Background: an optimization exercise with open tools, aiming at small area, a short achievable clock period and few clock cycles per item. Do not read the settings as production practice. RTL that was checked went through simulation tests only; none was proved equivalent to the original. Not every run is shown, and edits may drop behaviour that the tests do not exercise. The RTL of runs 3 to 5 was laid out without a check of its function.

Run 1, metal 1:
Supply wires on this layer in gray.
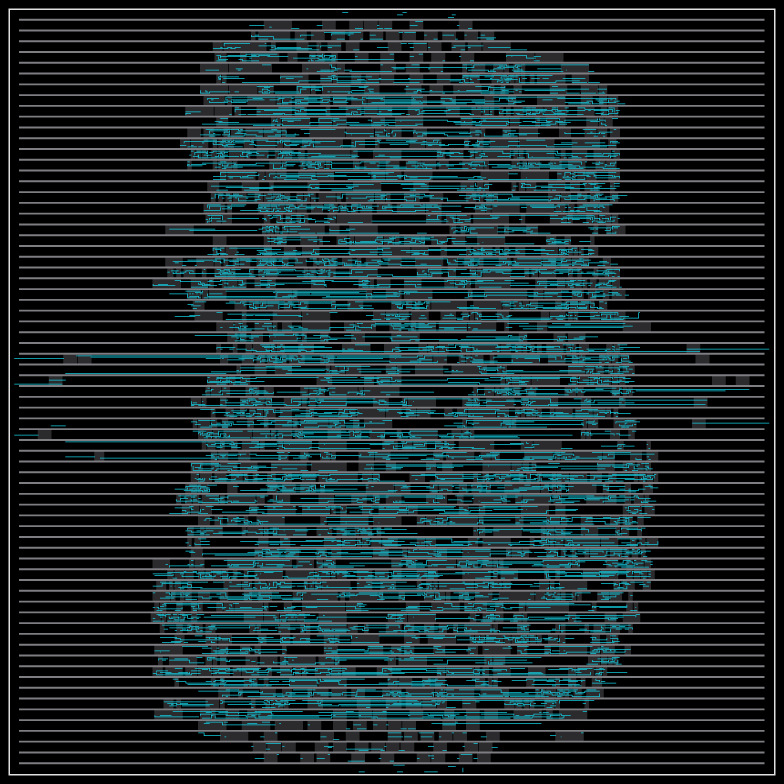
Run 1, M2 wires:
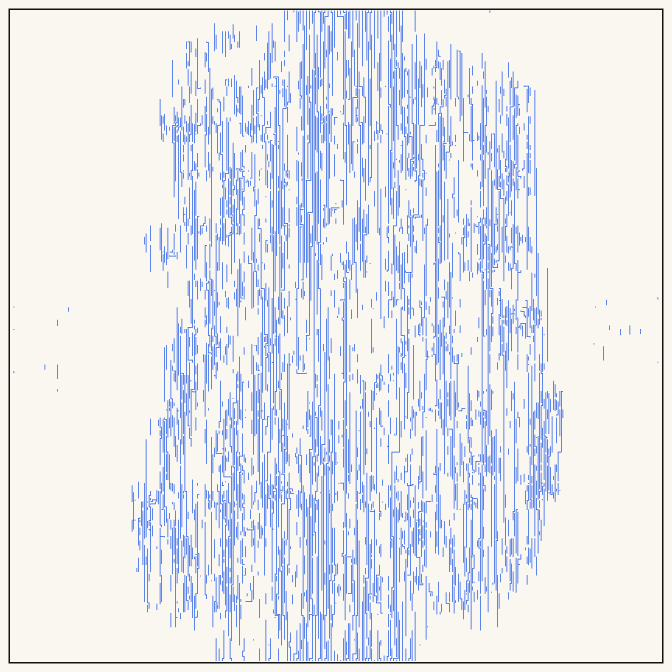
Run 1, signal wires on met3:
The bar under the picture is 50 um long.
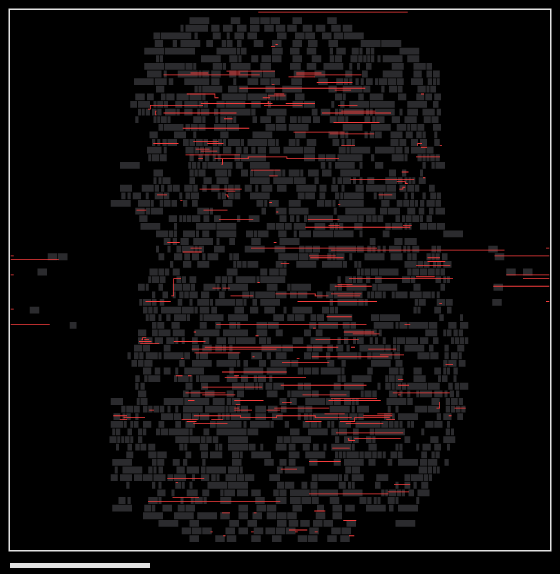
Run 1, the metal 4 layer:
Supply wires on this layer in gray.
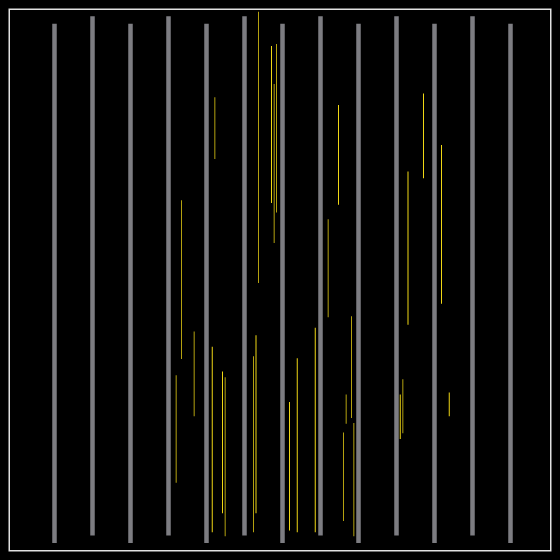
`design.v`:
```
module fifo #(parameter WIDTH = 8, parameter LOGDEPTH = 3) (
    input clk,
    input reset,
    input enq_val,
    input [WIDTH-1:0] enq_data,
    output enq_rdy,
    output deq_val,
    output [WIDTH-1:0] deq_data,
    input deq_rdy
);
localparam DEPTH = (1 << LOGDEPTH);
reg [WIDTH-1:0] buffer [DEPTH-1:0];
reg [LOGDEPTH-1:0] rptr, wptr;
reg full;
wire empty;
wire [LOGDEPTH-1:0] next;
wire behind = next == rptr;
wire enq_fire;
wire deq_fire;
assign enq_fire = enq_val & enq_rdy;
assign deq_fire = deq_val & deq_rdy;
assign next = wptr + 1;
assign empty = (rptr == wptr) && !full;
assign enq_rdy = !full;
assign deq_val = !empty;
assign deq_data = buffer[rptr];
always @(posedge clk) begin
    if (reset) begin
        wptr <= 0;
        rptr <= 0;
        full <= 0;
    end else begin
        if (enq_fire) begin
            buffer[wptr] <= enq_data;
            wptr <= wptr + 1;
        end
        if (deq_fire) begin
            rptr <= rptr + 1;
        end
        if (enq_fire && !deq_fire && behind) begin
            full <= 1;
        end
        if (!enq_fire && deq_fire) begin
            full <= 0;
        end
    end
end
endmodule
module gcd_datapath #( parameter W = 16 )
( 
	input [W-1:0] operands_bits_A,
	input [W-1:0] operands_bits_B,
	output [W-1:0] result_bits_data,
	input clk, reset,
	input B_mux_sel, A_en, B_en,
	input [1:0] A_mux_sel,
	output B_zero,
	output A_lt_B
);
reg [W-1:0] A_reg;
reg [W-1:0] B_reg;
wire [W-1:0] A_next;
wire [W-1:0] B_next;
wire [W-1:0] sub_out;
assign A_next
	= A_mux_sel == 0 ? operands_bits_A
	: A_mux_sel == 1 ? B_reg
	: A_mux_sel == 2 ? sub_out
	: {W{1'bx}};
assign B_next
	= B_mux_sel == 0 ? operands_bits_B
	: B_mux_sel == 1 ? A_reg
	: {W{1'bx}};
assign sub_out = A_reg - B_reg;
assign B_zero = (B_reg == 0) ? 1'b1 : 1'b0;
assign A_lt_B = (A_reg < B_reg) ? 1'b1 : 1'b0;
assign result_bits_data = A_reg;
always @ (posedge clk) begin
	if(reset) begin
		A_reg <= 0;
		B_reg <= 0;
	end else begin
		if (A_en) A_reg <= A_next;
		if (B_en) B_reg <= B_next;
	end
end
endmodule
module gcd_control
( 
	input clk, reset, operands_val, result_rdy,
	input B_zero, A_lt_B,
	output reg result_val, operands_rdy,
	output reg [1:0] A_mux_sel,
	output reg B_mux_sel, A_en, B_en
);
parameter CALC = 2'b00;
parameter IDLE = 2'b10;
parameter DONE = 2'b11;
reg [1:0] state;
reg [1:0] nextstate;
always @* begin
	nextstate = state; 
	A_en = 0;
	B_en = 0;
	result_val = 0;
	operands_rdy = 0;
	B_mux_sel = 0;
	A_mux_sel = 0;
	case (state)
		IDLE : begin
			operands_rdy = 1;
			if(operands_val == 1'b1) begin
				nextstate = CALC;
				A_en = 1;
				B_en = 1;
			end else begin
				nextstate = IDLE;
			end
		end
		CALC : begin
			if(A_lt_B == 1'b1) begin
				B_mux_sel = 1;
				A_mux_sel = 1;
				A_en = 1;
				B_en = 1;
				nextstate = CALC;
			end else if (B_zero == 1'b0) begin
				A_mux_sel = 2;
				A_en = 1;
				nextstate = CALC;
			end else begin
				nextstate = DONE;
			end
		end
		DONE : begin
      result_val = 1;
			if (result_rdy) begin
				nextstate = IDLE;
			end else begin
				nextstate = DONE;
			end
		end
	endcase
end
always @(posedge clk) begin
	if(reset)
		state <= IDLE;
	else
		state <= nextstate;
end
endmodule
module gcd_unit #( parameter W = 32 ) (
  input clk,
  input reset,
  input operands_val,
  input [W-1:0] operands_bits_A,
  input [W-1:0] operands_bits_B,
  output operands_rdy,
  output result_val,
  output [W-1:0] result_bits_data,
  input result_rdy
);
wire B_zero, A_lt_B, B_mux_sel, A_en, B_en;
wire [1:0] A_mux_sel;
gcd_datapath #(W) dpath (
  .clk(clk),
  .reset(reset),
  .B_mux_sel(B_mux_sel),
  .A_en(A_en),
  .B_en(B_en),
  .A_mux_sel(A_mux_sel),
  .B_zero(B_zero),
  .A_lt_B(A_lt_B),
  .operands_bits_A(operands_bits_A),
  .operands_bits_B(operands_bits_B),
  .result_bits_data(result_bits_data)
);
gcd_control ctrl (
  .clk(clk),
  .reset(reset),
  .operands_val(operands_val),
  .result_rdy(result_rdy),
  .B_zero(B_zero),
  .A_lt_B(A_lt_B),
  .result_val(result_val),
  .operands_rdy(operands_rdy),
  .A_mux_sel(A_mux_sel),
  .B_mux_sel(B_mux_sel),
  .A_en(A_en),
  .B_en(B_en)
);
endmodule
module gcd_arbiter #(parameter W = 32, parameter N = 2) (
  input clk,
  input reset,
  input operands_val,
  input [W-1:0] operands_bits_A,
  input [W-1:0] operands_bits_B,
  output operands_rdy,
  output [N-1:0] request_val,
  output [W-1:0] request_operands_bits_A,
  output [W-1:0] request_operands_bits_B,
  input [N-1:0] request_rdy,
  output result_val,
  output [W-1:0] result_bits_data,
  input result_rdy,
  input [N-1:0] response_val,
  input [N*W-1:0] response_result_bits_data,
  output [N-1:0] response_rdy
);
localparam U = $clog2(N);
genvar i, j;
wire enqueue;
wire dequeue;
wire can_enqueue;
wire can_dequeue;
wire [U-1:0] queue_input, queue_output;
wire [N-1:0] blocked;
wire [N-1:0] request_rdy_bus;
wire [N-1:0] active;
wire [U-1:0] ids [N-1:0];
wire [N-1:0] active_ids [U-1:0];
fifo#(U, U) queue (
  .clk(clk),
  .reset(reset),
  .enq_val(enqueue),
  .enq_data(queue_input),
  .enq_rdy(can_enqueue),
  .deq_val(can_dequeue),
  .deq_data(queue_output),
  .deq_rdy(dequeue)
);
wire operands_fire, result_fire;
assign blocked[0] = 0;
generate
  for (i = 1; i < N; i = i + 1) begin : blk
    assign blocked[i] = blocked[i-1] | request_rdy[i-1];
  end
endgenerate
generate
  for (i = 0; i < N; i = i + 1) begin : req
    assign request_rdy_bus[i] = request_rdy[i];
    assign request_val[i] = can_enqueue & !blocked[i] & operands_val;
    assign response_rdy[i] = (queue_output == i) & result_fire;
    assign active[i] = !blocked[i] & request_rdy[i] & operands_val;
    assign ids[i] = i;
    for (j = 0; j < U; j = j + 1) begin : bits
      assign active_ids[j][i] = active[i] & ids[i][j];
    end
  end
endgenerate
generate
  for (i = 0; i < U; i = i + 1) begin : qin
    assign queue_input[i] = |active_ids[i];
  end
endgenerate
assign operands_fire = (|request_rdy_bus) & can_enqueue;
assign operands_rdy = operands_fire;
assign result_val = result_fire;
assign request_operands_bits_A = operands_bits_A;
assign request_operands_bits_B = operands_bits_B;
assign result_fire = can_dequeue & response_val[queue_output] & result_rdy;
assign result_bits_data = response_result_bits_data[queue_output*W +: W];
assign enqueue = |active;
assign dequeue = result_fire;
endmodule
module gcd_coprocessor #( parameter W = 32, parameter P = 2 ) (
  input clk,
  input reset,
  input operands_val,
  input [W-1:0] operands_bits_A,
  input [W-1:0] operands_bits_B,
  output operands_rdy,
  output result_val,
  output [W-1:0] result_bits,
  input result_rdy
);
wire [P-1:0] execute;
wire [P-1:0] accepting;
wire [P-1:0] done;
wire [P-1:0] accepted;
wire [P*W-1:0] results;
wire [W-1:0] dispatch_A;
wire [W-1:0] dispatch_B;
genvar u;
generate
  for (u = 0; u < P; u = u + 1) begin : units
    gcd_unit#(W) unit (
      .clk(clk),
      .reset(reset),
      .operands_val(execute[u]),
      .operands_bits_A(dispatch_A),
      .operands_bits_B(dispatch_B),
      .operands_rdy(accepting[u]),
      .result_val(done[u]),
      .result_bits_data(results[u*W +: W]),
      .result_rdy(accepted[u])
    );
  end
endgenerate
gcd_arbiter#(W, P) arbiter(
  .clk(clk),
  .reset(reset),
  .operands_val(operands_val),
  .operands_bits_A(operands_bits_A),
  .operands_bits_B(operands_bits_B),
  .operands_rdy(operands_rdy),
  .request_val(execute),
  .request_operands_bits_A(dispatch_A),
  .request_operands_bits_B(dispatch_B),
  .request_rdy(accepting),
  .result_val(result_val),
  .result_bits_data(result_bits),
  .result_rdy(result_rdy),
  .response_val(done),
  .response_result_bits_data(results),
  .response_rdy(accepted)
);
endmodule
```
`run.sh`:
```
#!/bin/bash
# synth_recipe.tcl (not shown) runs the flow's synth.tcl, then flattens the netlist and writes it again
# the make line also repeats each setting of config.mk as NAME=value (left out here)
make -C /OpenROAD-flow-scripts/flow DESIGN_CONFIG=/design/flow/config.mk WORK_HOME=/design/flow/orfs CLKGATE_MAP_FILE= SYNTH_SCRIPT=/design/flow/synth_recipe.tcl finish
```
`config.mk`:
```
export PLATFORM = sky130hd
export DESIGN_NAME = gcd_coprocessor
export DESIGN_NICKNAME = gcd_coprocessor
export VERILOG_FILES = /design/flow/design.v
export SDC_FILE = /design/flow/constraint.sdc
export NUM_CORES = 4
export LEC_CHECK = 0
export CAP_MARGIN = 20
export CORE_MARGIN = 2
export CORE_UTILIZATION = 30
export SLEW_MARGIN = 20
```
`constraint.sdc`:
```
create_clock -name core_clock -period 4.0 [get_ports {clk}]
set_input_delay 0.8000 -clock core_clock [delete_from_list [all_inputs] [get_ports {clk}]]
set_output_delay 0.8000 -clock core_clock [all_outputs]
set_load 0.01 [all_outputs]
```
==> flow_summary_export.csv, run 1 <==
group,metric,value,unit
run_status,status,"no timing/DRC/antenna violations",
min_path,hold_start,"units[0].unit.ctrl.state[0]",
sta,skew,10.3,ps
setup_path,cp_max_fo,37,
setup_path,cpMaxStageDelayCell,"dfxtp_1",
final_layout,final_cells,1902,
setup_path,cp.arrival,3800,ps
sta,hold_viol,0,
final_layout,drive_gt1_share,9.78,%
clock_network,cts.clk_slew.worst_paths,60,ps
clock_network,clock_latency,430,ps
drt,vias_per_cell,5.52,
place,place_hpwl,28.6,mm
job,drv_cap,0,
final_layout,num-fill-cells,3614,
sta,setup_tns,0,ps
sta,setup_violations,0,
place,place_worst_setup_slack,546,ps
sta,drv_slew,0,
setup_path,timing.critical_path.buf_inv,3,
final_layout,utilization,36.6,%
synthesis,yosysSeqAreaShare,26.0,%
drt,avgRoutedWirePerCell,19.5,um
die,die-area,37200,um^2
sta,slew-limit-headroom,53.9,%
synthesis,synth_top_area_share,25.4,%
min_path,worstHoldPathType,"register to register",
setup_path,r2r_cells,13,
synthesis,yosys_warnings,4,
clock_network,cts_tree,"yes",
synthesis,synth_mux_area_share,10.9,%
final_layout,multi_input_area,7300,um^2
synthesis,yosys_register_bits,138,
Testbench counts for the RTL of run 1, summed over its fixed seeds: cycles 775,065, items 4,800.
## Picture notes: 'metal 1'
wire length on this layer: 17100 um
share of all routed wire: 46%
Vias: 10506
final WL: 37.0 mm
met1 usage: 27.7%

## Picture notes: 'M2 wires'
share of all routed wire: 45%
nets with wire on the layer: 1250
main direction: vertical
wire length on this layer: 16500 um
met2 Use GR: 31.0%

## Picture notes: 'signal wires on met3'
main direction: horizontal
share of all routed wire: 5.6%
nets with wire on the layer: 141
longest straight run: 61.6 um
M3 GR Usage: 2.93%

## Picture notes: 'the metal 4 layer'
nets with wire on the layer: 22
main direction: vertical
share of all routed wire: 3.4%

==> run 1: cell type report <==
cell class	count	area share, %
Timing Repair Buffer	130	9.97
Inverter	91	2.64
Sequential cell	138	21.5
Multi-Input combinational cell	1050	56.5
Clock inverter	11	1.30
Clock buffer	21	3.64
Tap cell	461	4.46
==> run 1: metal layers <==
| layer | routed length, um | global-route usage (%) |
|---|---|---|
| met1 | 17100 | 27.7 |
| met2 | 16500 | 31.0 |
| met3 | 2060 | 2.93 |
| met4 | 1260 | 7.93 |
| met5 | 0 | 0 |
==> run 1: tightest hold or removal path: stages, from the launching register on <==
cell	delay (ps)
dfxtp_1	330
nand2_1	70
a21oi_1	50
==> inputs of run 2 (changes only) <==
==> design.v (replaced) <==
module gcd_coprocessor #( parameter W = 32, parameter P = 2 ) (
  input clk,
  input reset,
  input operands_val,
  input [W-1:0] operands_bits_A,
  input [W-1:0] operands_bits_B,
  output operands_rdy,
  output result_val,
  output [W-1:0] result_bits,
  input result_rdy
);
localparam KW = $clog2(W);
reg [W-1:0] a, b;
reg [KW-1:0] k;
reg full;
wire za = (a == {W{1'b0}});
wire zb = (b == {W{1'b0}});
wire kz = (k == {KW{1'b0}});
wire fin = za | zb;
wire done = full & fin & kz;
wire take = done & result_rdy;
wire load = operands_val & (~full | take);
assign result_val = done;
assign result_bits = a | b;
assign operands_rdy = ~full | take;
wire [W:0] d_ab = {1'b0, a} - {1'b0, b};
wire [W-1:0] d_ba = b - a;
wire ge = ~d_ab[W];
wire [W-1:0] absd = ge ? d_ab[W-1:0] : d_ba;
wire a_odd = a[0];
wire b_odd = b[0];
wire s_both = a[1] | b[1];       
wire s_a = a[1];
wire s_b = b[1];
wire s_d = a[1] ^ b[1];
wire step = full & ~fin;
wire both_odd = a_odd & b_odd;
wire [W-1:0] a_src = both_odd ? absd : a;
wire a_sh1 = both_odd ? s_d : (b_odd ? s_a : s_both);
wire [W-1:0] a_shr = a_sh1 ? {1'b0, a_src[W-1:1]} : {2'b00, a_src[W-1:2]};
wire b_sh1 = a_odd ? s_b : s_both;
wire [W-1:0] b_shr = b_sh1 ? {1'b0, b[W-1:1]} : {2'b00, b[W-1:2]};
always @(posedge clk) begin
  if (reset) begin
    full <= 1'b0;
  end else if (load) begin
    full <= 1'b1;
  end else if (take) begin
    full <= 1'b0;
  end
end
always @(posedge clk) begin
  if (load) begin
    a <= operands_bits_A;
    b <= operands_bits_B;
    k <= {KW{1'b0}};
  end else if (step) begin
    if (~(a_odd & ~b_odd))
      a <= a_shr;
    if (~b_odd)
      b <= b_shr;
    else if (both_odd & ~ge)
      b <= a;
    if (~a_odd & ~b_odd)
      k <= k + (s_both ? 1 : 2);
  end else if (full & za & ~kz) begin
    b <= {b[W-2:0], 1'b0};
    k <= k - 1'b1;
  end
end
endmodule
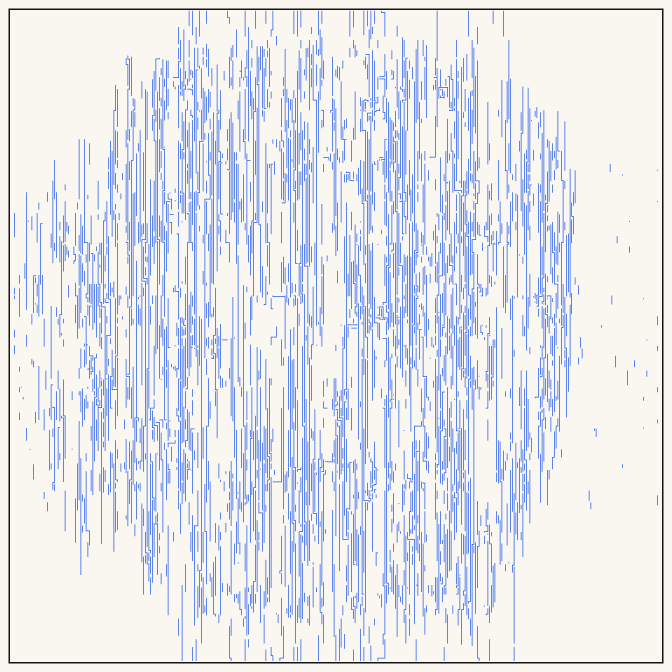
Run 2: M2 wires
main direction: vertical
share of all routed wire: 46%
nets with wire on the layer: 1205
wire length on this layer: 16500 um
Vias: 9255
final WL: 36.2 mm

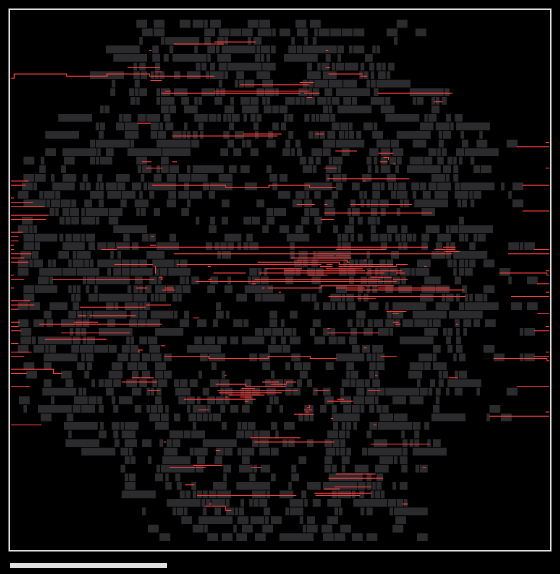
Run 2: signal wires on met3
The bar under the picture is 50 um long.
share of all routed wire: 6.2%
wire length on this layer: 2230 um
longest straight run: 98.4 um
main direction: horizontal
M3 GR Usage: 4.51%

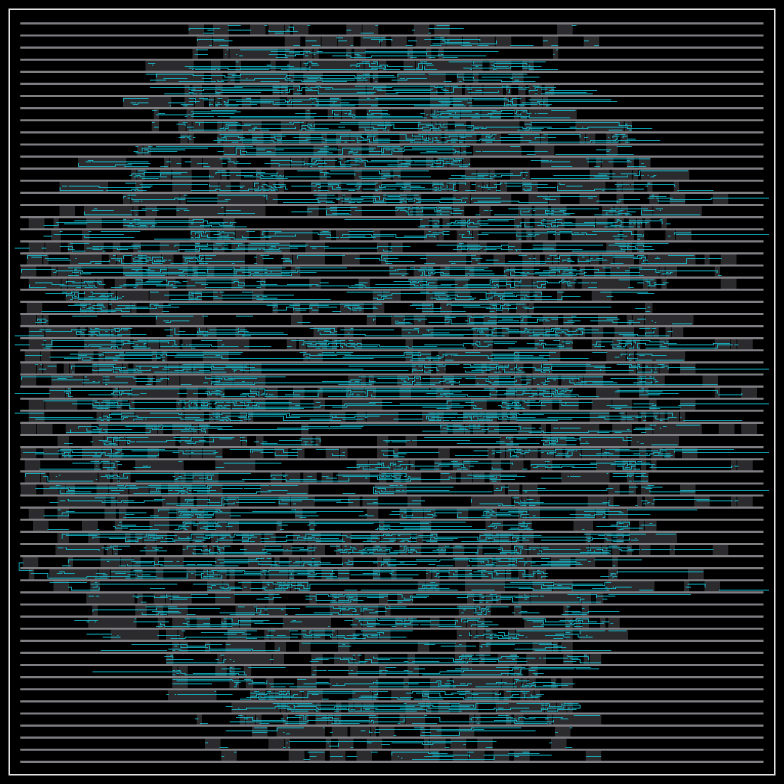
Run 2: metal 1
Supply wires on this layer in gray.
longest straight run: 58.4 um
share of all routed wire: 45%
nets with wire on the layer: 1359
wire length on this layer: 16300 um
met1 usage: 32.7%

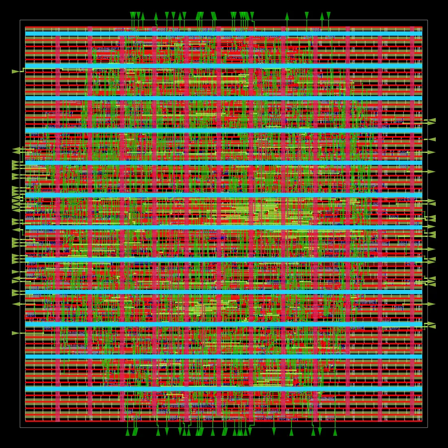
Run 2: top view of the die
Die Span X: 172 um
post-layout util: 41.5%
row count: 61

==> run 2 against run 1 <==
Still clean on timing, DRC and antenna. First-iteration DRC count down 11%. Synthesized area down 21%. Utilization up 4.9 points. Cell count down 9.7%. Wire length down 2.2%. Register-to-register slack worse by 390 ps. Sequential share of layout area down 3.8 points. Clock skew about the same. Synthesized cell count down 19%. Global-route usage up 4.7 points. Critical path type unchanged. Largest cell class unchanged.
==> flow_summary_export.csv, run 2 <==
group,metric,value,unit
run_status,status,"no timing/DRC/antenna violations",
final_layout,final_cells,1718,
final_layout,drive_gt1_share,17.2,%
setup_path,cp_max_fo,5,
synthesis,yosysSeqAreaShare,24.2,%
die,die-area,29500,um^2
setup_path,cpMaxStageDelayCell,"or4_4",
drt,route.met2.wl,16.5,mm
sta,setup_tns,0,ps
synthesis,synth_top_cells_by_count,"a21oi_1, inv_1, nor2_1, ha_1, o21ai_0",
place,place_hpwl,28.2,mm
place,dpl-instance-area,11200,um^2
clock_network,clock_latency,360,ps
sta,setup_violations,0,
drt,dr_wl_met3,2.23,mm
min_path,hold_start,"k[2]",
setup_path,crit_family,"simple AND/OR/NAND/NOR gates",
sta,drv_slew,0,
sta,hold_viol,0,
final_layout,seqCellArea,2040,um^2
global_routing,grt_use_met2,40.5,%
drt,dr.pass1.iters,7,
job,drv_cap,0,
setup_path,cp-startpoint,"b[28]",
synthesis,synthFlopType,"edfxtp_1",
setup_path,crit_chain,"inv_2 > ha_1 > or2_1 > or3_4 > or4_4 > a21oi_2 > or4_4 > nor2_4 > mux2_4 > a2111oi_4 > xnor2_1 > a221oi_1 > mux2_2",
final_layout,mostFrequentLayoutCells,"buf_4, a21oi_1, inv_1",
setup_path,timing.critical_path.buf_inv,1,
min_path,worstHoldPathType,"register to register",
drt,avgRoutedWirePerCell,21.1,um
clock_network,htree_levels,3,
drt,routed.top_layer,"met4",
global_routing,busiest_layer,"met2",
sta,fmax,257,MHz
setup_path,r2r_cells,13,
synthesis,synth_top_area_share,22.8,%
synthesis,yosys_register_bits,70,
clock_network,cts.clk_slew.worst_paths,70,ps
drt,vias_per_cell,5.39,
synthesis,yosys_warnings,1,
final_layout,num-fill-cells,2840,
drt,wl_met1,16.3,mm
setup_path,cp.arrival,4000,ps
synthesis,syn_area,8430,um^2
clock_network,cts_tree,"yes",
sta,skew,10.2,ps
drt,drc_errors,0,
place,place_worst_setup_slack,-16.8,ps
Testbench counts for the RTL of run 2, summed over its fixed seeds: cycles 127,348, items 4,800.
## run 2: cell count changes after synthesis, sizes merged, moves of 42 or more
cell / before / now
dfxtp: 136 / 6
edfxtp: 2 / 64
nor2: 173 / 131
inv: 91 / 139
a211oi: 120 / 13
mux2: 59 / 6
a21oi: 83 / 144
## run 2: area by class of cell
| class | count | area share (%) |
|---|---|---|
| clock buffer | 9 | 1.96 |
| clock inverter | 7 | 0.359 |
| inverter | 139 | 4.54 |
| multi-input combinational | 835 | 50.1 |
| sequential | 70 | 17.8 |
| tap | 378 | 4.11 |
| timing repair buffer | 280 | 21.2 |
## run 2: kinds of logic (layout without fill, tap and decap cells)
group	count (synthesis)	in the layout	share of synthesized area (%)
xor gates and xnor gates	33	33	3.43
and+or+nand+nor	279	279	15.2
adders and majority gates	99	99	15.0
muxes	35	35	4.29
DFF	70	70	24.2
AOI/OAI and AO/OA	389	389	29.1
buffers and inverters	195	435	8.80
==> inputs of run 3 (changes only) <==
==> design.v (replaced) <==
module gcd_coprocessor #( parameter W = 32, parameter P = 2 ) (
  input clk,
  input reset,
  input operands_val,
  input [W-1:0] operands_bits_A,
  input [W-1:0] operands_bits_B,
  output operands_rdy,
  output result_val,
  output [W-1:0] result_bits,
  input result_rdy
);
localparam KW = $clog2(W);
localparam S = 3;            
reg [W:0] a;                 
reg [W-1:0] b;
reg [KW-1:0] k;
reg full;
wire za = (a == {(W+1){1'b0}});
wire zb = (b == {W{1'b0}});
wire kz = (k == {KW{1'b0}});
wire fin = za | zb;
wire done = full & fin & kz;
wire take = done & result_rdy;
wire load = operands_val & (~full | take);
assign result_val = done;
assign result_bits = a[W-1:0] | b;
assign operands_rdy = ~full | take;
wire a_neg = a[W];
wire a_odd = a[0];
wire b_odd = b[0];
wire step = full & ~fin;
wire [W:0] bx = {1'b0, b} ^ {(W+1){~a_neg}};
wire [W:0] r = a + bx + {{W{1'b0}}, ~a_neg};
wire [W-1:0] a_abs = a[W-1:0] ^ {{(W-1){a_neg}}, 1'b0};
wire swap = r[W] ^ a_neg;
function [S-1:0] shsel;      
  input [S:0] v;             
  integer j;
  reg found;
  begin
    shsel = {S{1'b0}};
    found = 1'b0;
    for (j = 1; j < S; j = j + 1) begin
      if (!found && v[j]) begin
        shsel[j-1] = 1'b1;
        found = 1'b1;
      end
    end
    if (!found) shsel[S-1] = 1'b1;
  end
endfunction
wire [S-1:0] sh_r = shsel(r[S:0]);
wire [S-1:0] sh_a = shsel(a[S:0]);
wire [S-1:0] sh_b = shsel(b[S:0]);
wire [S-1:0] sh_ab = shsel(a[S:0] | b[S:0]);
function [W:0] shr_a;
  input [W:0] v;
  input [S-1:0] sel;
  integer j;
  begin
    shr_a = {(W+1){1'b0}};
    for (j = 1; j <= S; j = j + 1)
      if (sel[j-1]) shr_a = $signed(v) >>> j;
  end
endfunction
function [W-1:0] shr_b;
  input [W-1:0] v;
  input [S-1:0] sel;
  integer j;
  begin
    shr_b = {W{1'b0}};
    for (j = 1; j <= S; j = j + 1)
      if (sel[j-1]) shr_b = v >> j;
  end
endfunction
wire both_odd = a_odd & b_odd;
wire both_even = ~a_odd & ~b_odd;
wire [W:0] a_r = shr_a(r, sh_r);
wire [W:0] a_e = shr_a(a, both_even ? sh_ab : sh_a);
wire [W-1:0] b_e = shr_b(b, a_odd ? sh_b : sh_ab);
wire [2:0] k_inc = both_even ? (sh_ab[0] ? 3'd1 : sh_ab[1] ? 3'd2 : 3'd3) : 3'd0;
always @(posedge clk) begin
  if (reset) begin
    full <= 1'b0;
  end else if (load) begin
    full <= 1'b1;
  end else if (take) begin
    full <= 1'b0;
  end
end
always @(posedge clk) begin
  if (load) begin
    a <= {1'b0, operands_bits_A};
    b <= operands_bits_B;
    k <= {KW{1'b0}};
  end else if (step) begin
    if (both_odd)
      a <= a_r;
    else if (~a_odd)
      a <= a_e;
    if (~b_odd)
      b <= b_e;
    else if (both_odd & swap)
      b <= a_abs;
    k <= k + k_inc;
  end else if (full & za & ~kz) begin
    b <= {b[W-2:0], 1'b0};
    k <= k - 1'b1;
  end
end
endmodule
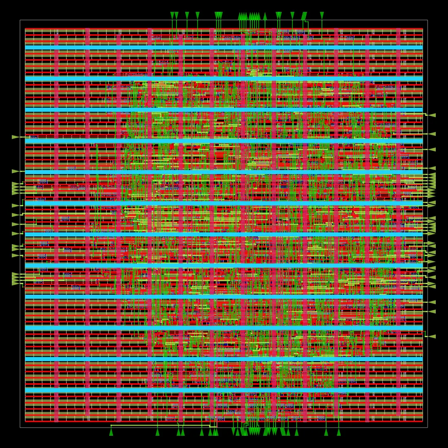
Run 3: top view of the die
overall die area: 31700 um^2
post-layout util: 36.7%
row count: 63
Die Span X: 178 um

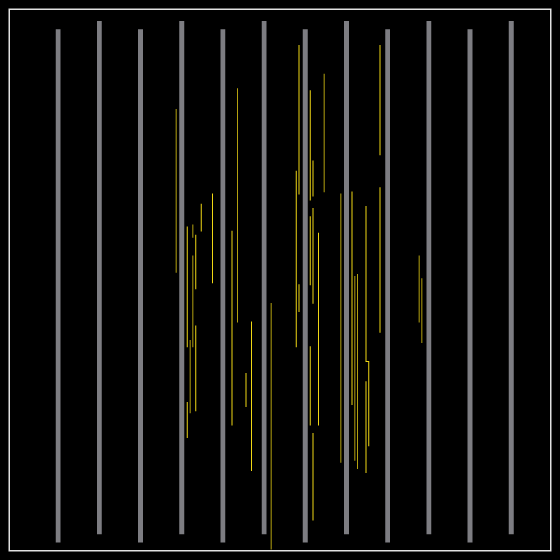
Run 3: the metal 4 layer
Supply wires on this layer in gray.
share of all routed wire: 4.0%
nets with wire on the layer: 30
wire length on this layer: 1420 um
main direction: vertical
final WL: 35.1 mm
Vias: 9830

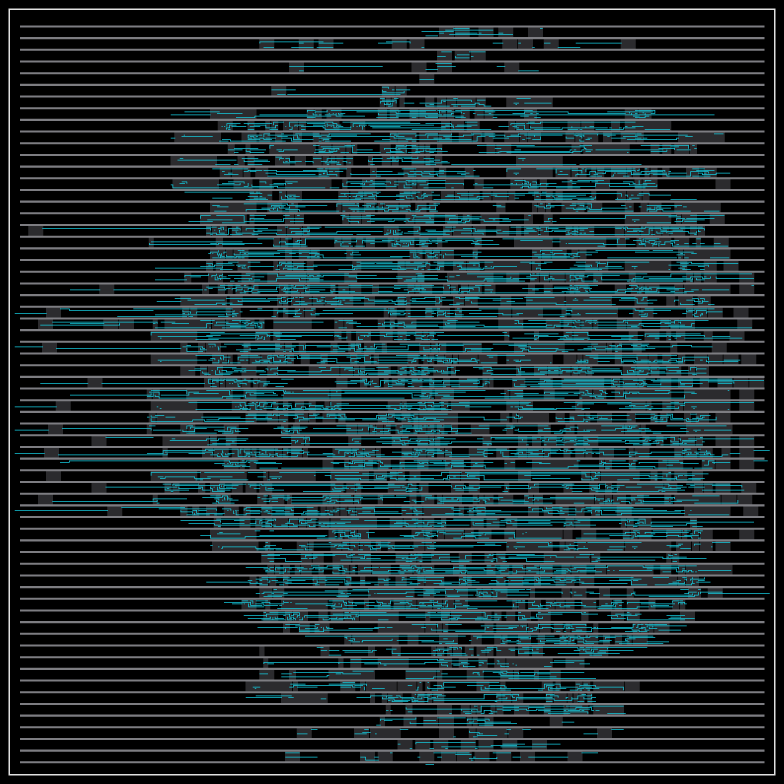
Run 3: metal 1
Supply wires on this layer in gray.
longest straight run: 55.2 um
share of all routed wire: 45%
nets with wire on the layer: 1256
wire length on this layer: 15900 um
main direction: horizontal
met1 usage: 31.5%

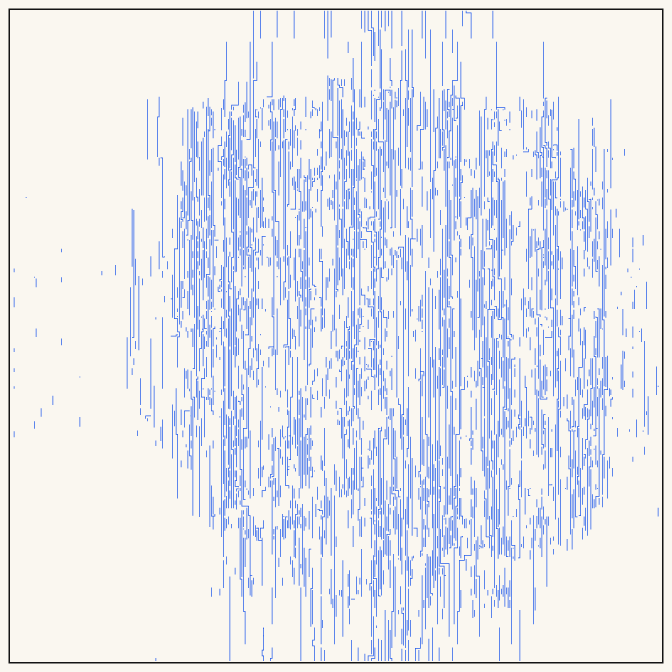
Run 3: M2 wires
share of all routed wire: 42%
wire length on this layer: 14900 um
nets with wire on the layer: 1077
longest straight run: 78.9 um
met2 Use GR: 32.3%

==> run 3 against run 2 <==
Cell count decreased by 5.1%. First-iteration DRC count rose by 89%. Sequential share of layout area is 1.2 points higher. Maximum frequency up 0.66%. Synthesized cell count up 7.8%.
==> flow_summary_export.csv, run 3 <==
group,metric,value,unit
final_layout,nMultiInputCombCells,973,
drt,wl_met1,15.9,mm
synthesis,syn_area,9070,um^2
final_layout,nClkBuffers,11,
setup_path,crit_chain,"nor4_2 > nand3_1 > nor3_1 > nor2_1 > nor2_1 > nand2_1 > nand2_1 > clkdlybuf4s50_1",
final_layout,num-fill-cells,3031,
min_path,worstHoldPathType,"register to register",
sta,setup_tns,0,ps
final_layout,final_cells,1631,
die,tap_cells,390,
global_routing,met3_usage,2.83,%
clock_network,clock_latency,350,ps
clock_network,htree_levels,3,
run_status,status,"no timing/DRC/antenna violations",
setup_path,r2r_cells,10,
final_layout,signal_buffers,157,
final_layout,mostFrequentLayoutCells,"o21ai_0, clkdlybuf4s50_1, nor2_1",
final_layout,seqCellArea,2070,um^2
global_routing,busiest_layer,"met2",
drt,dr.pass1.iters,6,
setup_path,cp_max_fo,8,
job,drv_cap,0,
synthesis,synth_top_cells_by_count,"o21ai_0, nor2_1, a21oi_1, clkbuf_1, nand2_1",
final_layout,sh_seq_area,18.9,%
setup_path,cp.arrival,3060,ps
sta,slew-limit-headroom,37.6,%
place,dpl-instance-area,10600,um^2
==> run 3: changes by cell type after synthesis, moves of 32 or more <==
cell,previous run,this run
a21oi_1,144,95
or2_2,0,32
o221ai_1,6,57
clkbuf_1,47,95
ha_1,96,35
nor2b_1,13,64
o21ai_0,66,124
mux2i_1,29,68
inv_1,139,24
==> run 3: cells by family after synthesis <==
logic type      synth area share (%)
mux                             7.50
xor+xnor                        5.12
fa+ha+maj                       5.27
buf+inv                         6.27
flops                           22.7
simple gates                    21.1
compound gates                  32.0
==> run 3: critical path, delay by kind of cell (launching register included) <==
family                 cells  cell delay, ps
and+or+nand+nor            7            1580
DFF                        1             580
buffers and inverters      1             540
==> run 3: what timing repair did <==
action                     4_1_cts  5_1_grt
gates resized for setup          2        0
setup endpoints to repair        2       13
setup buffers                    0        1
pin swaps                        0        0
==> inputs of run 4 (changes only) <==
--- a/config.mk
+++ b/config.mk
@@ -8,4 +8,5 @@
 export CAP_MARGIN = 20
 export CORE_MARGIN = 2
 export CORE_UTILIZATION = 30
+export SETUP_SLACK_MARGIN = 0.5
 export SLEW_MARGIN = 20
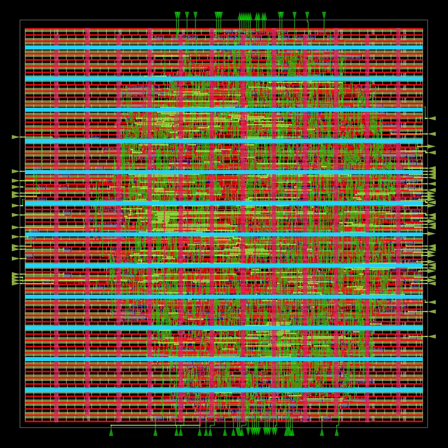
Run 4: top view of the die
Die Ht: 178 um
final WL: 36.3 mm

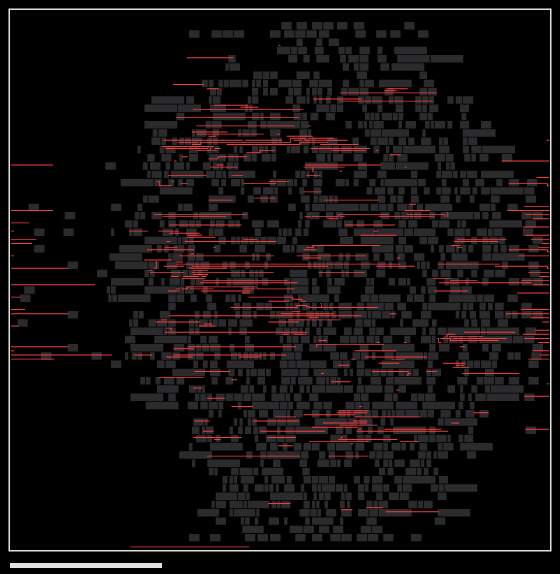
Run 4: signal wires on met3
The bar under the picture is 50 um long.
share of all routed wire: 8.2%
main direction: horizontal
longest straight run: 73.4 um
nets with wire on the layer: 197
wire length on this layer: 2970 um
Vias: 10057
M3 GR Usage: 2.85%

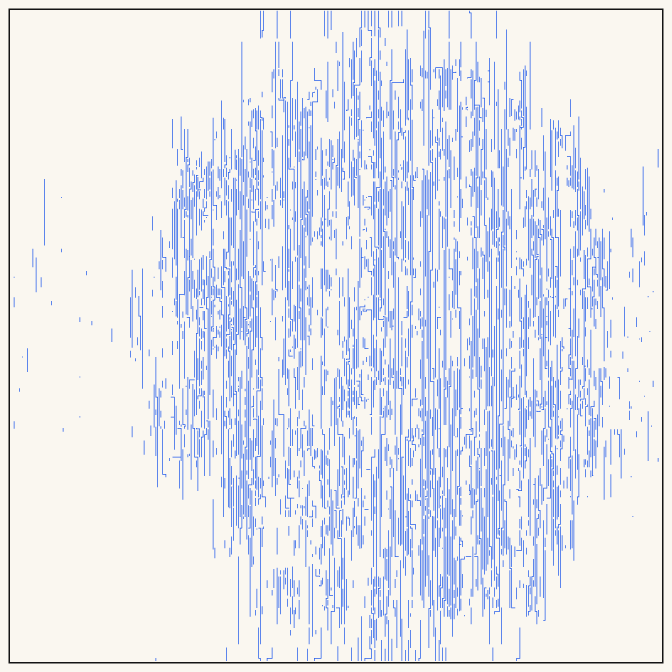
Run 4: M2 wires
nets with wire on the layer: 1104
main direction: vertical
share of all routed wire: 43%
longest straight run: 72.4 um
wire length on this layer: 15800 um
met2 Use GR: 33.4%

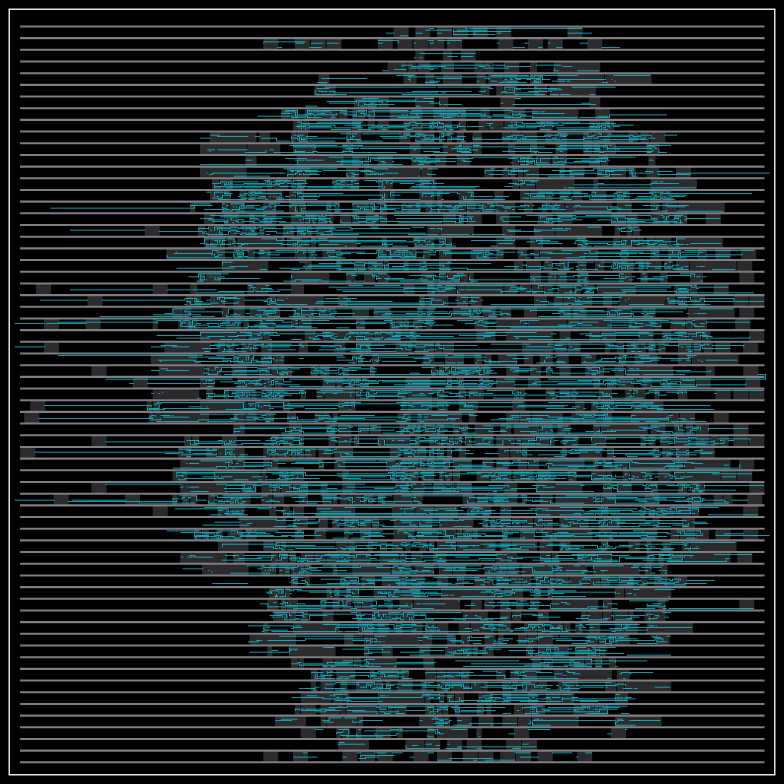
Run 4: metal 1
Supply wires on this layer in gray.
nets with wire on the layer: 1292
main direction: horizontal
longest straight run: 41.4 um
wire length on this layer: 16600 um
share of all routed wire: 46%
met1 usage: 32.7%

==> run 4 against run 3 <==
Sequential share of layout area decreased by 1.0 points. Non-clock buffer count increased by 53. Synthesized cell count unchanged. Maximum frequency increased by 10%. Hold slack got worse by 0.77 ps. First-iteration DRC count decreased by 12%. Clock skew about the same. Critical path depth decreased by 1. Clock-buffer cell count decreased by 1. Register-to-register slack improved by 240 ps. Global-route usage increased by 0.39 points.
==> flow_summary_export.csv, run 4 <==
group,metric,value,unit
sta,hold_viol,0,
sta,setup_violations,0,
drt,routed.top_layer,"met4",
job,drv_cap,0,
synthesis,syn_area,9070,um^2
setup_path,r2r_cells,11,
run_status,status,"no timing/DRC/antenna violations",
final_layout,num-fill-cells,3015,
final_layout,layout.nonclk_buf_share,17.0,%
place,dpl-instance-area,10700,um^2
sta,slew-limit-headroom,31.6,%
synthesis,synth_top_cells_by_count,"o21ai_0, nor2_1, a21oi_1, clkbuf_1, nand2_1",
setup_path,cp.depth,7,
die,rows,63,
clock_network,clock_latency,350,ps
place,place_hpwl,26.2,mm
setup_path,timing.critical_path.buf_inv,1,
drt,dr_wl_met3,2.97,mm
global_routing,busiest_layer,"met2",
die,tap_cells,390,
sta,drv_slew,0,
clock_network,htree_levels,3,
setup_path,crit_family,"simple AND/OR/NAND/NOR gates",
drt,drc_errors,0,
drt,dr.pass1.iters,6,
sta,skew,9.83,ps
synthesis,synthFlopType,"edfxtp_1",
clock_network,cts.clk_slew.worst_paths,70,ps
final_layout,signal_buffers,210,
setup_path,cpMaxStageDelayCell,"clkdlybuf4s50_1",
setup_path,crit_chain,"nor4_1 > nand4_1 > nor3_4 > nor2_1 > nor2_1 > and2_1 > clkdlybuf4s50_1",
die,die_x,178,um
synthesis,yosys_warnings,1,
setup_path,cp.arrival,2700,ps
setup_path,cp-startpoint,"a[9]",
synthesis,synth_top_area_share,21.2,%
sta,setup_tns,0,ps
final_layout,final_cells,1684,
drt,wl_met1,16.6,mm
drt,route.met2.wl,15.8,mm
final_layout,final-clk-cell-share,2.43,%
synthesis,yosysSeqAreaShare,22.7,%
final_layout,mostFrequentLayoutCells,"o21ai_0, clkdlybuf4s50_1, buf_4",
synthesis,yosys_register_bits,71,
==> run 4: cell families (layout without fill, tap and decap cells) <==
| kind of cell | count (synthesis) | after routing | synth area share (%) |
|---|---|---|---|
| AO/OA/AOI/OAI | 434 | 434 | 32.0 |
| AND/OR/NAND/NOR | 381 | 381 | 21.1 |
| buffers and inverters | 142 | 250 | 6.27 |
| adder cells (fa/ha/maj) | 37 | 37 | 5.27 |
| XOR/XNOR | 53 | 53 | 5.12 |
| flip-flops | 71 | 71 | 22.7 |
| multiplexers | 68 | 68 | 7.50 |
==> run 4: repair_timing <==
| action | 4_1_cts | 5_1_grt |
|---|---|---|
| pin swaps | 1 | 8 |
| hold endpoints to repair | 0 | 0 |
| buffers inserted | 8 | 41 |
| resized for setup | 7 | 22 |
| gates cloned | 0 | 3 |
| endpoints found under the setup margin | 43 | 78 |
==> run 4: worst max path at each step <==
| stage | endpoint | slack (ps) |
|---|---|---|
| after floorplan | b[10] | 510 |
| after global placement | operands_rdy | 290 |
| after global routing | result_val | 480 |
| final | result_val | 500 |
| after detailed placement | operands_rdy | 240 |
| after CTS | operands_rdy | 490 |
==> inputs of run 5 (changes only) <==
--- a/config.mk
+++ b/config.mk
@@ -8,5 +8,5 @@
 export CAP_MARGIN = 20
 export CORE_MARGIN = 2
 export CORE_UTILIZATION = 30
-export SETUP_SLACK_MARGIN = 0.5
+export SETUP_SLACK_MARGIN = 1.0
 export SLEW_MARGIN = 20
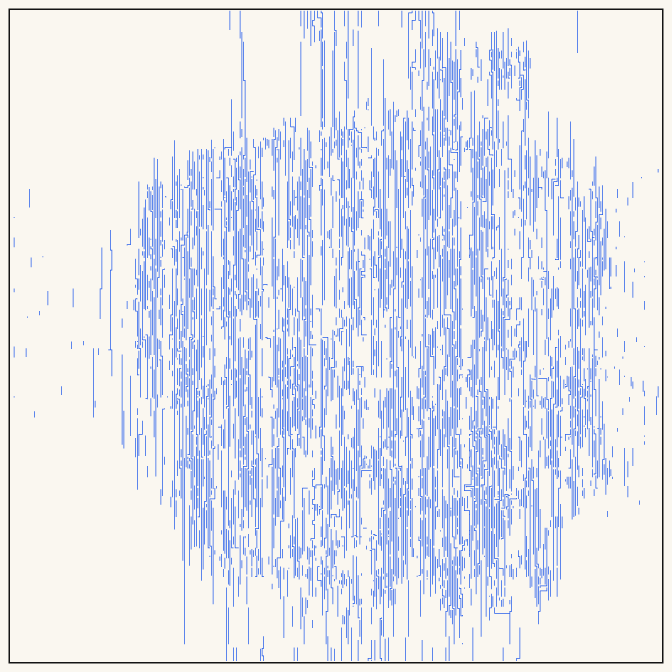
Run 5: M2 wires
wire length on this layer: 17900 um
share of all routed wire: 44%
main direction: vertical
nets with wire on the layer: 1252
longest straight run: 62.2 um
final WL: 40.4 mm
Vias: 10861
met2 Use GR: 36.9%

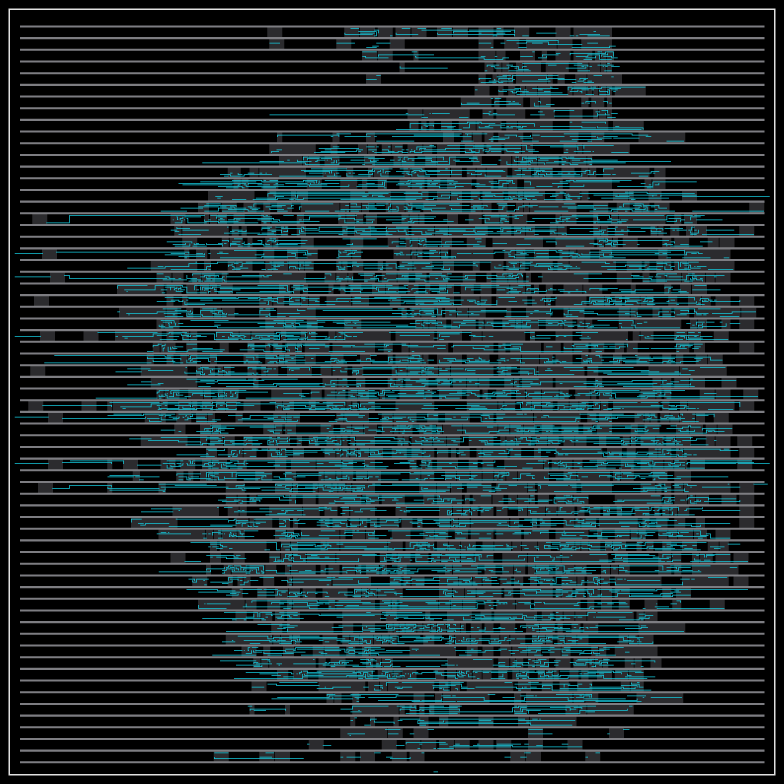
Run 5: metal 1
Supply wires on this layer in gray.
longest straight run: 48.8 um
nets with wire on the layer: 1380
wire length on this layer: 16800 um
main direction: horizontal
share of all routed wire: 42%
met1 usage: 33.6%

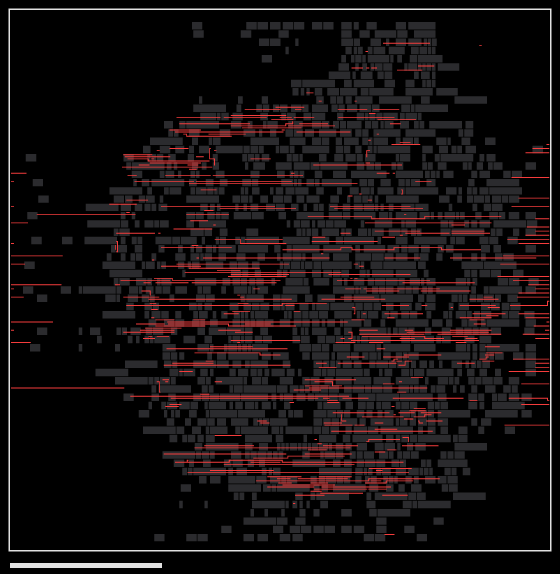
Run 5: signal wires on met3
The bar under the picture is 50 um long.
main direction: horizontal
longest straight run: 72.7 um
wire length on this layer: 4210 um
M3 GR Usage: 4.97%

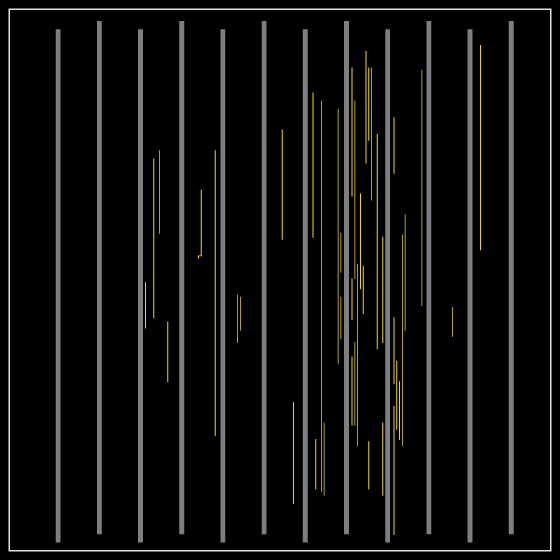
Run 5: the metal 4 layer
Supply wires on this layer in gray.
wire length on this layer: 1560 um
longest straight run: 129 um
main direction: vertical

==> run 5 against run 4 <==
Still clean. Cell count grew 5.6%. Final area grew 15%. Critical path depth grew 5. Clock skew grew 3.7 ps. Die area is the same. Utilization grew 5.9 points.
==> flow_summary_export.csv, run 5 <==
group,metric,value,unit
setup_path,cp.arrival,3330,ps
place,place_worst_setup_slack,419,ps
die,rows,63,
drt,routed.top_layer,"met4",
final_layout,utilization,44.7,%
synthesis,synth_top_area_share,21.2,%
setup_path,crit_chain,"buf_12 > xnor2_1 > ha_4 > nand2_1 > o21ai_1 > a21oi_2 > buf_4 > o211ai_1 > nor2_1 > xnor2_2 > a21o_1 > o32a_1",
drt,drc_errors,0,
drt,avgRoutedWirePerCell,22.7,um
clock_network,cts.clk_slew.worst_paths,70,ps
die,die_x,178,um
die,die-area,31700,um^2
final_layout,seqCellArea,2070,um^2
final_layout,final-clk-cell-share,2.42,%
sta,hold_viol,0,
sta,setup_tns,0,ps
synthesis,yosys_register_bits,71,
final_layout,multi_input_area,7520,um^2
final_layout,drive_gt1_share,29.8,%
final_layout,inverters,24,
drt,dr.pass1.iters,7,
clock_network,htree_levels,3,
setup_path,crit_family,"compound AO/OA/AOI/OAI gates",
die,tap_cells,390,
final_layout,final_cells,1778,
clock_network,cts_tree,"yes",
sta,setup_violations,0,
clock_network,clock_latency,360,ps
place,place_hpwl,26.7,mm
final_layout,nMultiInputCombCells,973,
final_layout,seq_cells,71,
run_status,status,"no timing/DRC/antenna violations",
sta,skew,13.6,ps
setup_path,cpMaxStageDelayCell,"dfxtp_4",
synthesis,synth_mux_area_share,7.50,%
place,dpl-instance-area,10700,um^2
final_layout,largest_class,"multi-input gates",
synthesis,synthFlopType,"edfxtp_1",
final_layout,sh_seq_area,15.5,%
setup_path,cp.depth,12,
setup_path,cp_max_fo,8,
setup_path,r2r_cells,12,
synthesis,synth_fa_ha_area_share,5.27,%
global_routing,busiest_layer,"met2",
final_layout,multi_input_area_share,56.6,%
sta,slew-limit-headroom,29.9,%
die,die_y,178,um
run 5: changes by cell type in the layout (fill, tap and decap cells not counted), sizes merged:
cell	before	now
clkinvlp	0	2
bufinv	0	2
clkbuf	12	11
clkinv	2	0
clkdlybuf4s50	100	99
buf	107	203
bufbuf	0	1
dlymetal6s2s	1	0
inv	28	26
run 5: worst paths after layout:
kind | startpoint | endpoint | slack [ps]
max reg2reg | a[32] | a[23] | 770
min reg2reg | k[4] | k[4] | 530
min | k[4] | k[4] | 530
max | a[32] | a[23] | 770
run 5: what timing repair did:
item / in CTS / in global routing
endpoints found under the hold margin: 0 / 0
hold buffers: 0 / 0
setup buffers: 112 / 35
pin swaps: 59 / 56
setup endpoints to repair: 126 / 129
cloned: 3 / 2
gates resized for setup: 120 / 108
==> inputs of run 6 (changes only) <==
==> design.v (replaced) <==
module gcd_coprocessor #( parameter W = 32, parameter P = 2 ) (
  input clk,
  input reset,
  input operands_val,
  input [W-1:0] operands_bits_A,
  input [W-1:0] operands_bits_B,
  output operands_rdy,
  output result_val,
  output [W-1:0] result_bits,
  input result_rdy
);
localparam KW = $clog2(W);
localparam S = 3;            
reg [W:0] a;                 
reg [W-1:0] b;
reg [KW-1:0] k;
reg full;
reg az, bz;                  
wire kz = (k == {KW{1'b0}});
wire fin = az | bz;
wire done = full & fin & kz;
wire take = done & result_rdy;
wire load = operands_val & (~full | take);
assign result_val = done;
assign result_bits = a[W-1:0] | b;
assign operands_rdy = ~full | take;
wire a_neg = a[W];
wire a_odd = a[0];
wire b_odd = b[0];
wire step = full & ~fin;
wire [W:0] bx = {1'b0, b} ^ {(W+1){~a_neg}};
wire [W:0] r = a + bx + {{W{1'b0}}, ~a_neg};
wire [W-1:0] a_abs = a[W-1:0] ^ {{(W-1){a_neg}}, 1'b0};
wire swap = r[W] ^ a_neg;
wire r_zero = (a_abs == b);
function [S-1:0] shsel;      
  input [S:0] v;             
  integer j;
  reg found;
  begin
    shsel = {S{1'b0}};
    found = 1'b0;
    for (j = 1; j < S; j = j + 1) begin
      if (!found && v[j]) begin
        shsel[j-1] = 1'b1;
        found = 1'b1;
      end
    end
    if (!found) shsel[S-1] = 1'b1;
  end
endfunction
wire both_odd = a_odd & b_odd;
wire both_even = ~a_odd & ~b_odd;
wire [S-1:0] sh_ab = shsel(a[S:0] | b[S:0]);
wire [S-1:0] sh_r = shsel(r[S:0]);
wire [S-1:0] sh_a = both_even ? sh_ab : shsel(a[S:0]);
wire [S-1:0] sh_b = a_odd ? shsel(b[S:0]) : sh_ab;
function [W:0] shr_a;
  input [W:0] v;
  input [S-1:0] sel;
  integer j;
  begin
    shr_a = {(W+1){1'b0}};
    for (j = 1; j <= S; j = j + 1)
      if (sel[j-1]) shr_a = (v >> j) | ({(W+1){v[W]}} << (W + 1 - j));
  end
endfunction
function [W-1:0] shr_b;
  input [W-1:0] v;
  input [S-1:0] sel;
  integer j;
  begin
    shr_b = {W{1'b0}};
    for (j = 1; j <= S; j = j + 1)
      if (sel[j-1]) shr_b = v >> j;
  end
endfunction
wire [W:0] a_src = both_odd ? r : a;
wire [S-1:0] sh_asrc = both_odd ? sh_r : sh_a;
wire [W:0] a_sh = shr_a(a_src, sh_asrc);
wire [W-1:0] b_sh = shr_b(b, sh_b);
wire restore = full & az & ~kz;
wire a_en = load | (step & ~(a_odd & ~b_odd));
wire [W:0] a_nx = load ? {1'b0, operands_bits_A} : a_sh;
wire b_en = load | (step & (~b_odd | (both_odd & swap))) | restore;
wire [W-1:0] b_nx = load ? operands_bits_B
                  : step ? (b_odd ? a_abs : b_sh)
                  : {b[W-2:0], 1'b0};
reg [KW-1:0] k_inc;
integer ki;
always @* begin
  k_inc = {KW{1'b0}};
  if (both_even)
    for (ki = 1; ki <= S; ki = ki + 1)
      if (sh_ab[ki-1]) k_inc = ki;
end
always @(posedge clk) begin
  if (reset) begin
    full <= 1'b0;
  end else if (load) begin
    full <= 1'b1;
  end else if (take) begin
    full <= 1'b0;
  end
end
always @(posedge clk) begin
  if (a_en) a <= a_nx;
  if (b_en) b <= b_nx;
  if (load) begin
    k <= {KW{1'b0}};
    az <= (operands_bits_A == {W{1'b0}});
    bz <= (operands_bits_B == {W{1'b0}});
  end else if (step) begin
    if (both_odd)
      az <= r_zero;
    k <= k + k_inc;
  end else if (restore) begin
    k <= k - 1'b1;
  end
end
endmodule
--- a/config.mk
+++ b/config.mk
@@ -8,5 +8,4 @@
 export CAP_MARGIN = 20
 export CORE_MARGIN = 2
 export CORE_UTILIZATION = 30
-export SETUP_SLACK_MARGIN = 1.0
 export SLEW_MARGIN = 20
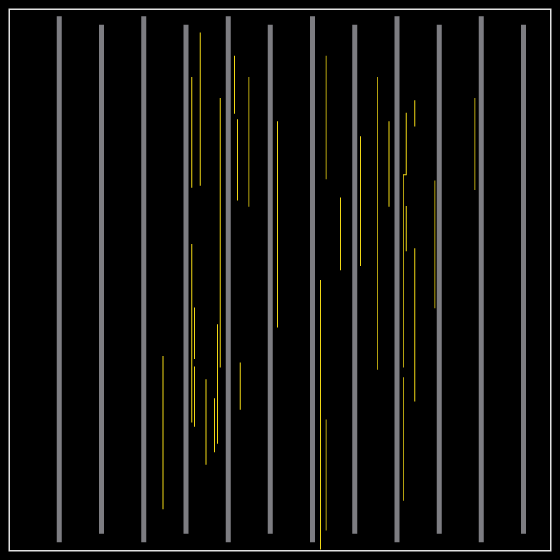
Run 6: the metal 4 layer
Supply wires on this layer in gray.
main direction: vertical
longest straight run: 93.8 um
wire length on this layer: 1170 um
share of all routed wire: 3.6%
nets with wire on the layer: 25
Vias: 9017
final WL: 32.6 mm

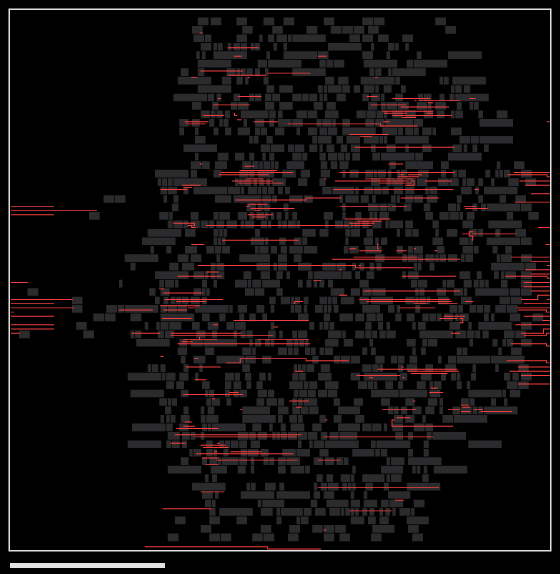
Run 6: signal wires on met3
The bar under the picture is 50 um long.
longest straight run: 50.6 um
wire length on this layer: 2400 um
share of all routed wire: 7.4%
main direction: horizontal
nets with wire on the layer: 168
M3 GR Usage: 2.89%

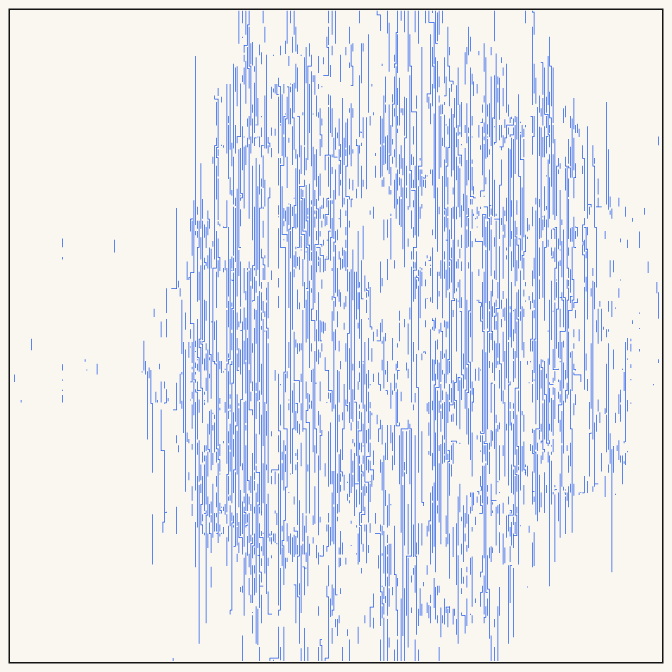
Run 6: M2 wires
main direction: vertical
wire length on this layer: 14700 um
met2 Use GR: 33.6%

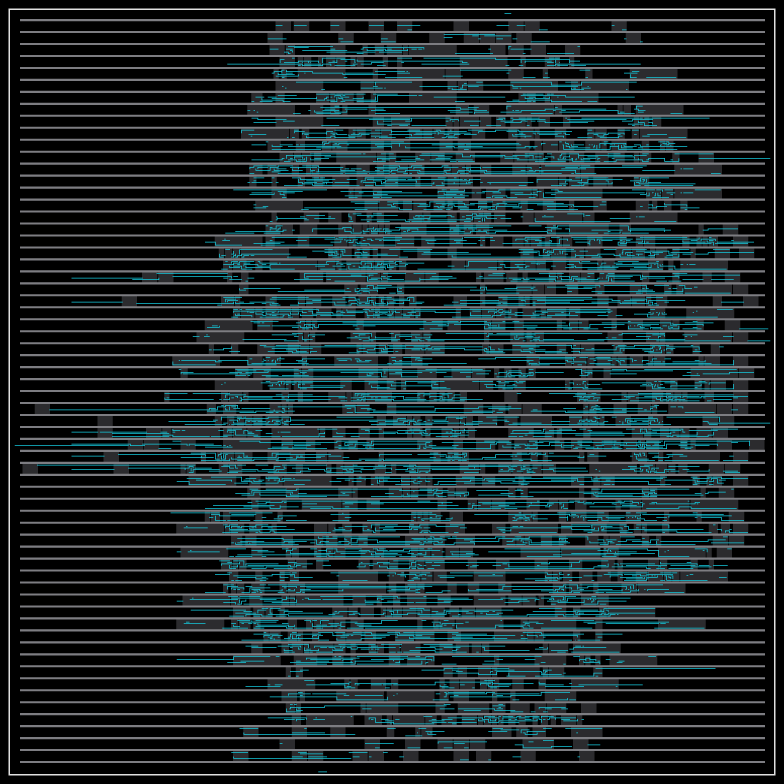
Run 6: metal 1
Supply wires on this layer in gray.
wire length on this layer: 14400 um
share of all routed wire: 44%
main direction: horizontal
met1 usage: 29.1%

==> run 6 against run 5 <==
Still clean. Clock-buffer cell count did not move. Die area down 4.7%. Clock skew about the same. Critical path type unchanged. Critical endpoint is now a[10]. Largest cell class unchanged.
==> flow_summary_export.csv, run 6 <==
group,metric,value,unit
run_status,status,"no timing/DRC/antenna violations",
clock_network,clock_latency,360,ps
setup_path,crit_family,"compound AO/OA/AOI/OAI gates",
place,dpl-instance-area,10100,um^2
synthesis,synth_top_cells_by_count,"nor2_1, a21oi_1, clkbuf_1, edfxtp_1, xnor2_1",
die,rows,62,
die,die_x,174,um
sta,fmax,270,MHz
sta,skew,13.4,ps
final_layout,seqCellArea,2130,um^2
synthesis,synth_fa_ha_area_share,5.97,%
job,drv_cap,0,
synthesis,synth_mux_area_share,3.19,%
setup_path,worstReg2RegEnd,"a[10]",
drt,drc_errors,0,
sta,drv_slew,0,
min_path,hold_start,"k[3]",
drt,dr.pass1.iters,8,
setup_path,cpMaxStageDelayCell,"edfxtp_1",
synthesis,yosysSeqAreaShare,24.7,%
min_path,worstHoldPathType,"register to register",
synthesis,synth_top_area_share,23.3,%
synthesis,synth-simple-area-share,19.7,%
place,place_hpwl,25.0,mm
synthesis,synth_xor_area_share,11.3,%
setup_path,r2r_slack,300,ps
Testbench counts for the RTL of run 6, summed over its fixed seeds: cycles 111,616, items 4,800.
-- run 6: worst max path at each step --
| stage | startpoint | to | slack [ps] | cells after the start |
|---|---|---|---|---|
| finish | a[32] | a[10] | 300 | 12 |
| floorplan | a[32] | b[0] | 30 | 17 |
| detailed placement | a[32] | a[16] | 390 | 12 |
| global placement | a[32] | b[0] | 470 | 13 |
| global route | a[32] | a[16] | 120 | 12 |
| CTS | a[32] | a[16] | 350 | 12 |
-- run 6: layer usage --
layer / global-route usage (%) / routed length [um]
met5: 0 / 0
met3: 2.89 / 2400
met2: 33.6 / 14700
met1: 29.1 / 14400
met4: 8.68 / 1170
-- run 6: layout make-up --
type                       instances  area share, %
clock buffer                      10           2.29
clock inverter                     6          0.647
inverter                          27          0.971
multi-input combinational        899           58.1
sequential                        73           20.4
tap                              384           4.60
timing repair buffer             139           13.0
==> inputs of run 7 (changes only) <==
==> design.v (replaced) <==
module gcd_coprocessor #( parameter W = 32, parameter P = 2 ) (
  input clk,
  input reset,
  input operands_val,
  input [W-1:0] operands_bits_A,
  input [W-1:0] operands_bits_B,
  output operands_rdy,
  output result_val,
  output [W-1:0] result_bits,
  input result_rdy
);
localparam KW = $clog2(W);
localparam S = 4;            
reg [W:0] a, b;              
reg [KW-1:0] k;
reg full;
reg bz;                      
wire az = (a == {(W+1){1'b0}});
wire kz = (k == {KW{1'b0}});
wire fin = az | bz;
wire done = full & fin & kz;
wire take = done & result_rdy;
wire load = operands_val & (~full | take);
wire step = full & ~fin;
wire restore = full & az & ~kz;
assign result_val = done;
assign result_bits = a[W-1:0] | b[W-1:0];
assign operands_rdy = ~full | take;
wire a_odd = a[0];
wire b_odd = b[0];
wire both_odd = a_odd & b_odd;
wire both_even = ~a_odd & ~b_odd;
wire [W:0] y = {(W+1){a_odd}} & ~b;
wire [W:0] r = a + y + {{W{1'b0}}, a_odd};
wire [S:0] r_lo = a[S:0] + y[S:0] + {{S{1'b0}}, a_odd};
wire swap = r[W] ^ a[W];
reg [S-1:0] sh;              
integer j;
reg found;
always @* begin
  sh = {S{1'b0}};
  found = 1'b0;
  if (both_even) begin
    sh[0] = 1'b1;
  end else begin
    for (j = 1; j < S; j = j + 1)
      if (!found && r_lo[j]) begin
        sh[j-1] = 1'b1;
        found = 1'b1;
      end
    if (!found) sh[S-1] = 1'b1;
  end
end
wire [W:0] a_ld = {1'b0, operands_bits_A};
wire [W:0] a_nx_j [0:S];
assign a_nx_j[0] = {(W+1){load}} & a_ld;
genvar gj;
generate
  for (gj = 1; gj <= S; gj = gj + 1) begin : ash
    wire [W:0] r_s = {{gj{r[W]}}, r[W:gj]};
    assign a_nx_j[gj] = a_nx_j[gj-1] | ({(W+1){~load & sh[gj-1]}} & r_s);
  end
endgenerate
wire [W:0] a_nx = a_nx_j[S];
wire a_en = load | (step & ~(a_odd & ~b_odd));
wire [W:0] a_negd = {~a[W:1], 1'b1};
wire [W:0] b_nx = load ? {1'b0, operands_bits_B}
                : step ? (b_odd ? a_negd : {b[W], b[W:1]})
                : {b[W-1:0], 1'b0};
wire b_en = load | (step & (~b_odd | (both_odd & swap))) | restore;
always @(posedge clk) begin
  if (reset) begin
    full <= 1'b0;
  end else if (load) begin
    full <= 1'b1;
  end else if (take) begin
    full <= 1'b0;
  end
end
always @(posedge clk) begin
  if (a_en) a <= a_nx;
  if (b_en) b <= b_nx;
  if (load) begin
    k <= {KW{1'b0}};
    bz <= (operands_bits_B == {W{1'b0}});
  end else if (step) begin
    if (both_even)
      k <= k + 1'b1;
  end else if (restore) begin
    k <= k - 1'b1;
  end
end
endmodule
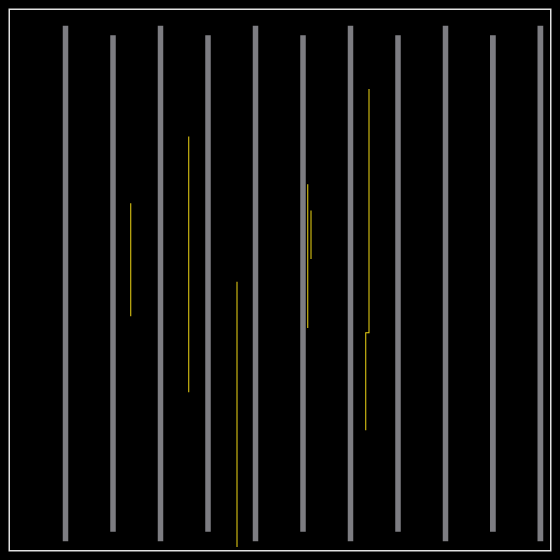
Run 7: the metal 4 layer
Supply wires on this layer in gray.
longest straight run: 75.5 um
share of all routed wire: 1.5%
main direction: vertical
final WL: 22.9 mm
Vias: 6606

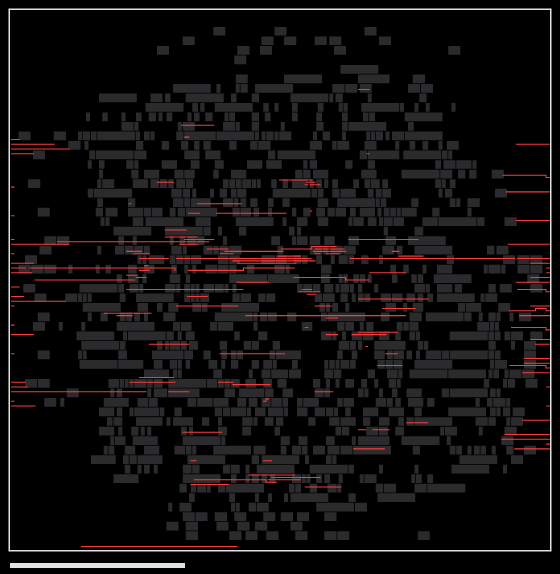
Run 7: signal wires on met3
The bar under the picture is 50 um long.
longest straight run: 46.9 um
share of all routed wire: 5.9%
M3 GR Usage: 2.66%

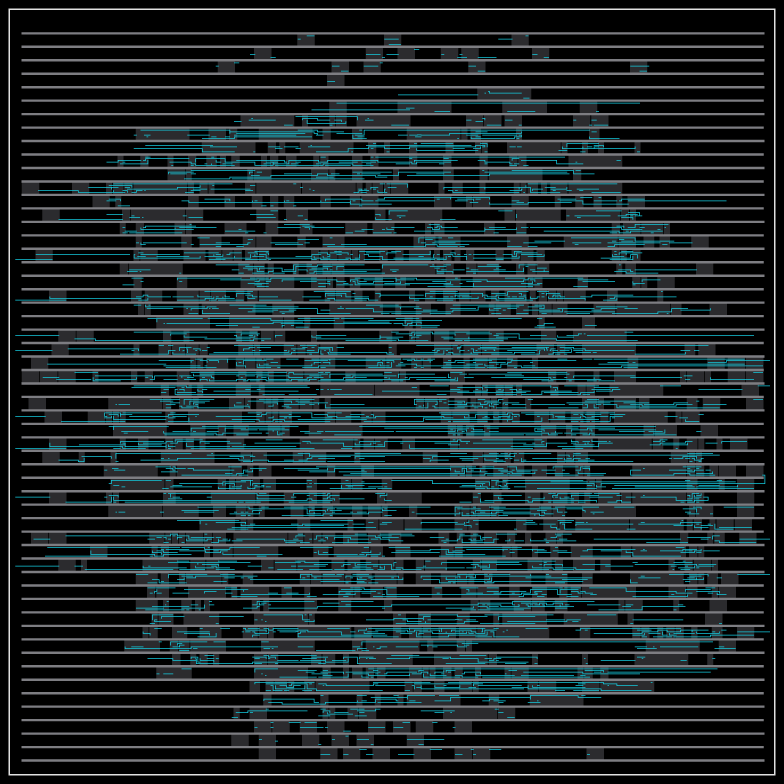
Run 7: metal 1
Supply wires on this layer in gray.
wire length on this layer: 11000 um
longest straight run: 70.8 um
share of all routed wire: 48%
main direction: horizontal
met1 usage: 27.4%

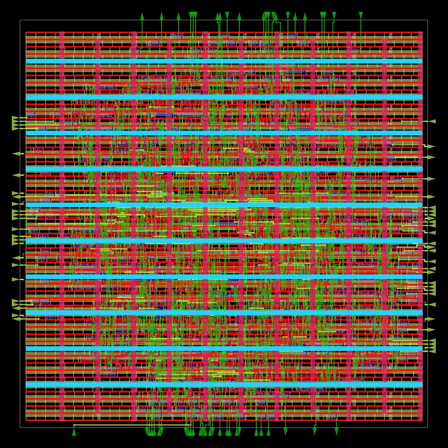
Run 7: top view of the die
Die Span X: 154 um
non-filler cells, final: 1204
number of primary I/O pins: 102
final instance area: 8410 um^2
post-layout util: 38.2%

==> run 7 against run 6 <==
Sequential share of layout area is 4.9 points higher. Register-to-register slack improved by 140 ps. Final area down 19%. Hold slack worse by 47 ps. Utilization rose by 1.6 points. Clock skew fell by 5.6 ps. Highest routed layer unchanged.
==> flow_summary_export.csv, run 7 <==
group,metric,value,unit
clock_network,cts.clk_slew.worst_paths,60,ps
run_status,status,"no timing/DRC/antenna violations",
clock_network,cts_resized,0,
final_layout,sh_seq_area,25.3,%
min_path,hold_start,"k[4]",
setup_path,worstReg2RegEnd,"b[16]",
clock_network,post_cts_buffers,0,
final_layout,num-fill-cells,2288,
setup_path,cp.arrival,2960,ps
place,place_worst_setup_slack,486,ps
drt,drc_errors,0,
drt,dr_wl_met3,1.36,mm
final_layout,seq_cells,73,
sta,skew,7.79,ps
synthesis,yosys_warnings,1,
global_routing,grt_use_met2,29.8,%
setup_path,r2r_cells,13,
drt,wl_met1,11.0,mm
clock_network,cts_tree,"yes",
die,rows,54,
synthesis,yosysSeqAreaShare,31.5,%
synthesis,synth_top_area_share,29.7,%
clock_network,clock_latency,360,ps
final_layout,inverters,40,
final_layout,nClkBuffers,11,
synthesis,yosys_register_bits,73,
setup_path,r2r-start,"a[0]",
final_layout,nMultiInputCombCells,676,
clock_network,cts_hold_repair.buffers,0,
min_path,min_to,"k[4]",
final_layout,final-clk-cell-share,3.72,%
setup_path,crit_chain,"nor4_1 > and4_1 > a31oi_2 > o31ai_4 > clkdlybuf4s50_1",
global_routing,busiest_layer,"met2",
drt,dr.pass1.iters,5,
min_path,worstHoldPathType,"register to register",
setup_path,cp-startpoint,"a[13]",
final_layout,largest_class,"multi-input gates",
sta,setup_tns,0,ps
sta,hold_viol,0,
drt,vias_per_cell,5.49,
Testbench counts for the RTL of run 7, summed over its fixed seeds: cycles 107,856, items 4,800.
## run 7: cell types whose count changed after synthesis, sizes merged, moves of 11 or more
| cell | previous run | this run |
|---|---|---|
| a21oi | 128 | 88 |
| inv | 27 | 40 |
| a222oi | 31 | 1 |
| xor2 | 52 | 19 |
| nor2 | 135 | 90 |
| nand2 | 58 | 79 |
| a211oi | 32 | 14 |
| clkbuf | 86 | 24 |
| xnor2 | 59 | 18 |
| nand3 | 23 | 7 |
| nor2b | 14 | 34 |
| o21ai | 42 | 78 |
| nor3 | 17 | 6 |
## run 7: cells by family (layout without fill, tap and decap cells)
family	after synthesis	after routing	synth area share [%]
AND/OR/NAND/NOR	299	299	21.5
AO/OA/AOI/OAI	276	276	25.8
buffers and inverters	86	175	5.37
flip-flops	73	73	31.5
XOR/XNOR	37	37	4.78
adder cells (fa/ha/maj)	36	36	6.87
multiplexers	28	28	4.15
## run 7: worst max-delay path by stage
stage                        end  slack [ps]
global placement           b[15]         560
finish              operands_rdy         240
global route               b[20]         190
floorplan                   b[0]         100
CTS                 operands_rdy         340
detailed placement         b[15]         490
==> inputs of run 8 (changes only) <==
==> flow/run.sh (new file) <==
#!/bin/bash
# The standard layout (standard.sh, all ORFS steps), with the port
# buffers that ORFS's buffer_ports adds made of sky130_fd_sc_hd__buf_1.
# Every port still gets its own buffer; the resizer may upsize them.
# make's full output goes to standard.log; ORFS's per-step logs are under
# orfs/logs/.
set -euo pipefail
export BUFFER_PORTS_ARGS="-buffer_cell sky130_fd_sc_hd__buf_1"
bash standard.sh > standard.log 2>&1
==> standard.sh (new file) <==
#!/bin/bash
# synth_recipe.tcl (not shown) runs the flow's synth.tcl, then flattens the netlist and writes it again
# the make line also repeats each setting of config.mk as NAME=value (left out here)
make -C /OpenROAD-flow-scripts/flow DESIGN_CONFIG=/design/flow/config.mk WORK_HOME=/design/flow/orfs CLKGATE_MAP_FILE= SYNTH_SCRIPT=/design/flow/synth_recipe.tcl "${@:-finish}"
--- a/config.mk
+++ b/config.mk
@@ -7,5 +7,6 @@
 export LEC_CHECK = 0
 export CAP_MARGIN = 20
 export CORE_MARGIN = 2
-export CORE_UTILIZATION = 30
+export CORE_UTILIZATION = 65
+export CTS_BUF_LIST = sky130_fd_sc_hd__clkbuf_8
 export SLEW_MARGIN = 20
removed: run.sh
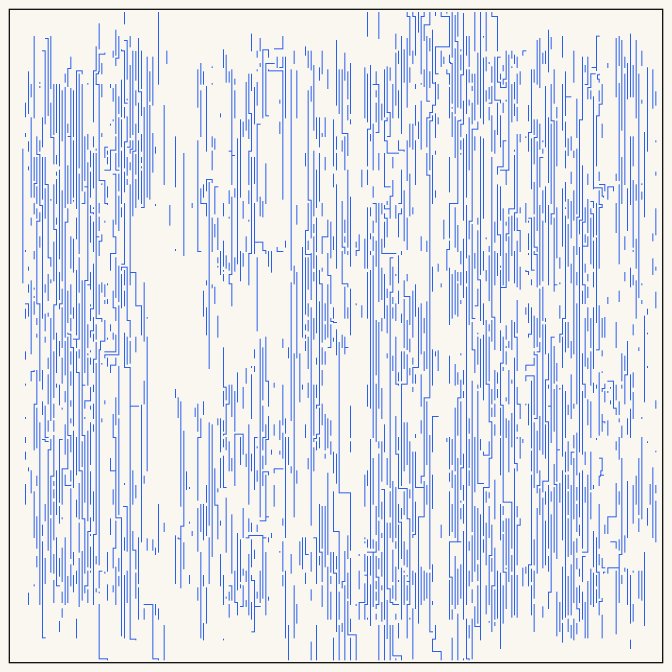
Run 8: M2 wires
main direction: vertical
wire length on this layer: 8920 um
longest straight run: 51.7 um
Vias: 6910
final WL: 21.1 mm
met2 Use GR: 53.7%

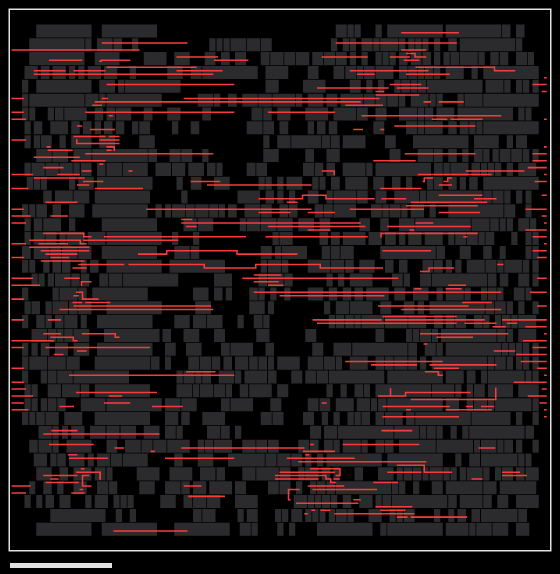
Run 8: signal wires on met3
The bar under the picture is 20 um long.
nets with wire on the layer: 209
main direction: horizontal
share of all routed wire: 11%
longest straight run: 52.0 um
M3 GR Usage: 6.87%

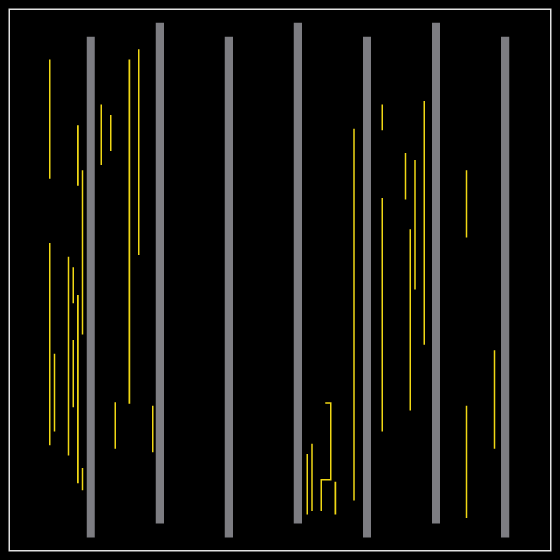
Run 8: the metal 4 layer
Supply wires on this layer in gray.
main direction: vertical
longest straight run: 72.8 um
wire length on this layer: 712 um
nets with wire on the layer: 26
share of all routed wire: 3.4%

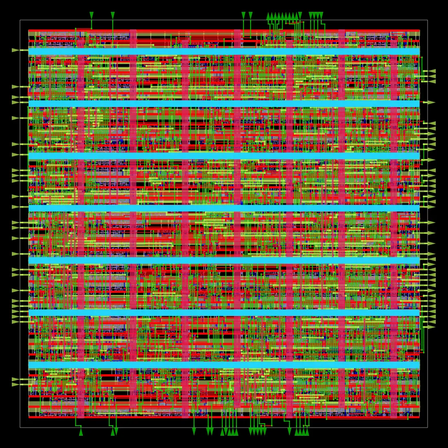
Run 8: top view of the die
row count: 37
Die Span X: 106 um
Die Ht: 106 um
overall die area: 11300 um^2

==> run 8 against run 7 <==
Maximum frequency increased by 2.6%. Wire length fell by 7.9%. Register-to-register slack worse by 110 ps. Sequential share of layout area rose by 3.5 points. Critical endpoint is now b[0]. Final area down 12%. Worst setup slack gained 96 ps. Cell count decreased by 12%.
==> flow_summary_export.csv, run 8 <==
group,metric,value,unit
run_status,status,"no timing/DRC/antenna violations",
setup_path,r2r-start,"a[0]",
place,place_hpwl,16.0,mm
place,dpl-instance-area,7230,um^2
synthesis,yosys_warnings,1,
sta,hold_viol,0,
synthesis,synth_mux_area_share,4.15,%
clock_network,cts_hold_repair.buffers,0,
sta,skew,19.4,ps
place,place_worst_setup_slack,429,ps
sta,setup_violations,0,
final_layout,mostFrequentLayoutCells,"buf_1, nor2_1, a21oi_1",
synthesis,synth_top_family_by_area,"compound AO/OA/AOI/OAI gates",
synthesis,synth_compound_area_share,25.8,%
setup_path,cp_max_fo,34,
final_layout,utilization,72.3,%
drt,vias_per_cell,6.55,
synthesis,yosys_register_bits,73,
drt,dr.pass1.iters,8,
global_routing,busiest_layer,"met1",
min_path,min_to,"k[4]",
drt,route.met2.wl,8.92,mm
synthesis,synth_fa_ha_area_share,6.87,%
setup_path,r2r_slack,330,ps
min_path,worstHoldPathType,"register to register",
setup_path,worstReg2RegEnd,"b[0]",
run 8: worst max-delay path, stage by stage, from the launching register on:
cell and delay [ps]:
edfxtp_1 460, buf_4 270, nor2b_1 170, ha_1 380, a21oi_1 360, o211ai_1 160, a22oi_1 190, nand2_1 110
nor2_1 220, o21ai_0 110, a21oi_1 280, xnor2_1 160, o21ai_2 170, buf_4 300
run 8: worst max-delay path by stage:
stage | start | to | cells after the start
2_1_floorplan | a[0] | b[0] | 13
3_3_place_gp | a[0] | b[4] | 11
3_5_place_dp | a[0] | b[3] | 13
4_1_cts | a[0] | b[16] | 13
5_1_grt | a[0] | b[17] | 13
6_report | a[0] | b[0] | 13
run 8: logic make-up after synthesis:
kind of cell | Yosys count
flops | 73
fa+ha+maj | 36
buf+inv | 86
compound gates | 276
mux | 28
xor+xnor | 37
simple gates | 299
run 8: cell type report:
cell class / instances / area, um^2
repair buffers: 114 / 489
inverters: 40 / 150
fillers: 865 / 2830
clock inverters: 7 / 45.0
clock buffers: 9 / 124
well taps: 136 / 170
flip-flops and latches: 73 / 2130
multi-input cells: 676 / 4290
==> inputs of run 9 (changes only) <==
--- a/config.mk
+++ b/config.mk
@@ -9,4 +9,5 @@
 export CORE_MARGIN = 2
 export CORE_UTILIZATION = 65
 export CTS_BUF_LIST = sky130_fd_sc_hd__clkbuf_8
+export SETUP_SLACK_MARGIN = 0.8
 export SLEW_MARGIN = 20
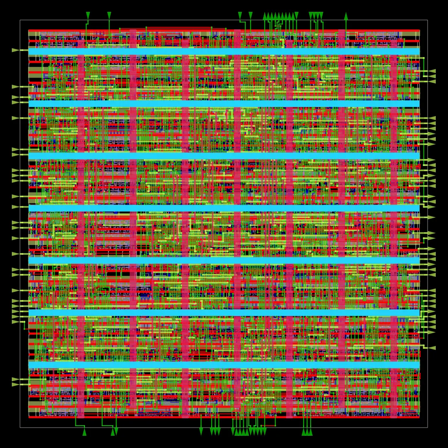
Run 9: top view of the die
final WL: 23.0 mm
post-layout util: 82.4%
non-filler cells, final: 1096
final instance area: 8430 um^2

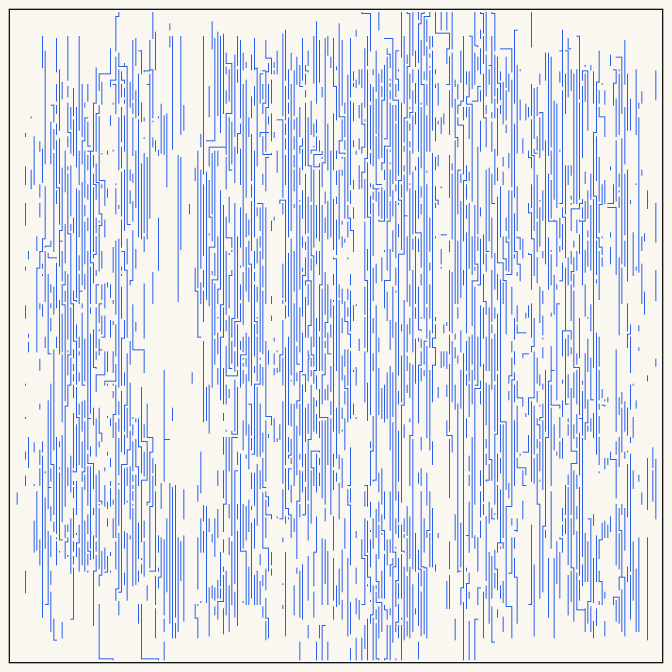
Run 9: M2 wires
nets with wire on the layer: 899
wire length on this layer: 10400 um
main direction: vertical
longest straight run: 38.1 um
Vias: 7380
met2 Use GR: 56.1%

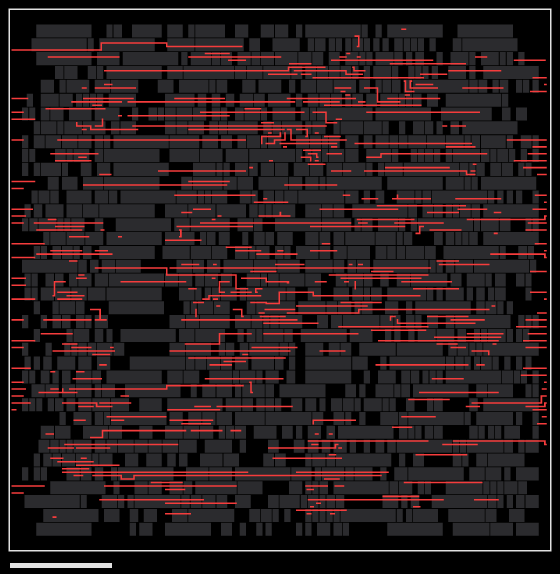
Run 9: signal wires on met3
The bar under the picture is 20 um long.
main direction: horizontal
wire length on this layer: 2640 um
share of all routed wire: 12%
nets with wire on the layer: 258
longest straight run: 51.1 um
M3 GR Usage: 7.91%

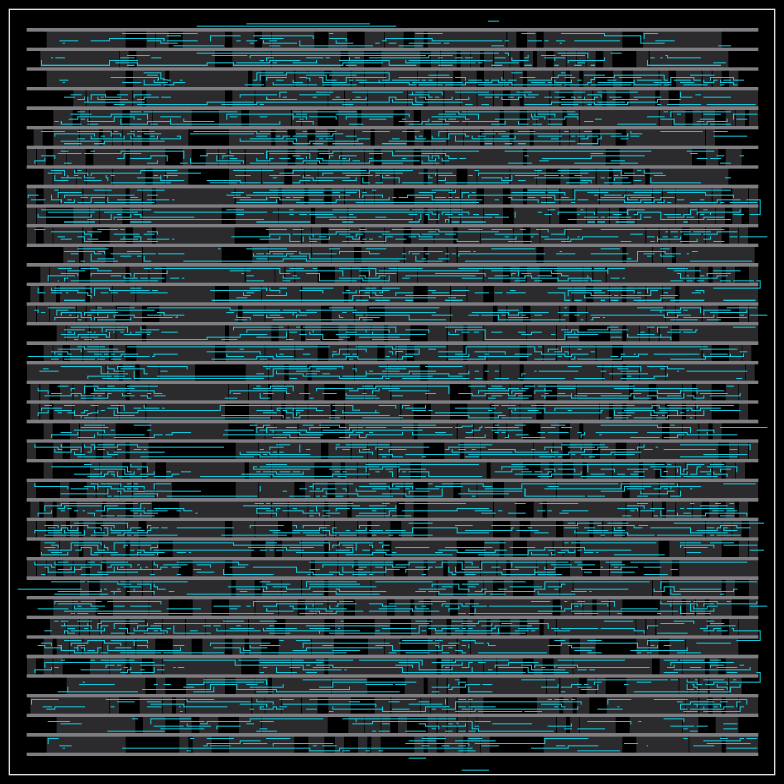
Run 9: metal 1
Supply wires on this layer in gray.
wire length on this layer: 9030 um
main direction: horizontal
share of all routed wire: 39%
met1 usage: 52.2%

==> run 9 against run 8 <==
Cell count rose by 3.9%. Global-route usage decreased by 0.38 points. Register-to-register slack better by 380 ps. Still clean. Worst setup slack gained 380 ps. Via count is 6.8% higher. Utilization up 10 points. Sequential share of layout area is 3.5 points lower. Non-clock buffer count is 41 higher. Clock-buffer cell count did not move.
==> flow_summary_export.csv, run 9 <==
group,metric,value,unit
sta,drv_slew,0,
job,drv_cap,0,
place,place_worst_setup_slack,357,ps
setup_path,crit_chain,"buf_6 > nor2b_4 > fa_2 > a211oi_2 > o211a_1 > a211oi_2 > o211a_1 > buf_4 > o21a_1 > o211ai_1 > buf_4 > o21ai_0 > a21oi_1 > nor2_1",
die,die_y,106,um
synthesis,synth_top_cells_by_count,"nor2_1, a21oi_1, nand2_1, edfxtp_1, o21ai_0",
setup_path,max_stage_delay,440,ps
clock_network,cts_hold_repair.buffers,0,
setup_path,timing.critical_path.buf_inv,3,
sta,skew,19.7,ps
synthesis,yosys_warnings,1,
die,die-area,11300,um^2
die,rows,37,
clock_network,post_cts_buffers,15,
sta,setup_tns,0,ps
synthesis,yosys_register_bits,73,
final_layout,seqCellArea,2130,um^2
setup_path,r2r-start,"a[0]",
setup_path,cp.arrival,3420,ps
sta,slew-limit-headroom,42.7,%
die,num_io_pins,102,
setup_path,cp_max_fo,6,
final_layout,multi_input_area,4900,um^2
place,dpl-instance-area,7270,um^2
clock_network,cts_resized,18,
synthesis,syn_area,6780,um^2
clock_network,htree_levels,3,
synthesis,yosysSeqAreaShare,31.5,%
run_status,status,"no timing/DRC/antenna violations",
setup_path,cp-startpoint,"a[0]",
[run 9: cell families (layout without fill, tap and decap cells)]
family	Yosys count	count (layout)	share of synthesized area, %
fa+ha+maj	36	36	6.87
flops	73	73	31.5
xor+xnor	37	37	4.78
buf+inv	86	211	5.37
compound gates	276	276	25.8
mux	28	28	4.15
simple gates	299	299	21.5
[run 9: cell type report]
cell class,instances,area share [%]
flip-flops and latches,73,25.3
clock buffers,9,1.47
inverters,40,1.78
multi-input cells,676,58.1
repair buffers,155,10.2
clock inverters,7,1.11
well taps,136,2.02
[run 9: path summary, 6_finish.rpt]
check	endpoint	slack, ps	cells past startpoint
hold / removal	k[4]	530	2
setup reg to reg	a[30]	720	14
hold reg to reg	k[4]	530	2
setup / recovery	a[30]	720	14
[run 9: metal layers]
metal,GRT usage (%),part of all wire (%)
met1,52.2,39
met2,56.1,45
met3,7.91,12
met4,15.8,4.1
met5,0,0
[run 9: worst register-to-register path: stages, from the launching register on]
cell and delay (ps):
edfxtp_1 440, buf_6 160, nor2b_4 130, fa_2 370
a211oi_2 270, o211a_1 230, a211oi_2 60, o211a_1 300
buf_4 170, o21a_1 190, o211ai_1 210, buf_4 200
o21ai_0 120, a21oi_1 160, nor2_1 50
==> inputs of run 10 (changes only) <==
--- a/design.v
+++ b/design.v
@@ -52,22 +52,28 @@
   end
 end
 wire [W:0] a_ld = {1'b0, operands_bits_A};
+wire a_en = load | (step & ~(a_odd & ~b_odd));
 wire [W:0] a_nx_j [0:S];
-assign a_nx_j[0] = {(W+1){load}} & a_ld;
+assign a_nx_j[0] = ({(W+1){load}} & a_ld) | ({(W+1){~a_en}} & a);
 genvar gj;
 generate
   for (gj = 1; gj <= S; gj = gj + 1) begin : ash
     wire [W:0] r_s = {{gj{r[W]}}, r[W:gj]};
-    assign a_nx_j[gj] = a_nx_j[gj-1] | ({(W+1){~load & sh[gj-1]}} & r_s);
+    assign a_nx_j[gj] = a_nx_j[gj-1] | ({(W+1){a_en & ~load & sh[gj-1]}} & r_s);
   end
 endgenerate
 wire [W:0] a_nx = a_nx_j[S];
-wire a_en = load | (step & ~(a_odd & ~b_odd));
 wire [W:0] a_negd = {~a[W:1], 1'b1};
-wire [W:0] b_nx = load ? {1'b0, operands_bits_B}
-                : step ? (b_odd ? a_negd : {b[W], b[W:1]})
-                : {b[W-1:0], 1'b0};
-wire b_en = load | (step & (~b_odd | (both_odd & swap))) | restore;
+wire b_ld = load;
+wire b_ng = ~load & step & both_odd & swap;
+wire b_sr = ~load & step & ~b_odd;
+wire b_sl = ~load & restore;
+wire b_hd = ~(b_ld | b_ng | b_sr | b_sl);
+wire [W:0] b_nx = ({(W+1){b_ld}} & {1'b0, operands_bits_B})
+                | ({(W+1){b_ng}} & a_negd)
+                | ({(W+1){b_sr}} & {b[W], b[W:1]})
+                | ({(W+1){b_sl}} & {b[W-1:0], 1'b0})
+                | ({(W+1){b_hd}} & b);
 always @(posedge clk) begin
   if (reset) begin
     full <= 1'b0;
@@ -78,8 +84,8 @@
   end
 end
 always @(posedge clk) begin
-  if (a_en) a <= a_nx;
-  if (b_en) b <= b_nx;
+  a <= a_nx;
+  b <= b_nx;
   if (load) begin
     k <= {KW{1'b0}};
     bz <= (operands_bits_B == {W{1'b0}});
--- a/config.mk
+++ b/config.mk
@@ -9,5 +9,4 @@
 export CORE_MARGIN = 2
 export CORE_UTILIZATION = 65
 export CTS_BUF_LIST = sky130_fd_sc_hd__clkbuf_8
-export SETUP_SLACK_MARGIN = 0.8
 export SLEW_MARGIN = 20
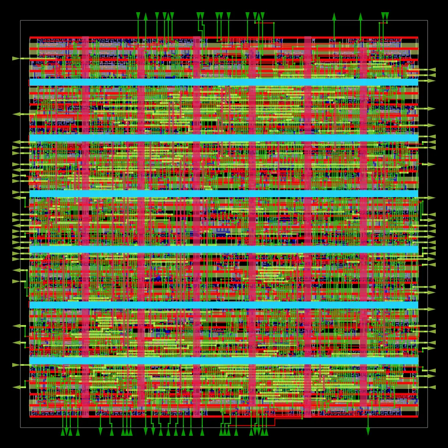
Run 10: top view of the die
post-layout util: 74.7%
row count: 34
final instance area: 6540 um^2
final WL: 19.4 mm

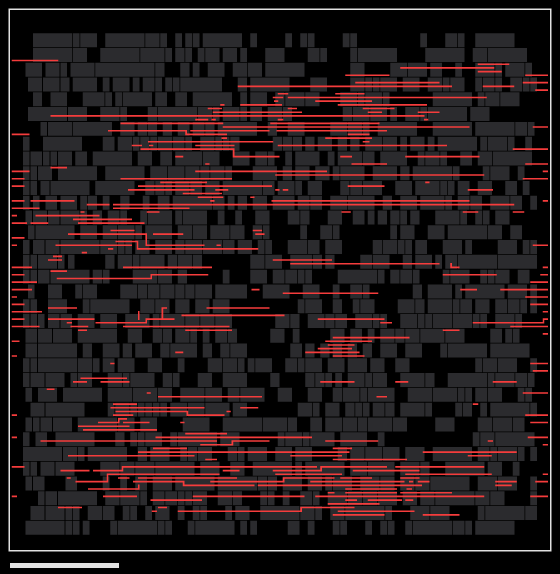
Run 10: signal wires on met3
The bar under the picture is 20 um long.
nets with wire on the layer: 169
longest straight run: 73.6 um
M3 GR Usage: 8.64%
Vias: 6662

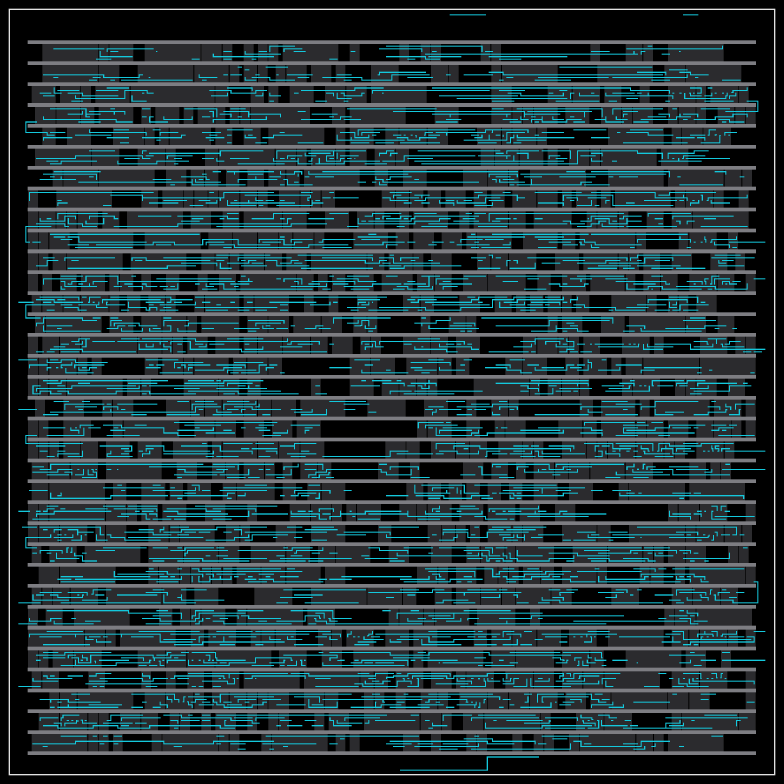
Run 10: metal 1
Supply wires on this layer in gray.
nets with wire on the layer: 846
wire length on this layer: 7360 um
main direction: horizontal
met1 usage: 48.8%

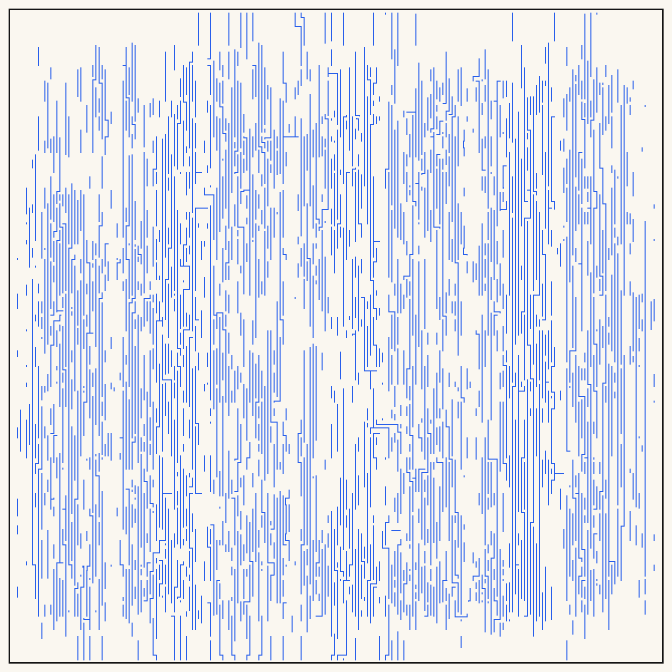
Run 10: M2 wires
longest straight run: 54.1 um
wire length on this layer: 8980 um
main direction: vertical
nets with wire on the layer: 787
share of all routed wire: 46%
met2 Use GR: 62.7%

==> run 10 against run 9 <==
Still clean. Maximum frequency fell by 12%. Sequential cell count is the same. Global-route usage increased by 1.5 points. Critical endpoint is now a[28]. Highest routed layer unchanged.
==> flow_summary_export.csv, run 10 <==
group,metric,value,unit
synthesis,synth_top_cells_by_count,"nand2_1, dfxtp_1, nor2_1, o211ai_1, a222oi_1",
setup_path,crit_family,"compound AO/OA/AOI/OAI gates",
die,die_y,99.4,um
place,place_worst_setup_slack,402,ps
setup_path,timing.critical_path.buf_inv,3,
synthesis,synth_compound_area_share,33.4,%
synthesis,yosys_register_bits,73,
synthesis,synthFlopType,"dfxtp_1",
final_layout,drive_gt1_share,9.81,%
setup_path,r2r-start,"a[0]",
setup_path,cp_max_fo,25,
synthesis,synth_top_family_by_area,"compound AO/OA/AOI/OAI gates",
setup_path,cpMaxStageDelayCell,"a211oi_4",
setup_path,max_stage_delay,380,ps
final_layout,final_cells,944,
place,place_hpwl,14.1,mm
setup_path,r2r_slack,260,ps
setup_path,r2r_cells,14,
place,dpl-instance-area,6370,um^2
drt,vias_per_cell,7.06,
run_status,status,"no timing/DRC/antenna violations",
job,drv_cap,0,
min_path,min_to,"k[2]",
min_path,worstHoldPathType,"register to register",
synthesis,synth_top_area_share,24.4,%
drt,dr.pass1.iters,6,
final_layout,mostFrequentLayoutCells,"buf_1, nand2_1, dfxtp_1",
synthesis,synth_xor_area_share,5.18,%
sta,setup_violations,0,
sta,drv_slew,0,
drt,drc_errors,0,
clock_network,cts_tree,"yes",
clock_network,clock_latency,370,ps
sta,slew-limit-headroom,24.6,%
min_path,hold_depth,2,
clock_network,cts_hold_repair.buffers,0,
clock_network,htree_levels,3,
synthesis,synth_mux_area_share,0.888,%
setup_path,cp.arrival,3980,ps
min_path,hold_start,"k[2]",
clock_network,post_cts_buffers,0,
die,num_io_pins,102,
die,die_x,99.4,um
synthesis,yosysSeqAreaShare,24.9,%
Testbench counts for the RTL of run 10, summed over its fixed seeds: cycles 107,856, items 4,800.
## run 10: how the worst max path moves through the flow
stage	from	endpoint	slack [ps]	cells past startpoint
6_report	a[0]	a[28]	260	14
5_1_grt	a[0]	b[32]	30	14
4_1_cts	a[0]	b[26]	380	13
3_5_place_dp	a[0]	b[32]	400	14
3_3_place_gp	a[0]	b[32]	500	15
2_1_floorplan	a[0]	a[14]	560	14
## run 10: cells by family (layout without fill, tap and decap cells)
logic type,count (synthesis),in the layout
buffers and inverters,60,144
adders and majority gates,36,36
xor gates and xnor gates,35,35
and+or+nand+nor,285,285
AOI/OAI and AO/OA,258,258
muxes,5,5
DFF,73,73
## run 10: final cells by class
| type | instances | area, um^2 |
|---|---|---|
| multi-input cells | 619 | 4220 |
| flip-flops and latches | 73 | 1470 |
| clock buffers | 10 | 138 |
| well taps | 108 | 135 |
| fillers | 721 | 2220 |
| repair buffers | 119 | 514 |
| inverters | 9 | 33.8 |
| clock inverters | 6 | 36.3 |
## run 10: layer usage
layer | GRT usage [%] | vias up | wire (um)
met5 | 0 | - | 0
li1 | - | 3099 | -
met2 | 62.7 | 448 | 8980
met3 | 8.64 | 68 | 2220
met4 | 20.2 | 0 | 788
met1 | 48.8 | 3047 | 7360
==> inputs of run 11 (changes only) <==
--- a/config.mk
+++ b/config.mk
@@ -9,4 +9,5 @@
 export CORE_MARGIN = 2
 export CORE_UTILIZATION = 65
 export CTS_BUF_LIST = sky130_fd_sc_hd__clkbuf_8
+export SETUP_SLACK_MARGIN = 0.4
 export SLEW_MARGIN = 20
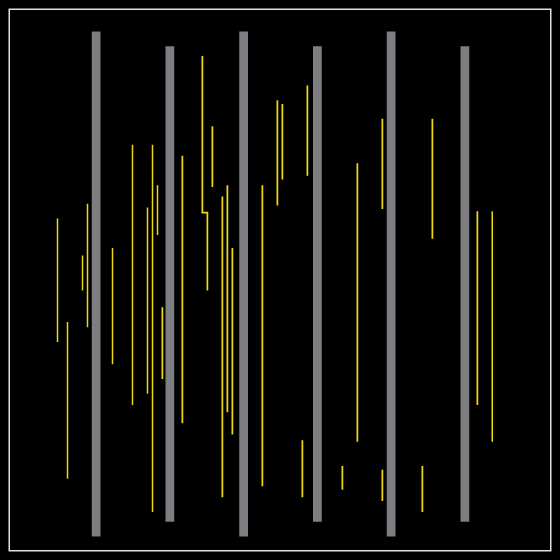
Run 11: the metal 4 layer
Supply wires on this layer in gray.
share of all routed wire: 4.2%
nets with wire on the layer: 25
wire length on this layer: 804 um
longest straight run: 67.3 um
main direction: vertical
Vias: 6697
final WL: 19.4 mm

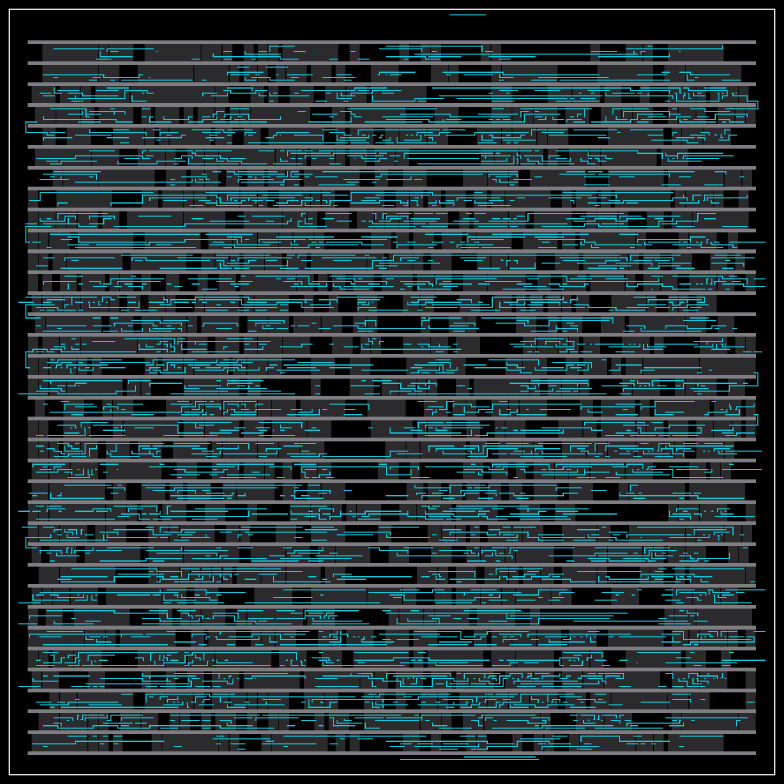
Run 11: metal 1
Supply wires on this layer in gray.
wire length on this layer: 7490 um
longest straight run: 31.3 um
share of all routed wire: 39%
main direction: horizontal
nets with wire on the layer: 846
met1 usage: 49.2%

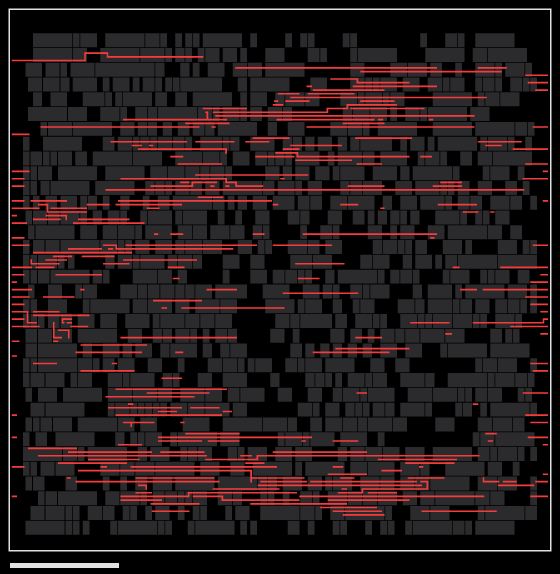
Run 11: signal wires on met3
The bar under the picture is 20 um long.
longest straight run: 76.8 um
wire length on this layer: 2140 um
main direction: horizontal
nets with wire on the layer: 170
M3 GR Usage: 8.08%

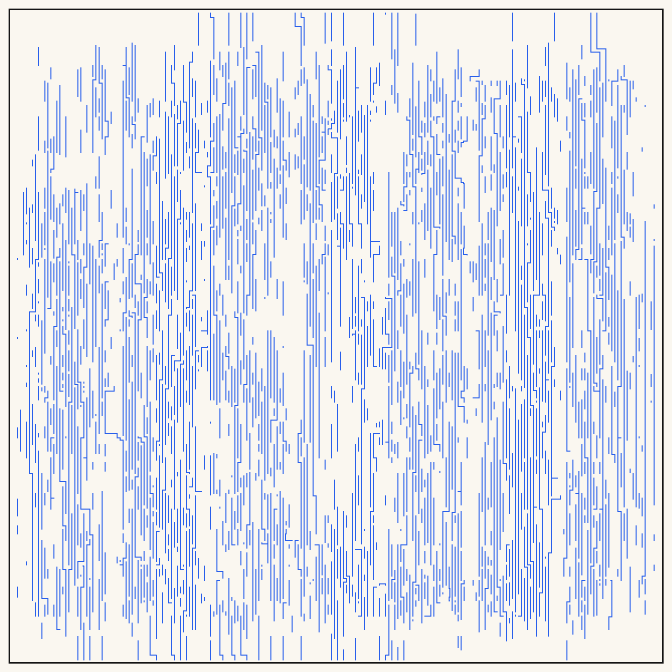
Run 11: M2 wires
nets with wire on the layer: 792
share of all routed wire: 46%
longest straight run: 54.1 um
met2 Use GR: 62.6%

==> run 11 against run 10 <==
Critical path type unchanged. Sequential cell count stayed put. Wire length is 0.19% higher. Global-route usage hardly changed. Cell count is 0.21% higher. Still clean on timing, DRC and antenna. Critical endpoint is now a[16]. First-iteration DRC count is 3.3% higher.
==> flow_summary_export.csv, run 11 <==
group,metric,value,unit
setup_path,crit_chain,"inv_1 > buf_8 > buf_4 > nor2_1 > ha_1 > a211oi_2 > nor2_1 > o31ai_1 > o311ai_2 > o2bb2ai_2 > a211oi_1 > xnor2_1 > a222oi_1 > nand2_1",
clock_network,cts_tree,"yes",
setup_path,timing.critical_path.buf_inv,3,
synthesis,yosys_warnings,1,
final_layout,final_cells,946,
synthesis,yosys_register_bits,73,
die,rows,34,
drt,avgRoutedWirePerCell,20.5,um
final_layout,nClkBuffers,10,
clock_network,clock_latency,360,ps
final_layout,nMultiInputCombCells,619,
final_layout,seqCellArea,1470,um^2
min_path,hold_depth,2,
min_path,worstHoldPathType,"register to register",
final_layout,signal_buffers,121,
clock_network,htree_levels,3,
clock_network,post_cts_buffers,1,
min_path,min_to,"k[2]",
place,place_hpwl,14.1,mm
die,die_x,99.4,um
synthesis,syn_area,5920,um^2
die,die-area,9880,um^2
setup_path,cp_max_fo,25,
sta,setup_violations,0,
die,die_y,99.4,um
setup_path,r2r_cells,14,
die,num_io_pins,102,
sta,fmax,289,MHz
die,tap_cells,108,
min_path,hold_start,"k[2]",
setup_path,max_stage_delay,380,ps
clock_network,cts_resized,2,
setup_path,crit_family,"compound AO/OA/AOI/OAI gates",
job,drv_cap,0,
clock_network,cts.clk_slew.worst_paths,90,ps
setup_path,cpMaxStageDelayCell,"a222oi_1",
setup_path,r2r_slack,540,ps
final_layout,drive_gt1_share,11.0,%
final_layout,mostFrequentLayoutCells,"buf_1, nand2_1, dfxtp_1",
place,dpl-instance-area,6370,um^2
drt,drc_errors,0,
drt,dr.pass1.iters,8,
final_layout,sh_seq_area,22.2,%
place,place_worst_setup_slack,402,ps
sta,setup_tns,0,ps
run_status,status,"no timing/DRC/antenna violations",
sta,drv_slew,0,
run 11: cell counts after synthesis:
Identical to the previous run, type by type.
run 11: routing by layer:
layer / GRT usage, % / part of all wire, % / routed length [um]
met2: 62.6 / 46 / 8950
met3: 8.08 / 11 / 2140
met4: 20.7 / 4.1 / 804
met5: 0 / 0 / 0
met1: 49.2 / 39 / 7490
run 11: cells by family (layout without fill, tap and decap cells):
| kind of cell | after synthesis | in the layout | share of synthesized area [%] |
|---|---|---|---|
| AO/OA/AOI/OAI | 258 | 258 | 33.4 |
| XOR/XNOR | 35 | 35 | 5.18 |
| flip-flops | 73 | 73 | 24.9 |
| AND/OR/NAND/NOR | 285 | 285 | 23.6 |
| buffers and inverters | 60 | 146 | 4.19 |
| adder cells (fa/ha/maj) | 36 | 36 | 7.87 |
| multiplexers | 5 | 5 | 0.888 |
run 11: worst reg2reg max path: stages, from the launching register on:
cell       delay [ps]
dfxtp_1           310
inv_1             110
buf_8             210
buf_4             180
nor2_1             60
ha_1              360
a211oi_2          250
nor2_1            100
o31ai_1           290
o311ai_2          230
o2bb2ai_2         210
a211oi_1          350
xnor2_1           200
a222oi_1          380
nand2_1           100
==> inputs of run 12 (changes only) <==
--- a/design.v
+++ b/design.v
@@ -27,10 +27,12 @@
 assign result_bits = a[W-1:0] | b[W-1:0];
 assign operands_rdy = ~full | take;
 wire a_odd = a[0];
+reg a_even;
 wire b_odd = b[0];
 wire both_odd = a_odd & b_odd;
 wire both_even = ~a_odd & ~b_odd;
-wire [W:0] y = {(W+1){a_odd}} & ~b;
+localparam WH = (W + 1) / 2;
+wire [W:0] y = {{(W+1-WH){~a_even}}, {WH{a_odd}}} & ~b;
 wire [W:0] r = a + y + {{W{1'b0}}, a_odd};
 wire [S:0] r_lo = a[S:0] + y[S:0] + {{S{1'b0}}, a_odd};
 wire swap = r[W] ^ a[W];
@@ -85,6 +87,7 @@
 end
 always @(posedge clk) begin
   a <= a_nx;
+  a_even <= ~a_nx[0];
   b <= b_nx;
   if (load) begin
     k <= {KW{1'b0}};
--- a/config.mk
+++ b/config.mk
@@ -9,5 +9,4 @@
 export CORE_MARGIN = 2
 export CORE_UTILIZATION = 65
 export CTS_BUF_LIST = sky130_fd_sc_hd__clkbuf_8
-export SETUP_SLACK_MARGIN = 0.4
 export SLEW_MARGIN = 20
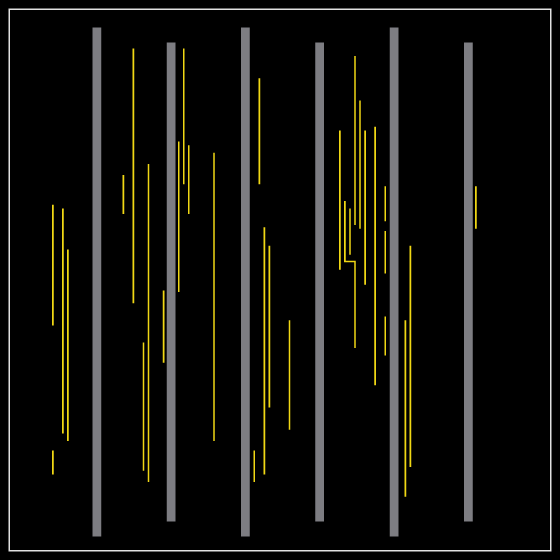
Run 12: the metal 4 layer
Supply wires on this layer in gray.
longest straight run: 57.8 um
share of all routed wire: 4.2%
main direction: vertical
nets with wire on the layer: 28
wire length on this layer: 773 um
Vias: 6460
final WL: 18.6 mm

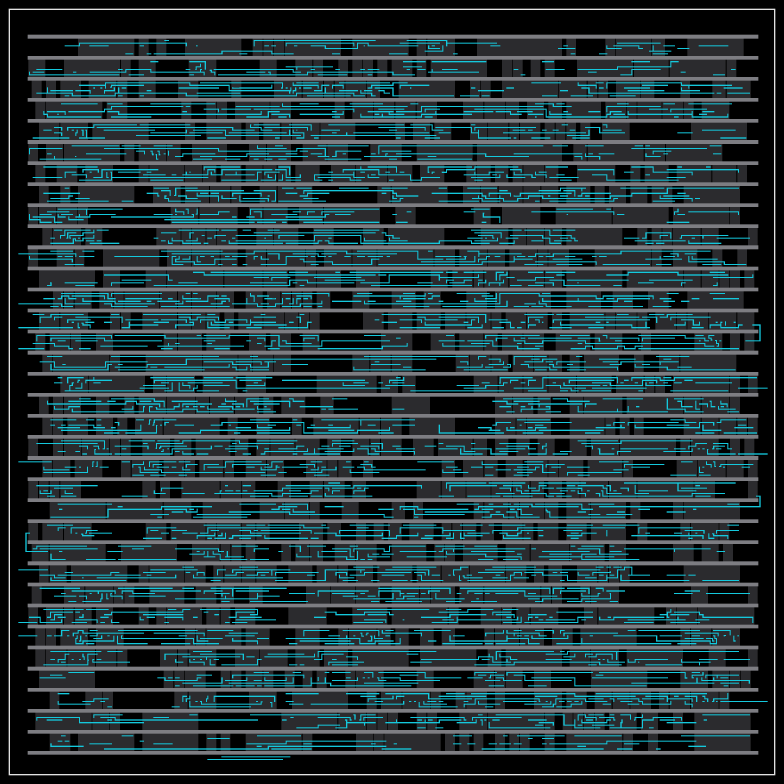
Run 12: metal 1
Supply wires on this layer in gray.
wire length on this layer: 7480 um
longest straight run: 32.2 um
nets with wire on the layer: 817
share of all routed wire: 40%
main direction: horizontal
met1 usage: 48.1%

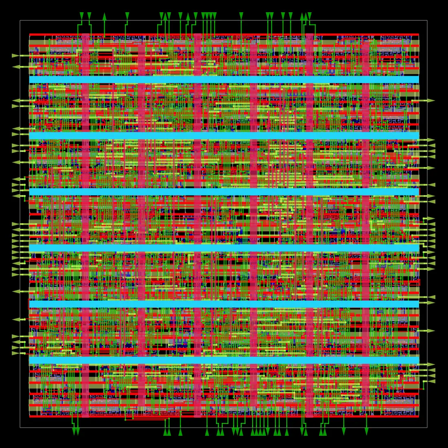
Run 12: top view of the die
non-filler cells, final: 909
Die Span X: 98.6 um

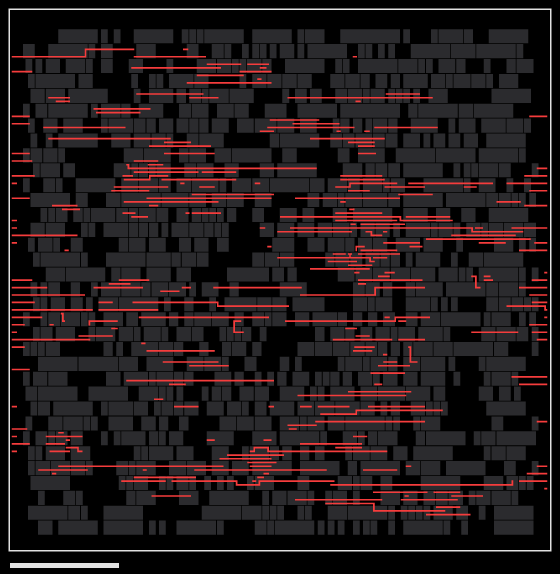
Run 12: signal wires on met3
The bar under the picture is 20 um long.
main direction: horizontal
longest straight run: 34.3 um
M3 GR Usage: 5.67%

==> run 12 against run 11 <==
Wire length decreased by 3.9%. Clock-buffer cell count up 1. Via count is 3.5% lower. Worst setup slack got worse by 170 ps. Highest routed layer unchanged. Critical path type unchanged. Synthesized cell count fell by 4.1%. Sequential cell count grew 1. First-iteration DRC count decreased by 6.3%. Synthesized area down 1.6%.
==> flow_summary_export.csv, run 12 <==
group,metric,value,unit
final_layout,multi_input_area_share,62.9,%
final_layout,drive_gt1_share,9.86,%
synthesis,yosys_register_bits,74,
setup_path,crit_family,"compound AO/OA/AOI/OAI gates",
final_layout,seqCellArea,1490,um^2
job,drv_cap,0,
clock_network,htree_levels,3,
synthesis,synth_top_cells_by_count,"nand2_1, dfxtp_1, nor2_1, a222oi_1, o211ai_1",
place,place_hpwl,13.6,mm
min_path,hold_start,"k[4]",
die,die-area,9730,um^2
setup_path,r2r-start,"a[0]",
drt,wl_met1,7.47,mm
final_layout,utilization,73.7,%
final_layout,layout.nonclk_buf_share,7.76,%
setup_path,max_stage_delay,400,ps
min_path,worstHoldPathType,"register to register",
setup_path,timing.critical_path.buf_inv,1,
final_layout,signal_buffers,117,
drt,vias_per_cell,7.11,
run_status,status,"no timing/DRC/antenna violations",
clock_network,post_cts_buffers,0,
final_layout,nMultiInputCombCells,581,
final_layout,seq_cells,74,
sta,setup_violations,0,
setup_path,cpMaxStageDelayCell,"o41ai_1",
final_layout,finalInstanceArea,6430,um^2
final_layout,largest_class,"multi-input gates",
drt,drc_errors,0,
drt,dr_wl_met3,1.74,mm
setup_path,cp.depth,12,
die,tap_cells,108,
min_path,hold_depth,2,
sta,setup_tns,0,ps
clock_network,clock_latency,370,ps
setup_path,r2r_slack,370,ps
global_routing,grt_use_met2,62.6,%
setup_path,cp_max_fo,16,
final_layout,num-fill-cells,714,
synthesis,yosysSeqAreaShare,25.6,%
Testbench counts for the RTL of run 12, summed over its fixed seeds: cycles 107,856, items 4,800.
[run 12: cell count changes in the layout (fill, tap and decap cells not counted), sizes merged, moves of 4 or more]
| cell | before | now |
|---|---|---|
| nand3 | 21 | 16 |
| xor2 | 19 | 14 |
| buf | 121 | 117 |
| o211ai | 50 | 40 |
| inv | 10 | 15 |
| nand2 | 88 | 75 |
| xnor2 | 16 | 24 |
| a221oi | 10 | 6 |
| a221o | 7 | 18 |
| nor2 | 70 | 64 |
[run 12: worst max-delay path by stage]
stage | from | endpoint
2_1_floorplan | a_even | b[10]
3_3_place_gp | a_even | b[32]
3_5_place_dp | a[0] | a[22]
4_1_cts | a[0] | a[22]
5_1_grt | a[0] | a[28]
6_report | a[0] | a[22]
[run 12: cells by family (layout without fill, tap and decap cells)]
family,after synthesis,count (layout),share of synthesized area [%]
and+or+nand+nor,251,251,20.8
buffers and inverters,66,146,5.05
AOI/OAI and AO/OA,250,250,33.8
muxes,6,6,1.05
xor gates and xnor gates,38,38,5.72
adders and majority gates,36,36,7.99
DFF,74,74,25.6

==> gallery <==
Top view of the die.
(a)
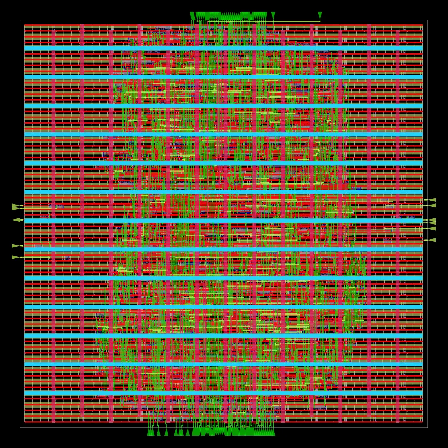
(b)
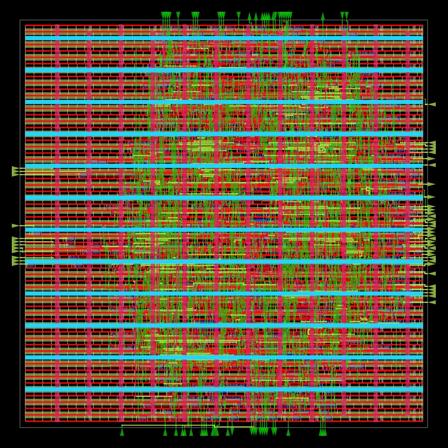
(c)
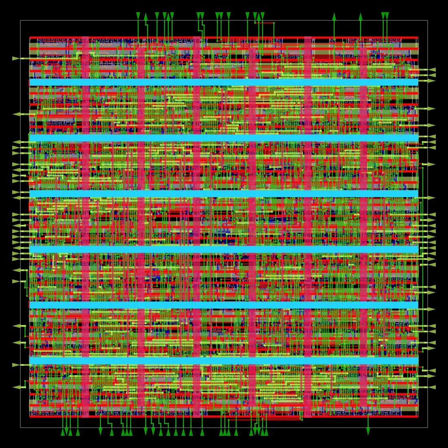
(d)
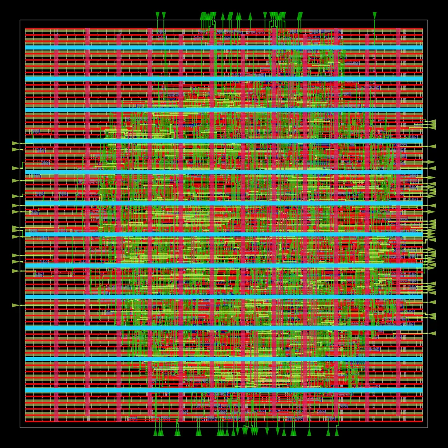
The one with the fewest cells is (c).
(a): run 1
(b): run 6
(c): run 11
(d): run 5


## Gallery

The metal 4 layer.
Supply wires on this layer in gray.
image #1
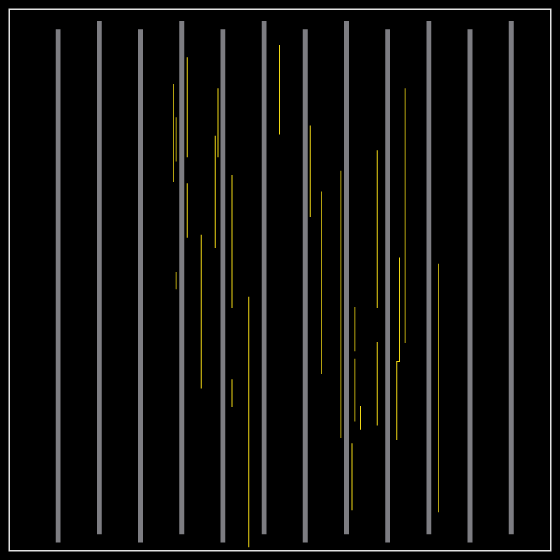
image #2
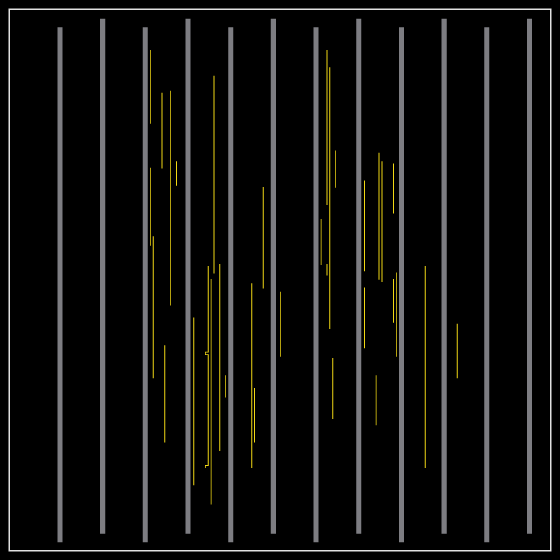
image #3
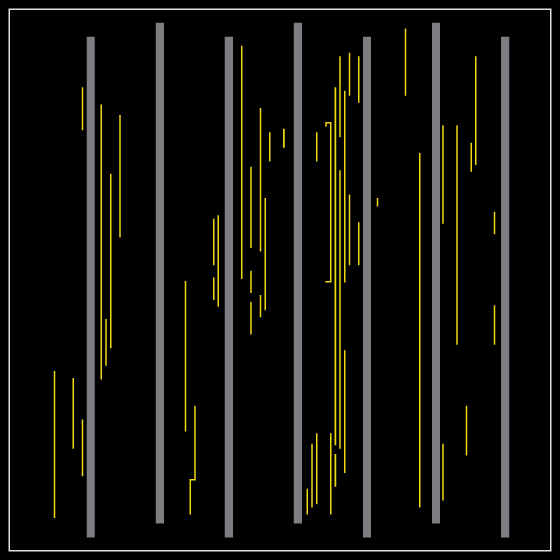
image #4
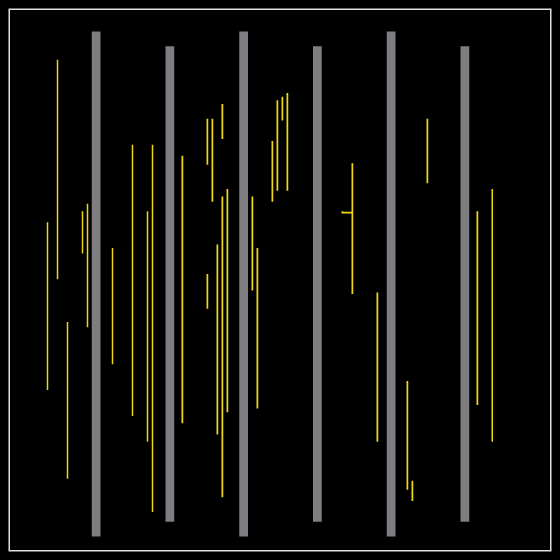
| from | picture |
|---|---|
| run 9 | image #3 |
| run 10 | image #4 |
| run 2 | image #2 |
| run 4 | image #1 |

==> static timing again, ports no longer ideal <==
No port has a modelled driver above. Below, the same layouts with a new extraction and two added sets of constraints.
Step 1 assumes that a clkbuf_16 drives the clock port and a buf_2 every other input.
Step 2 adds t to the input delays and takes it off the output delays; t is the mean of the earliest and latest rising clock arrival at the registers after step 1. Input paths then give back, and output paths get back, about the clock's delay inside the block.
Three values: ideal, step 1, step 2; two values: the first two.
run | shift t [ns] | slack for setup (ns) | worst setup path after step 2 | pins driven straight from the clock port
run 1 | 0.480 | 0.508 / 0.508 / 0.508 | register to register | 1
run 2 | 0.402 | 0.115 / 0.115 / 0.115 | register to register | 1
run 3 | 0.391 | 0.141 / 0.096 / 0.330 | register to register | 1
run 4 | 0.395 | 0.495 / 0.450 / 0.508 | input to register | 1
run 5 | 0.406 | 0.774 / 0.774 / 0.717 | input to register | 1
run 6 | 0.399 | 0.300 / 0.300 / 0.300 | register to register | 1
run 7 | 0.395 | 0.238 / 0.195 / 0.435 | register to register | 1
run 8 | 0.413 | 0.334 / 0.334 / 0.334 | register to register | 1
run 9 | 0.425 | 0.718 / 0.718 / 0.718 | register to register | 1
run 10 | 0.396 | 0.264 / 0.264 / 0.264 | register to register | 1
run 11 | 0.390 | 0.535 / 0.535 / 0.535 | register to register | 1
run 12 | 0.401 | 0.369 / 0.369 / 0.369 | register to register | 1
After both steps setup and hold are still met in every run listed. For run 5, which loses most, drivers alone change the setup slack by 0.000 ns; drivers and shift together by -0.057 ns.
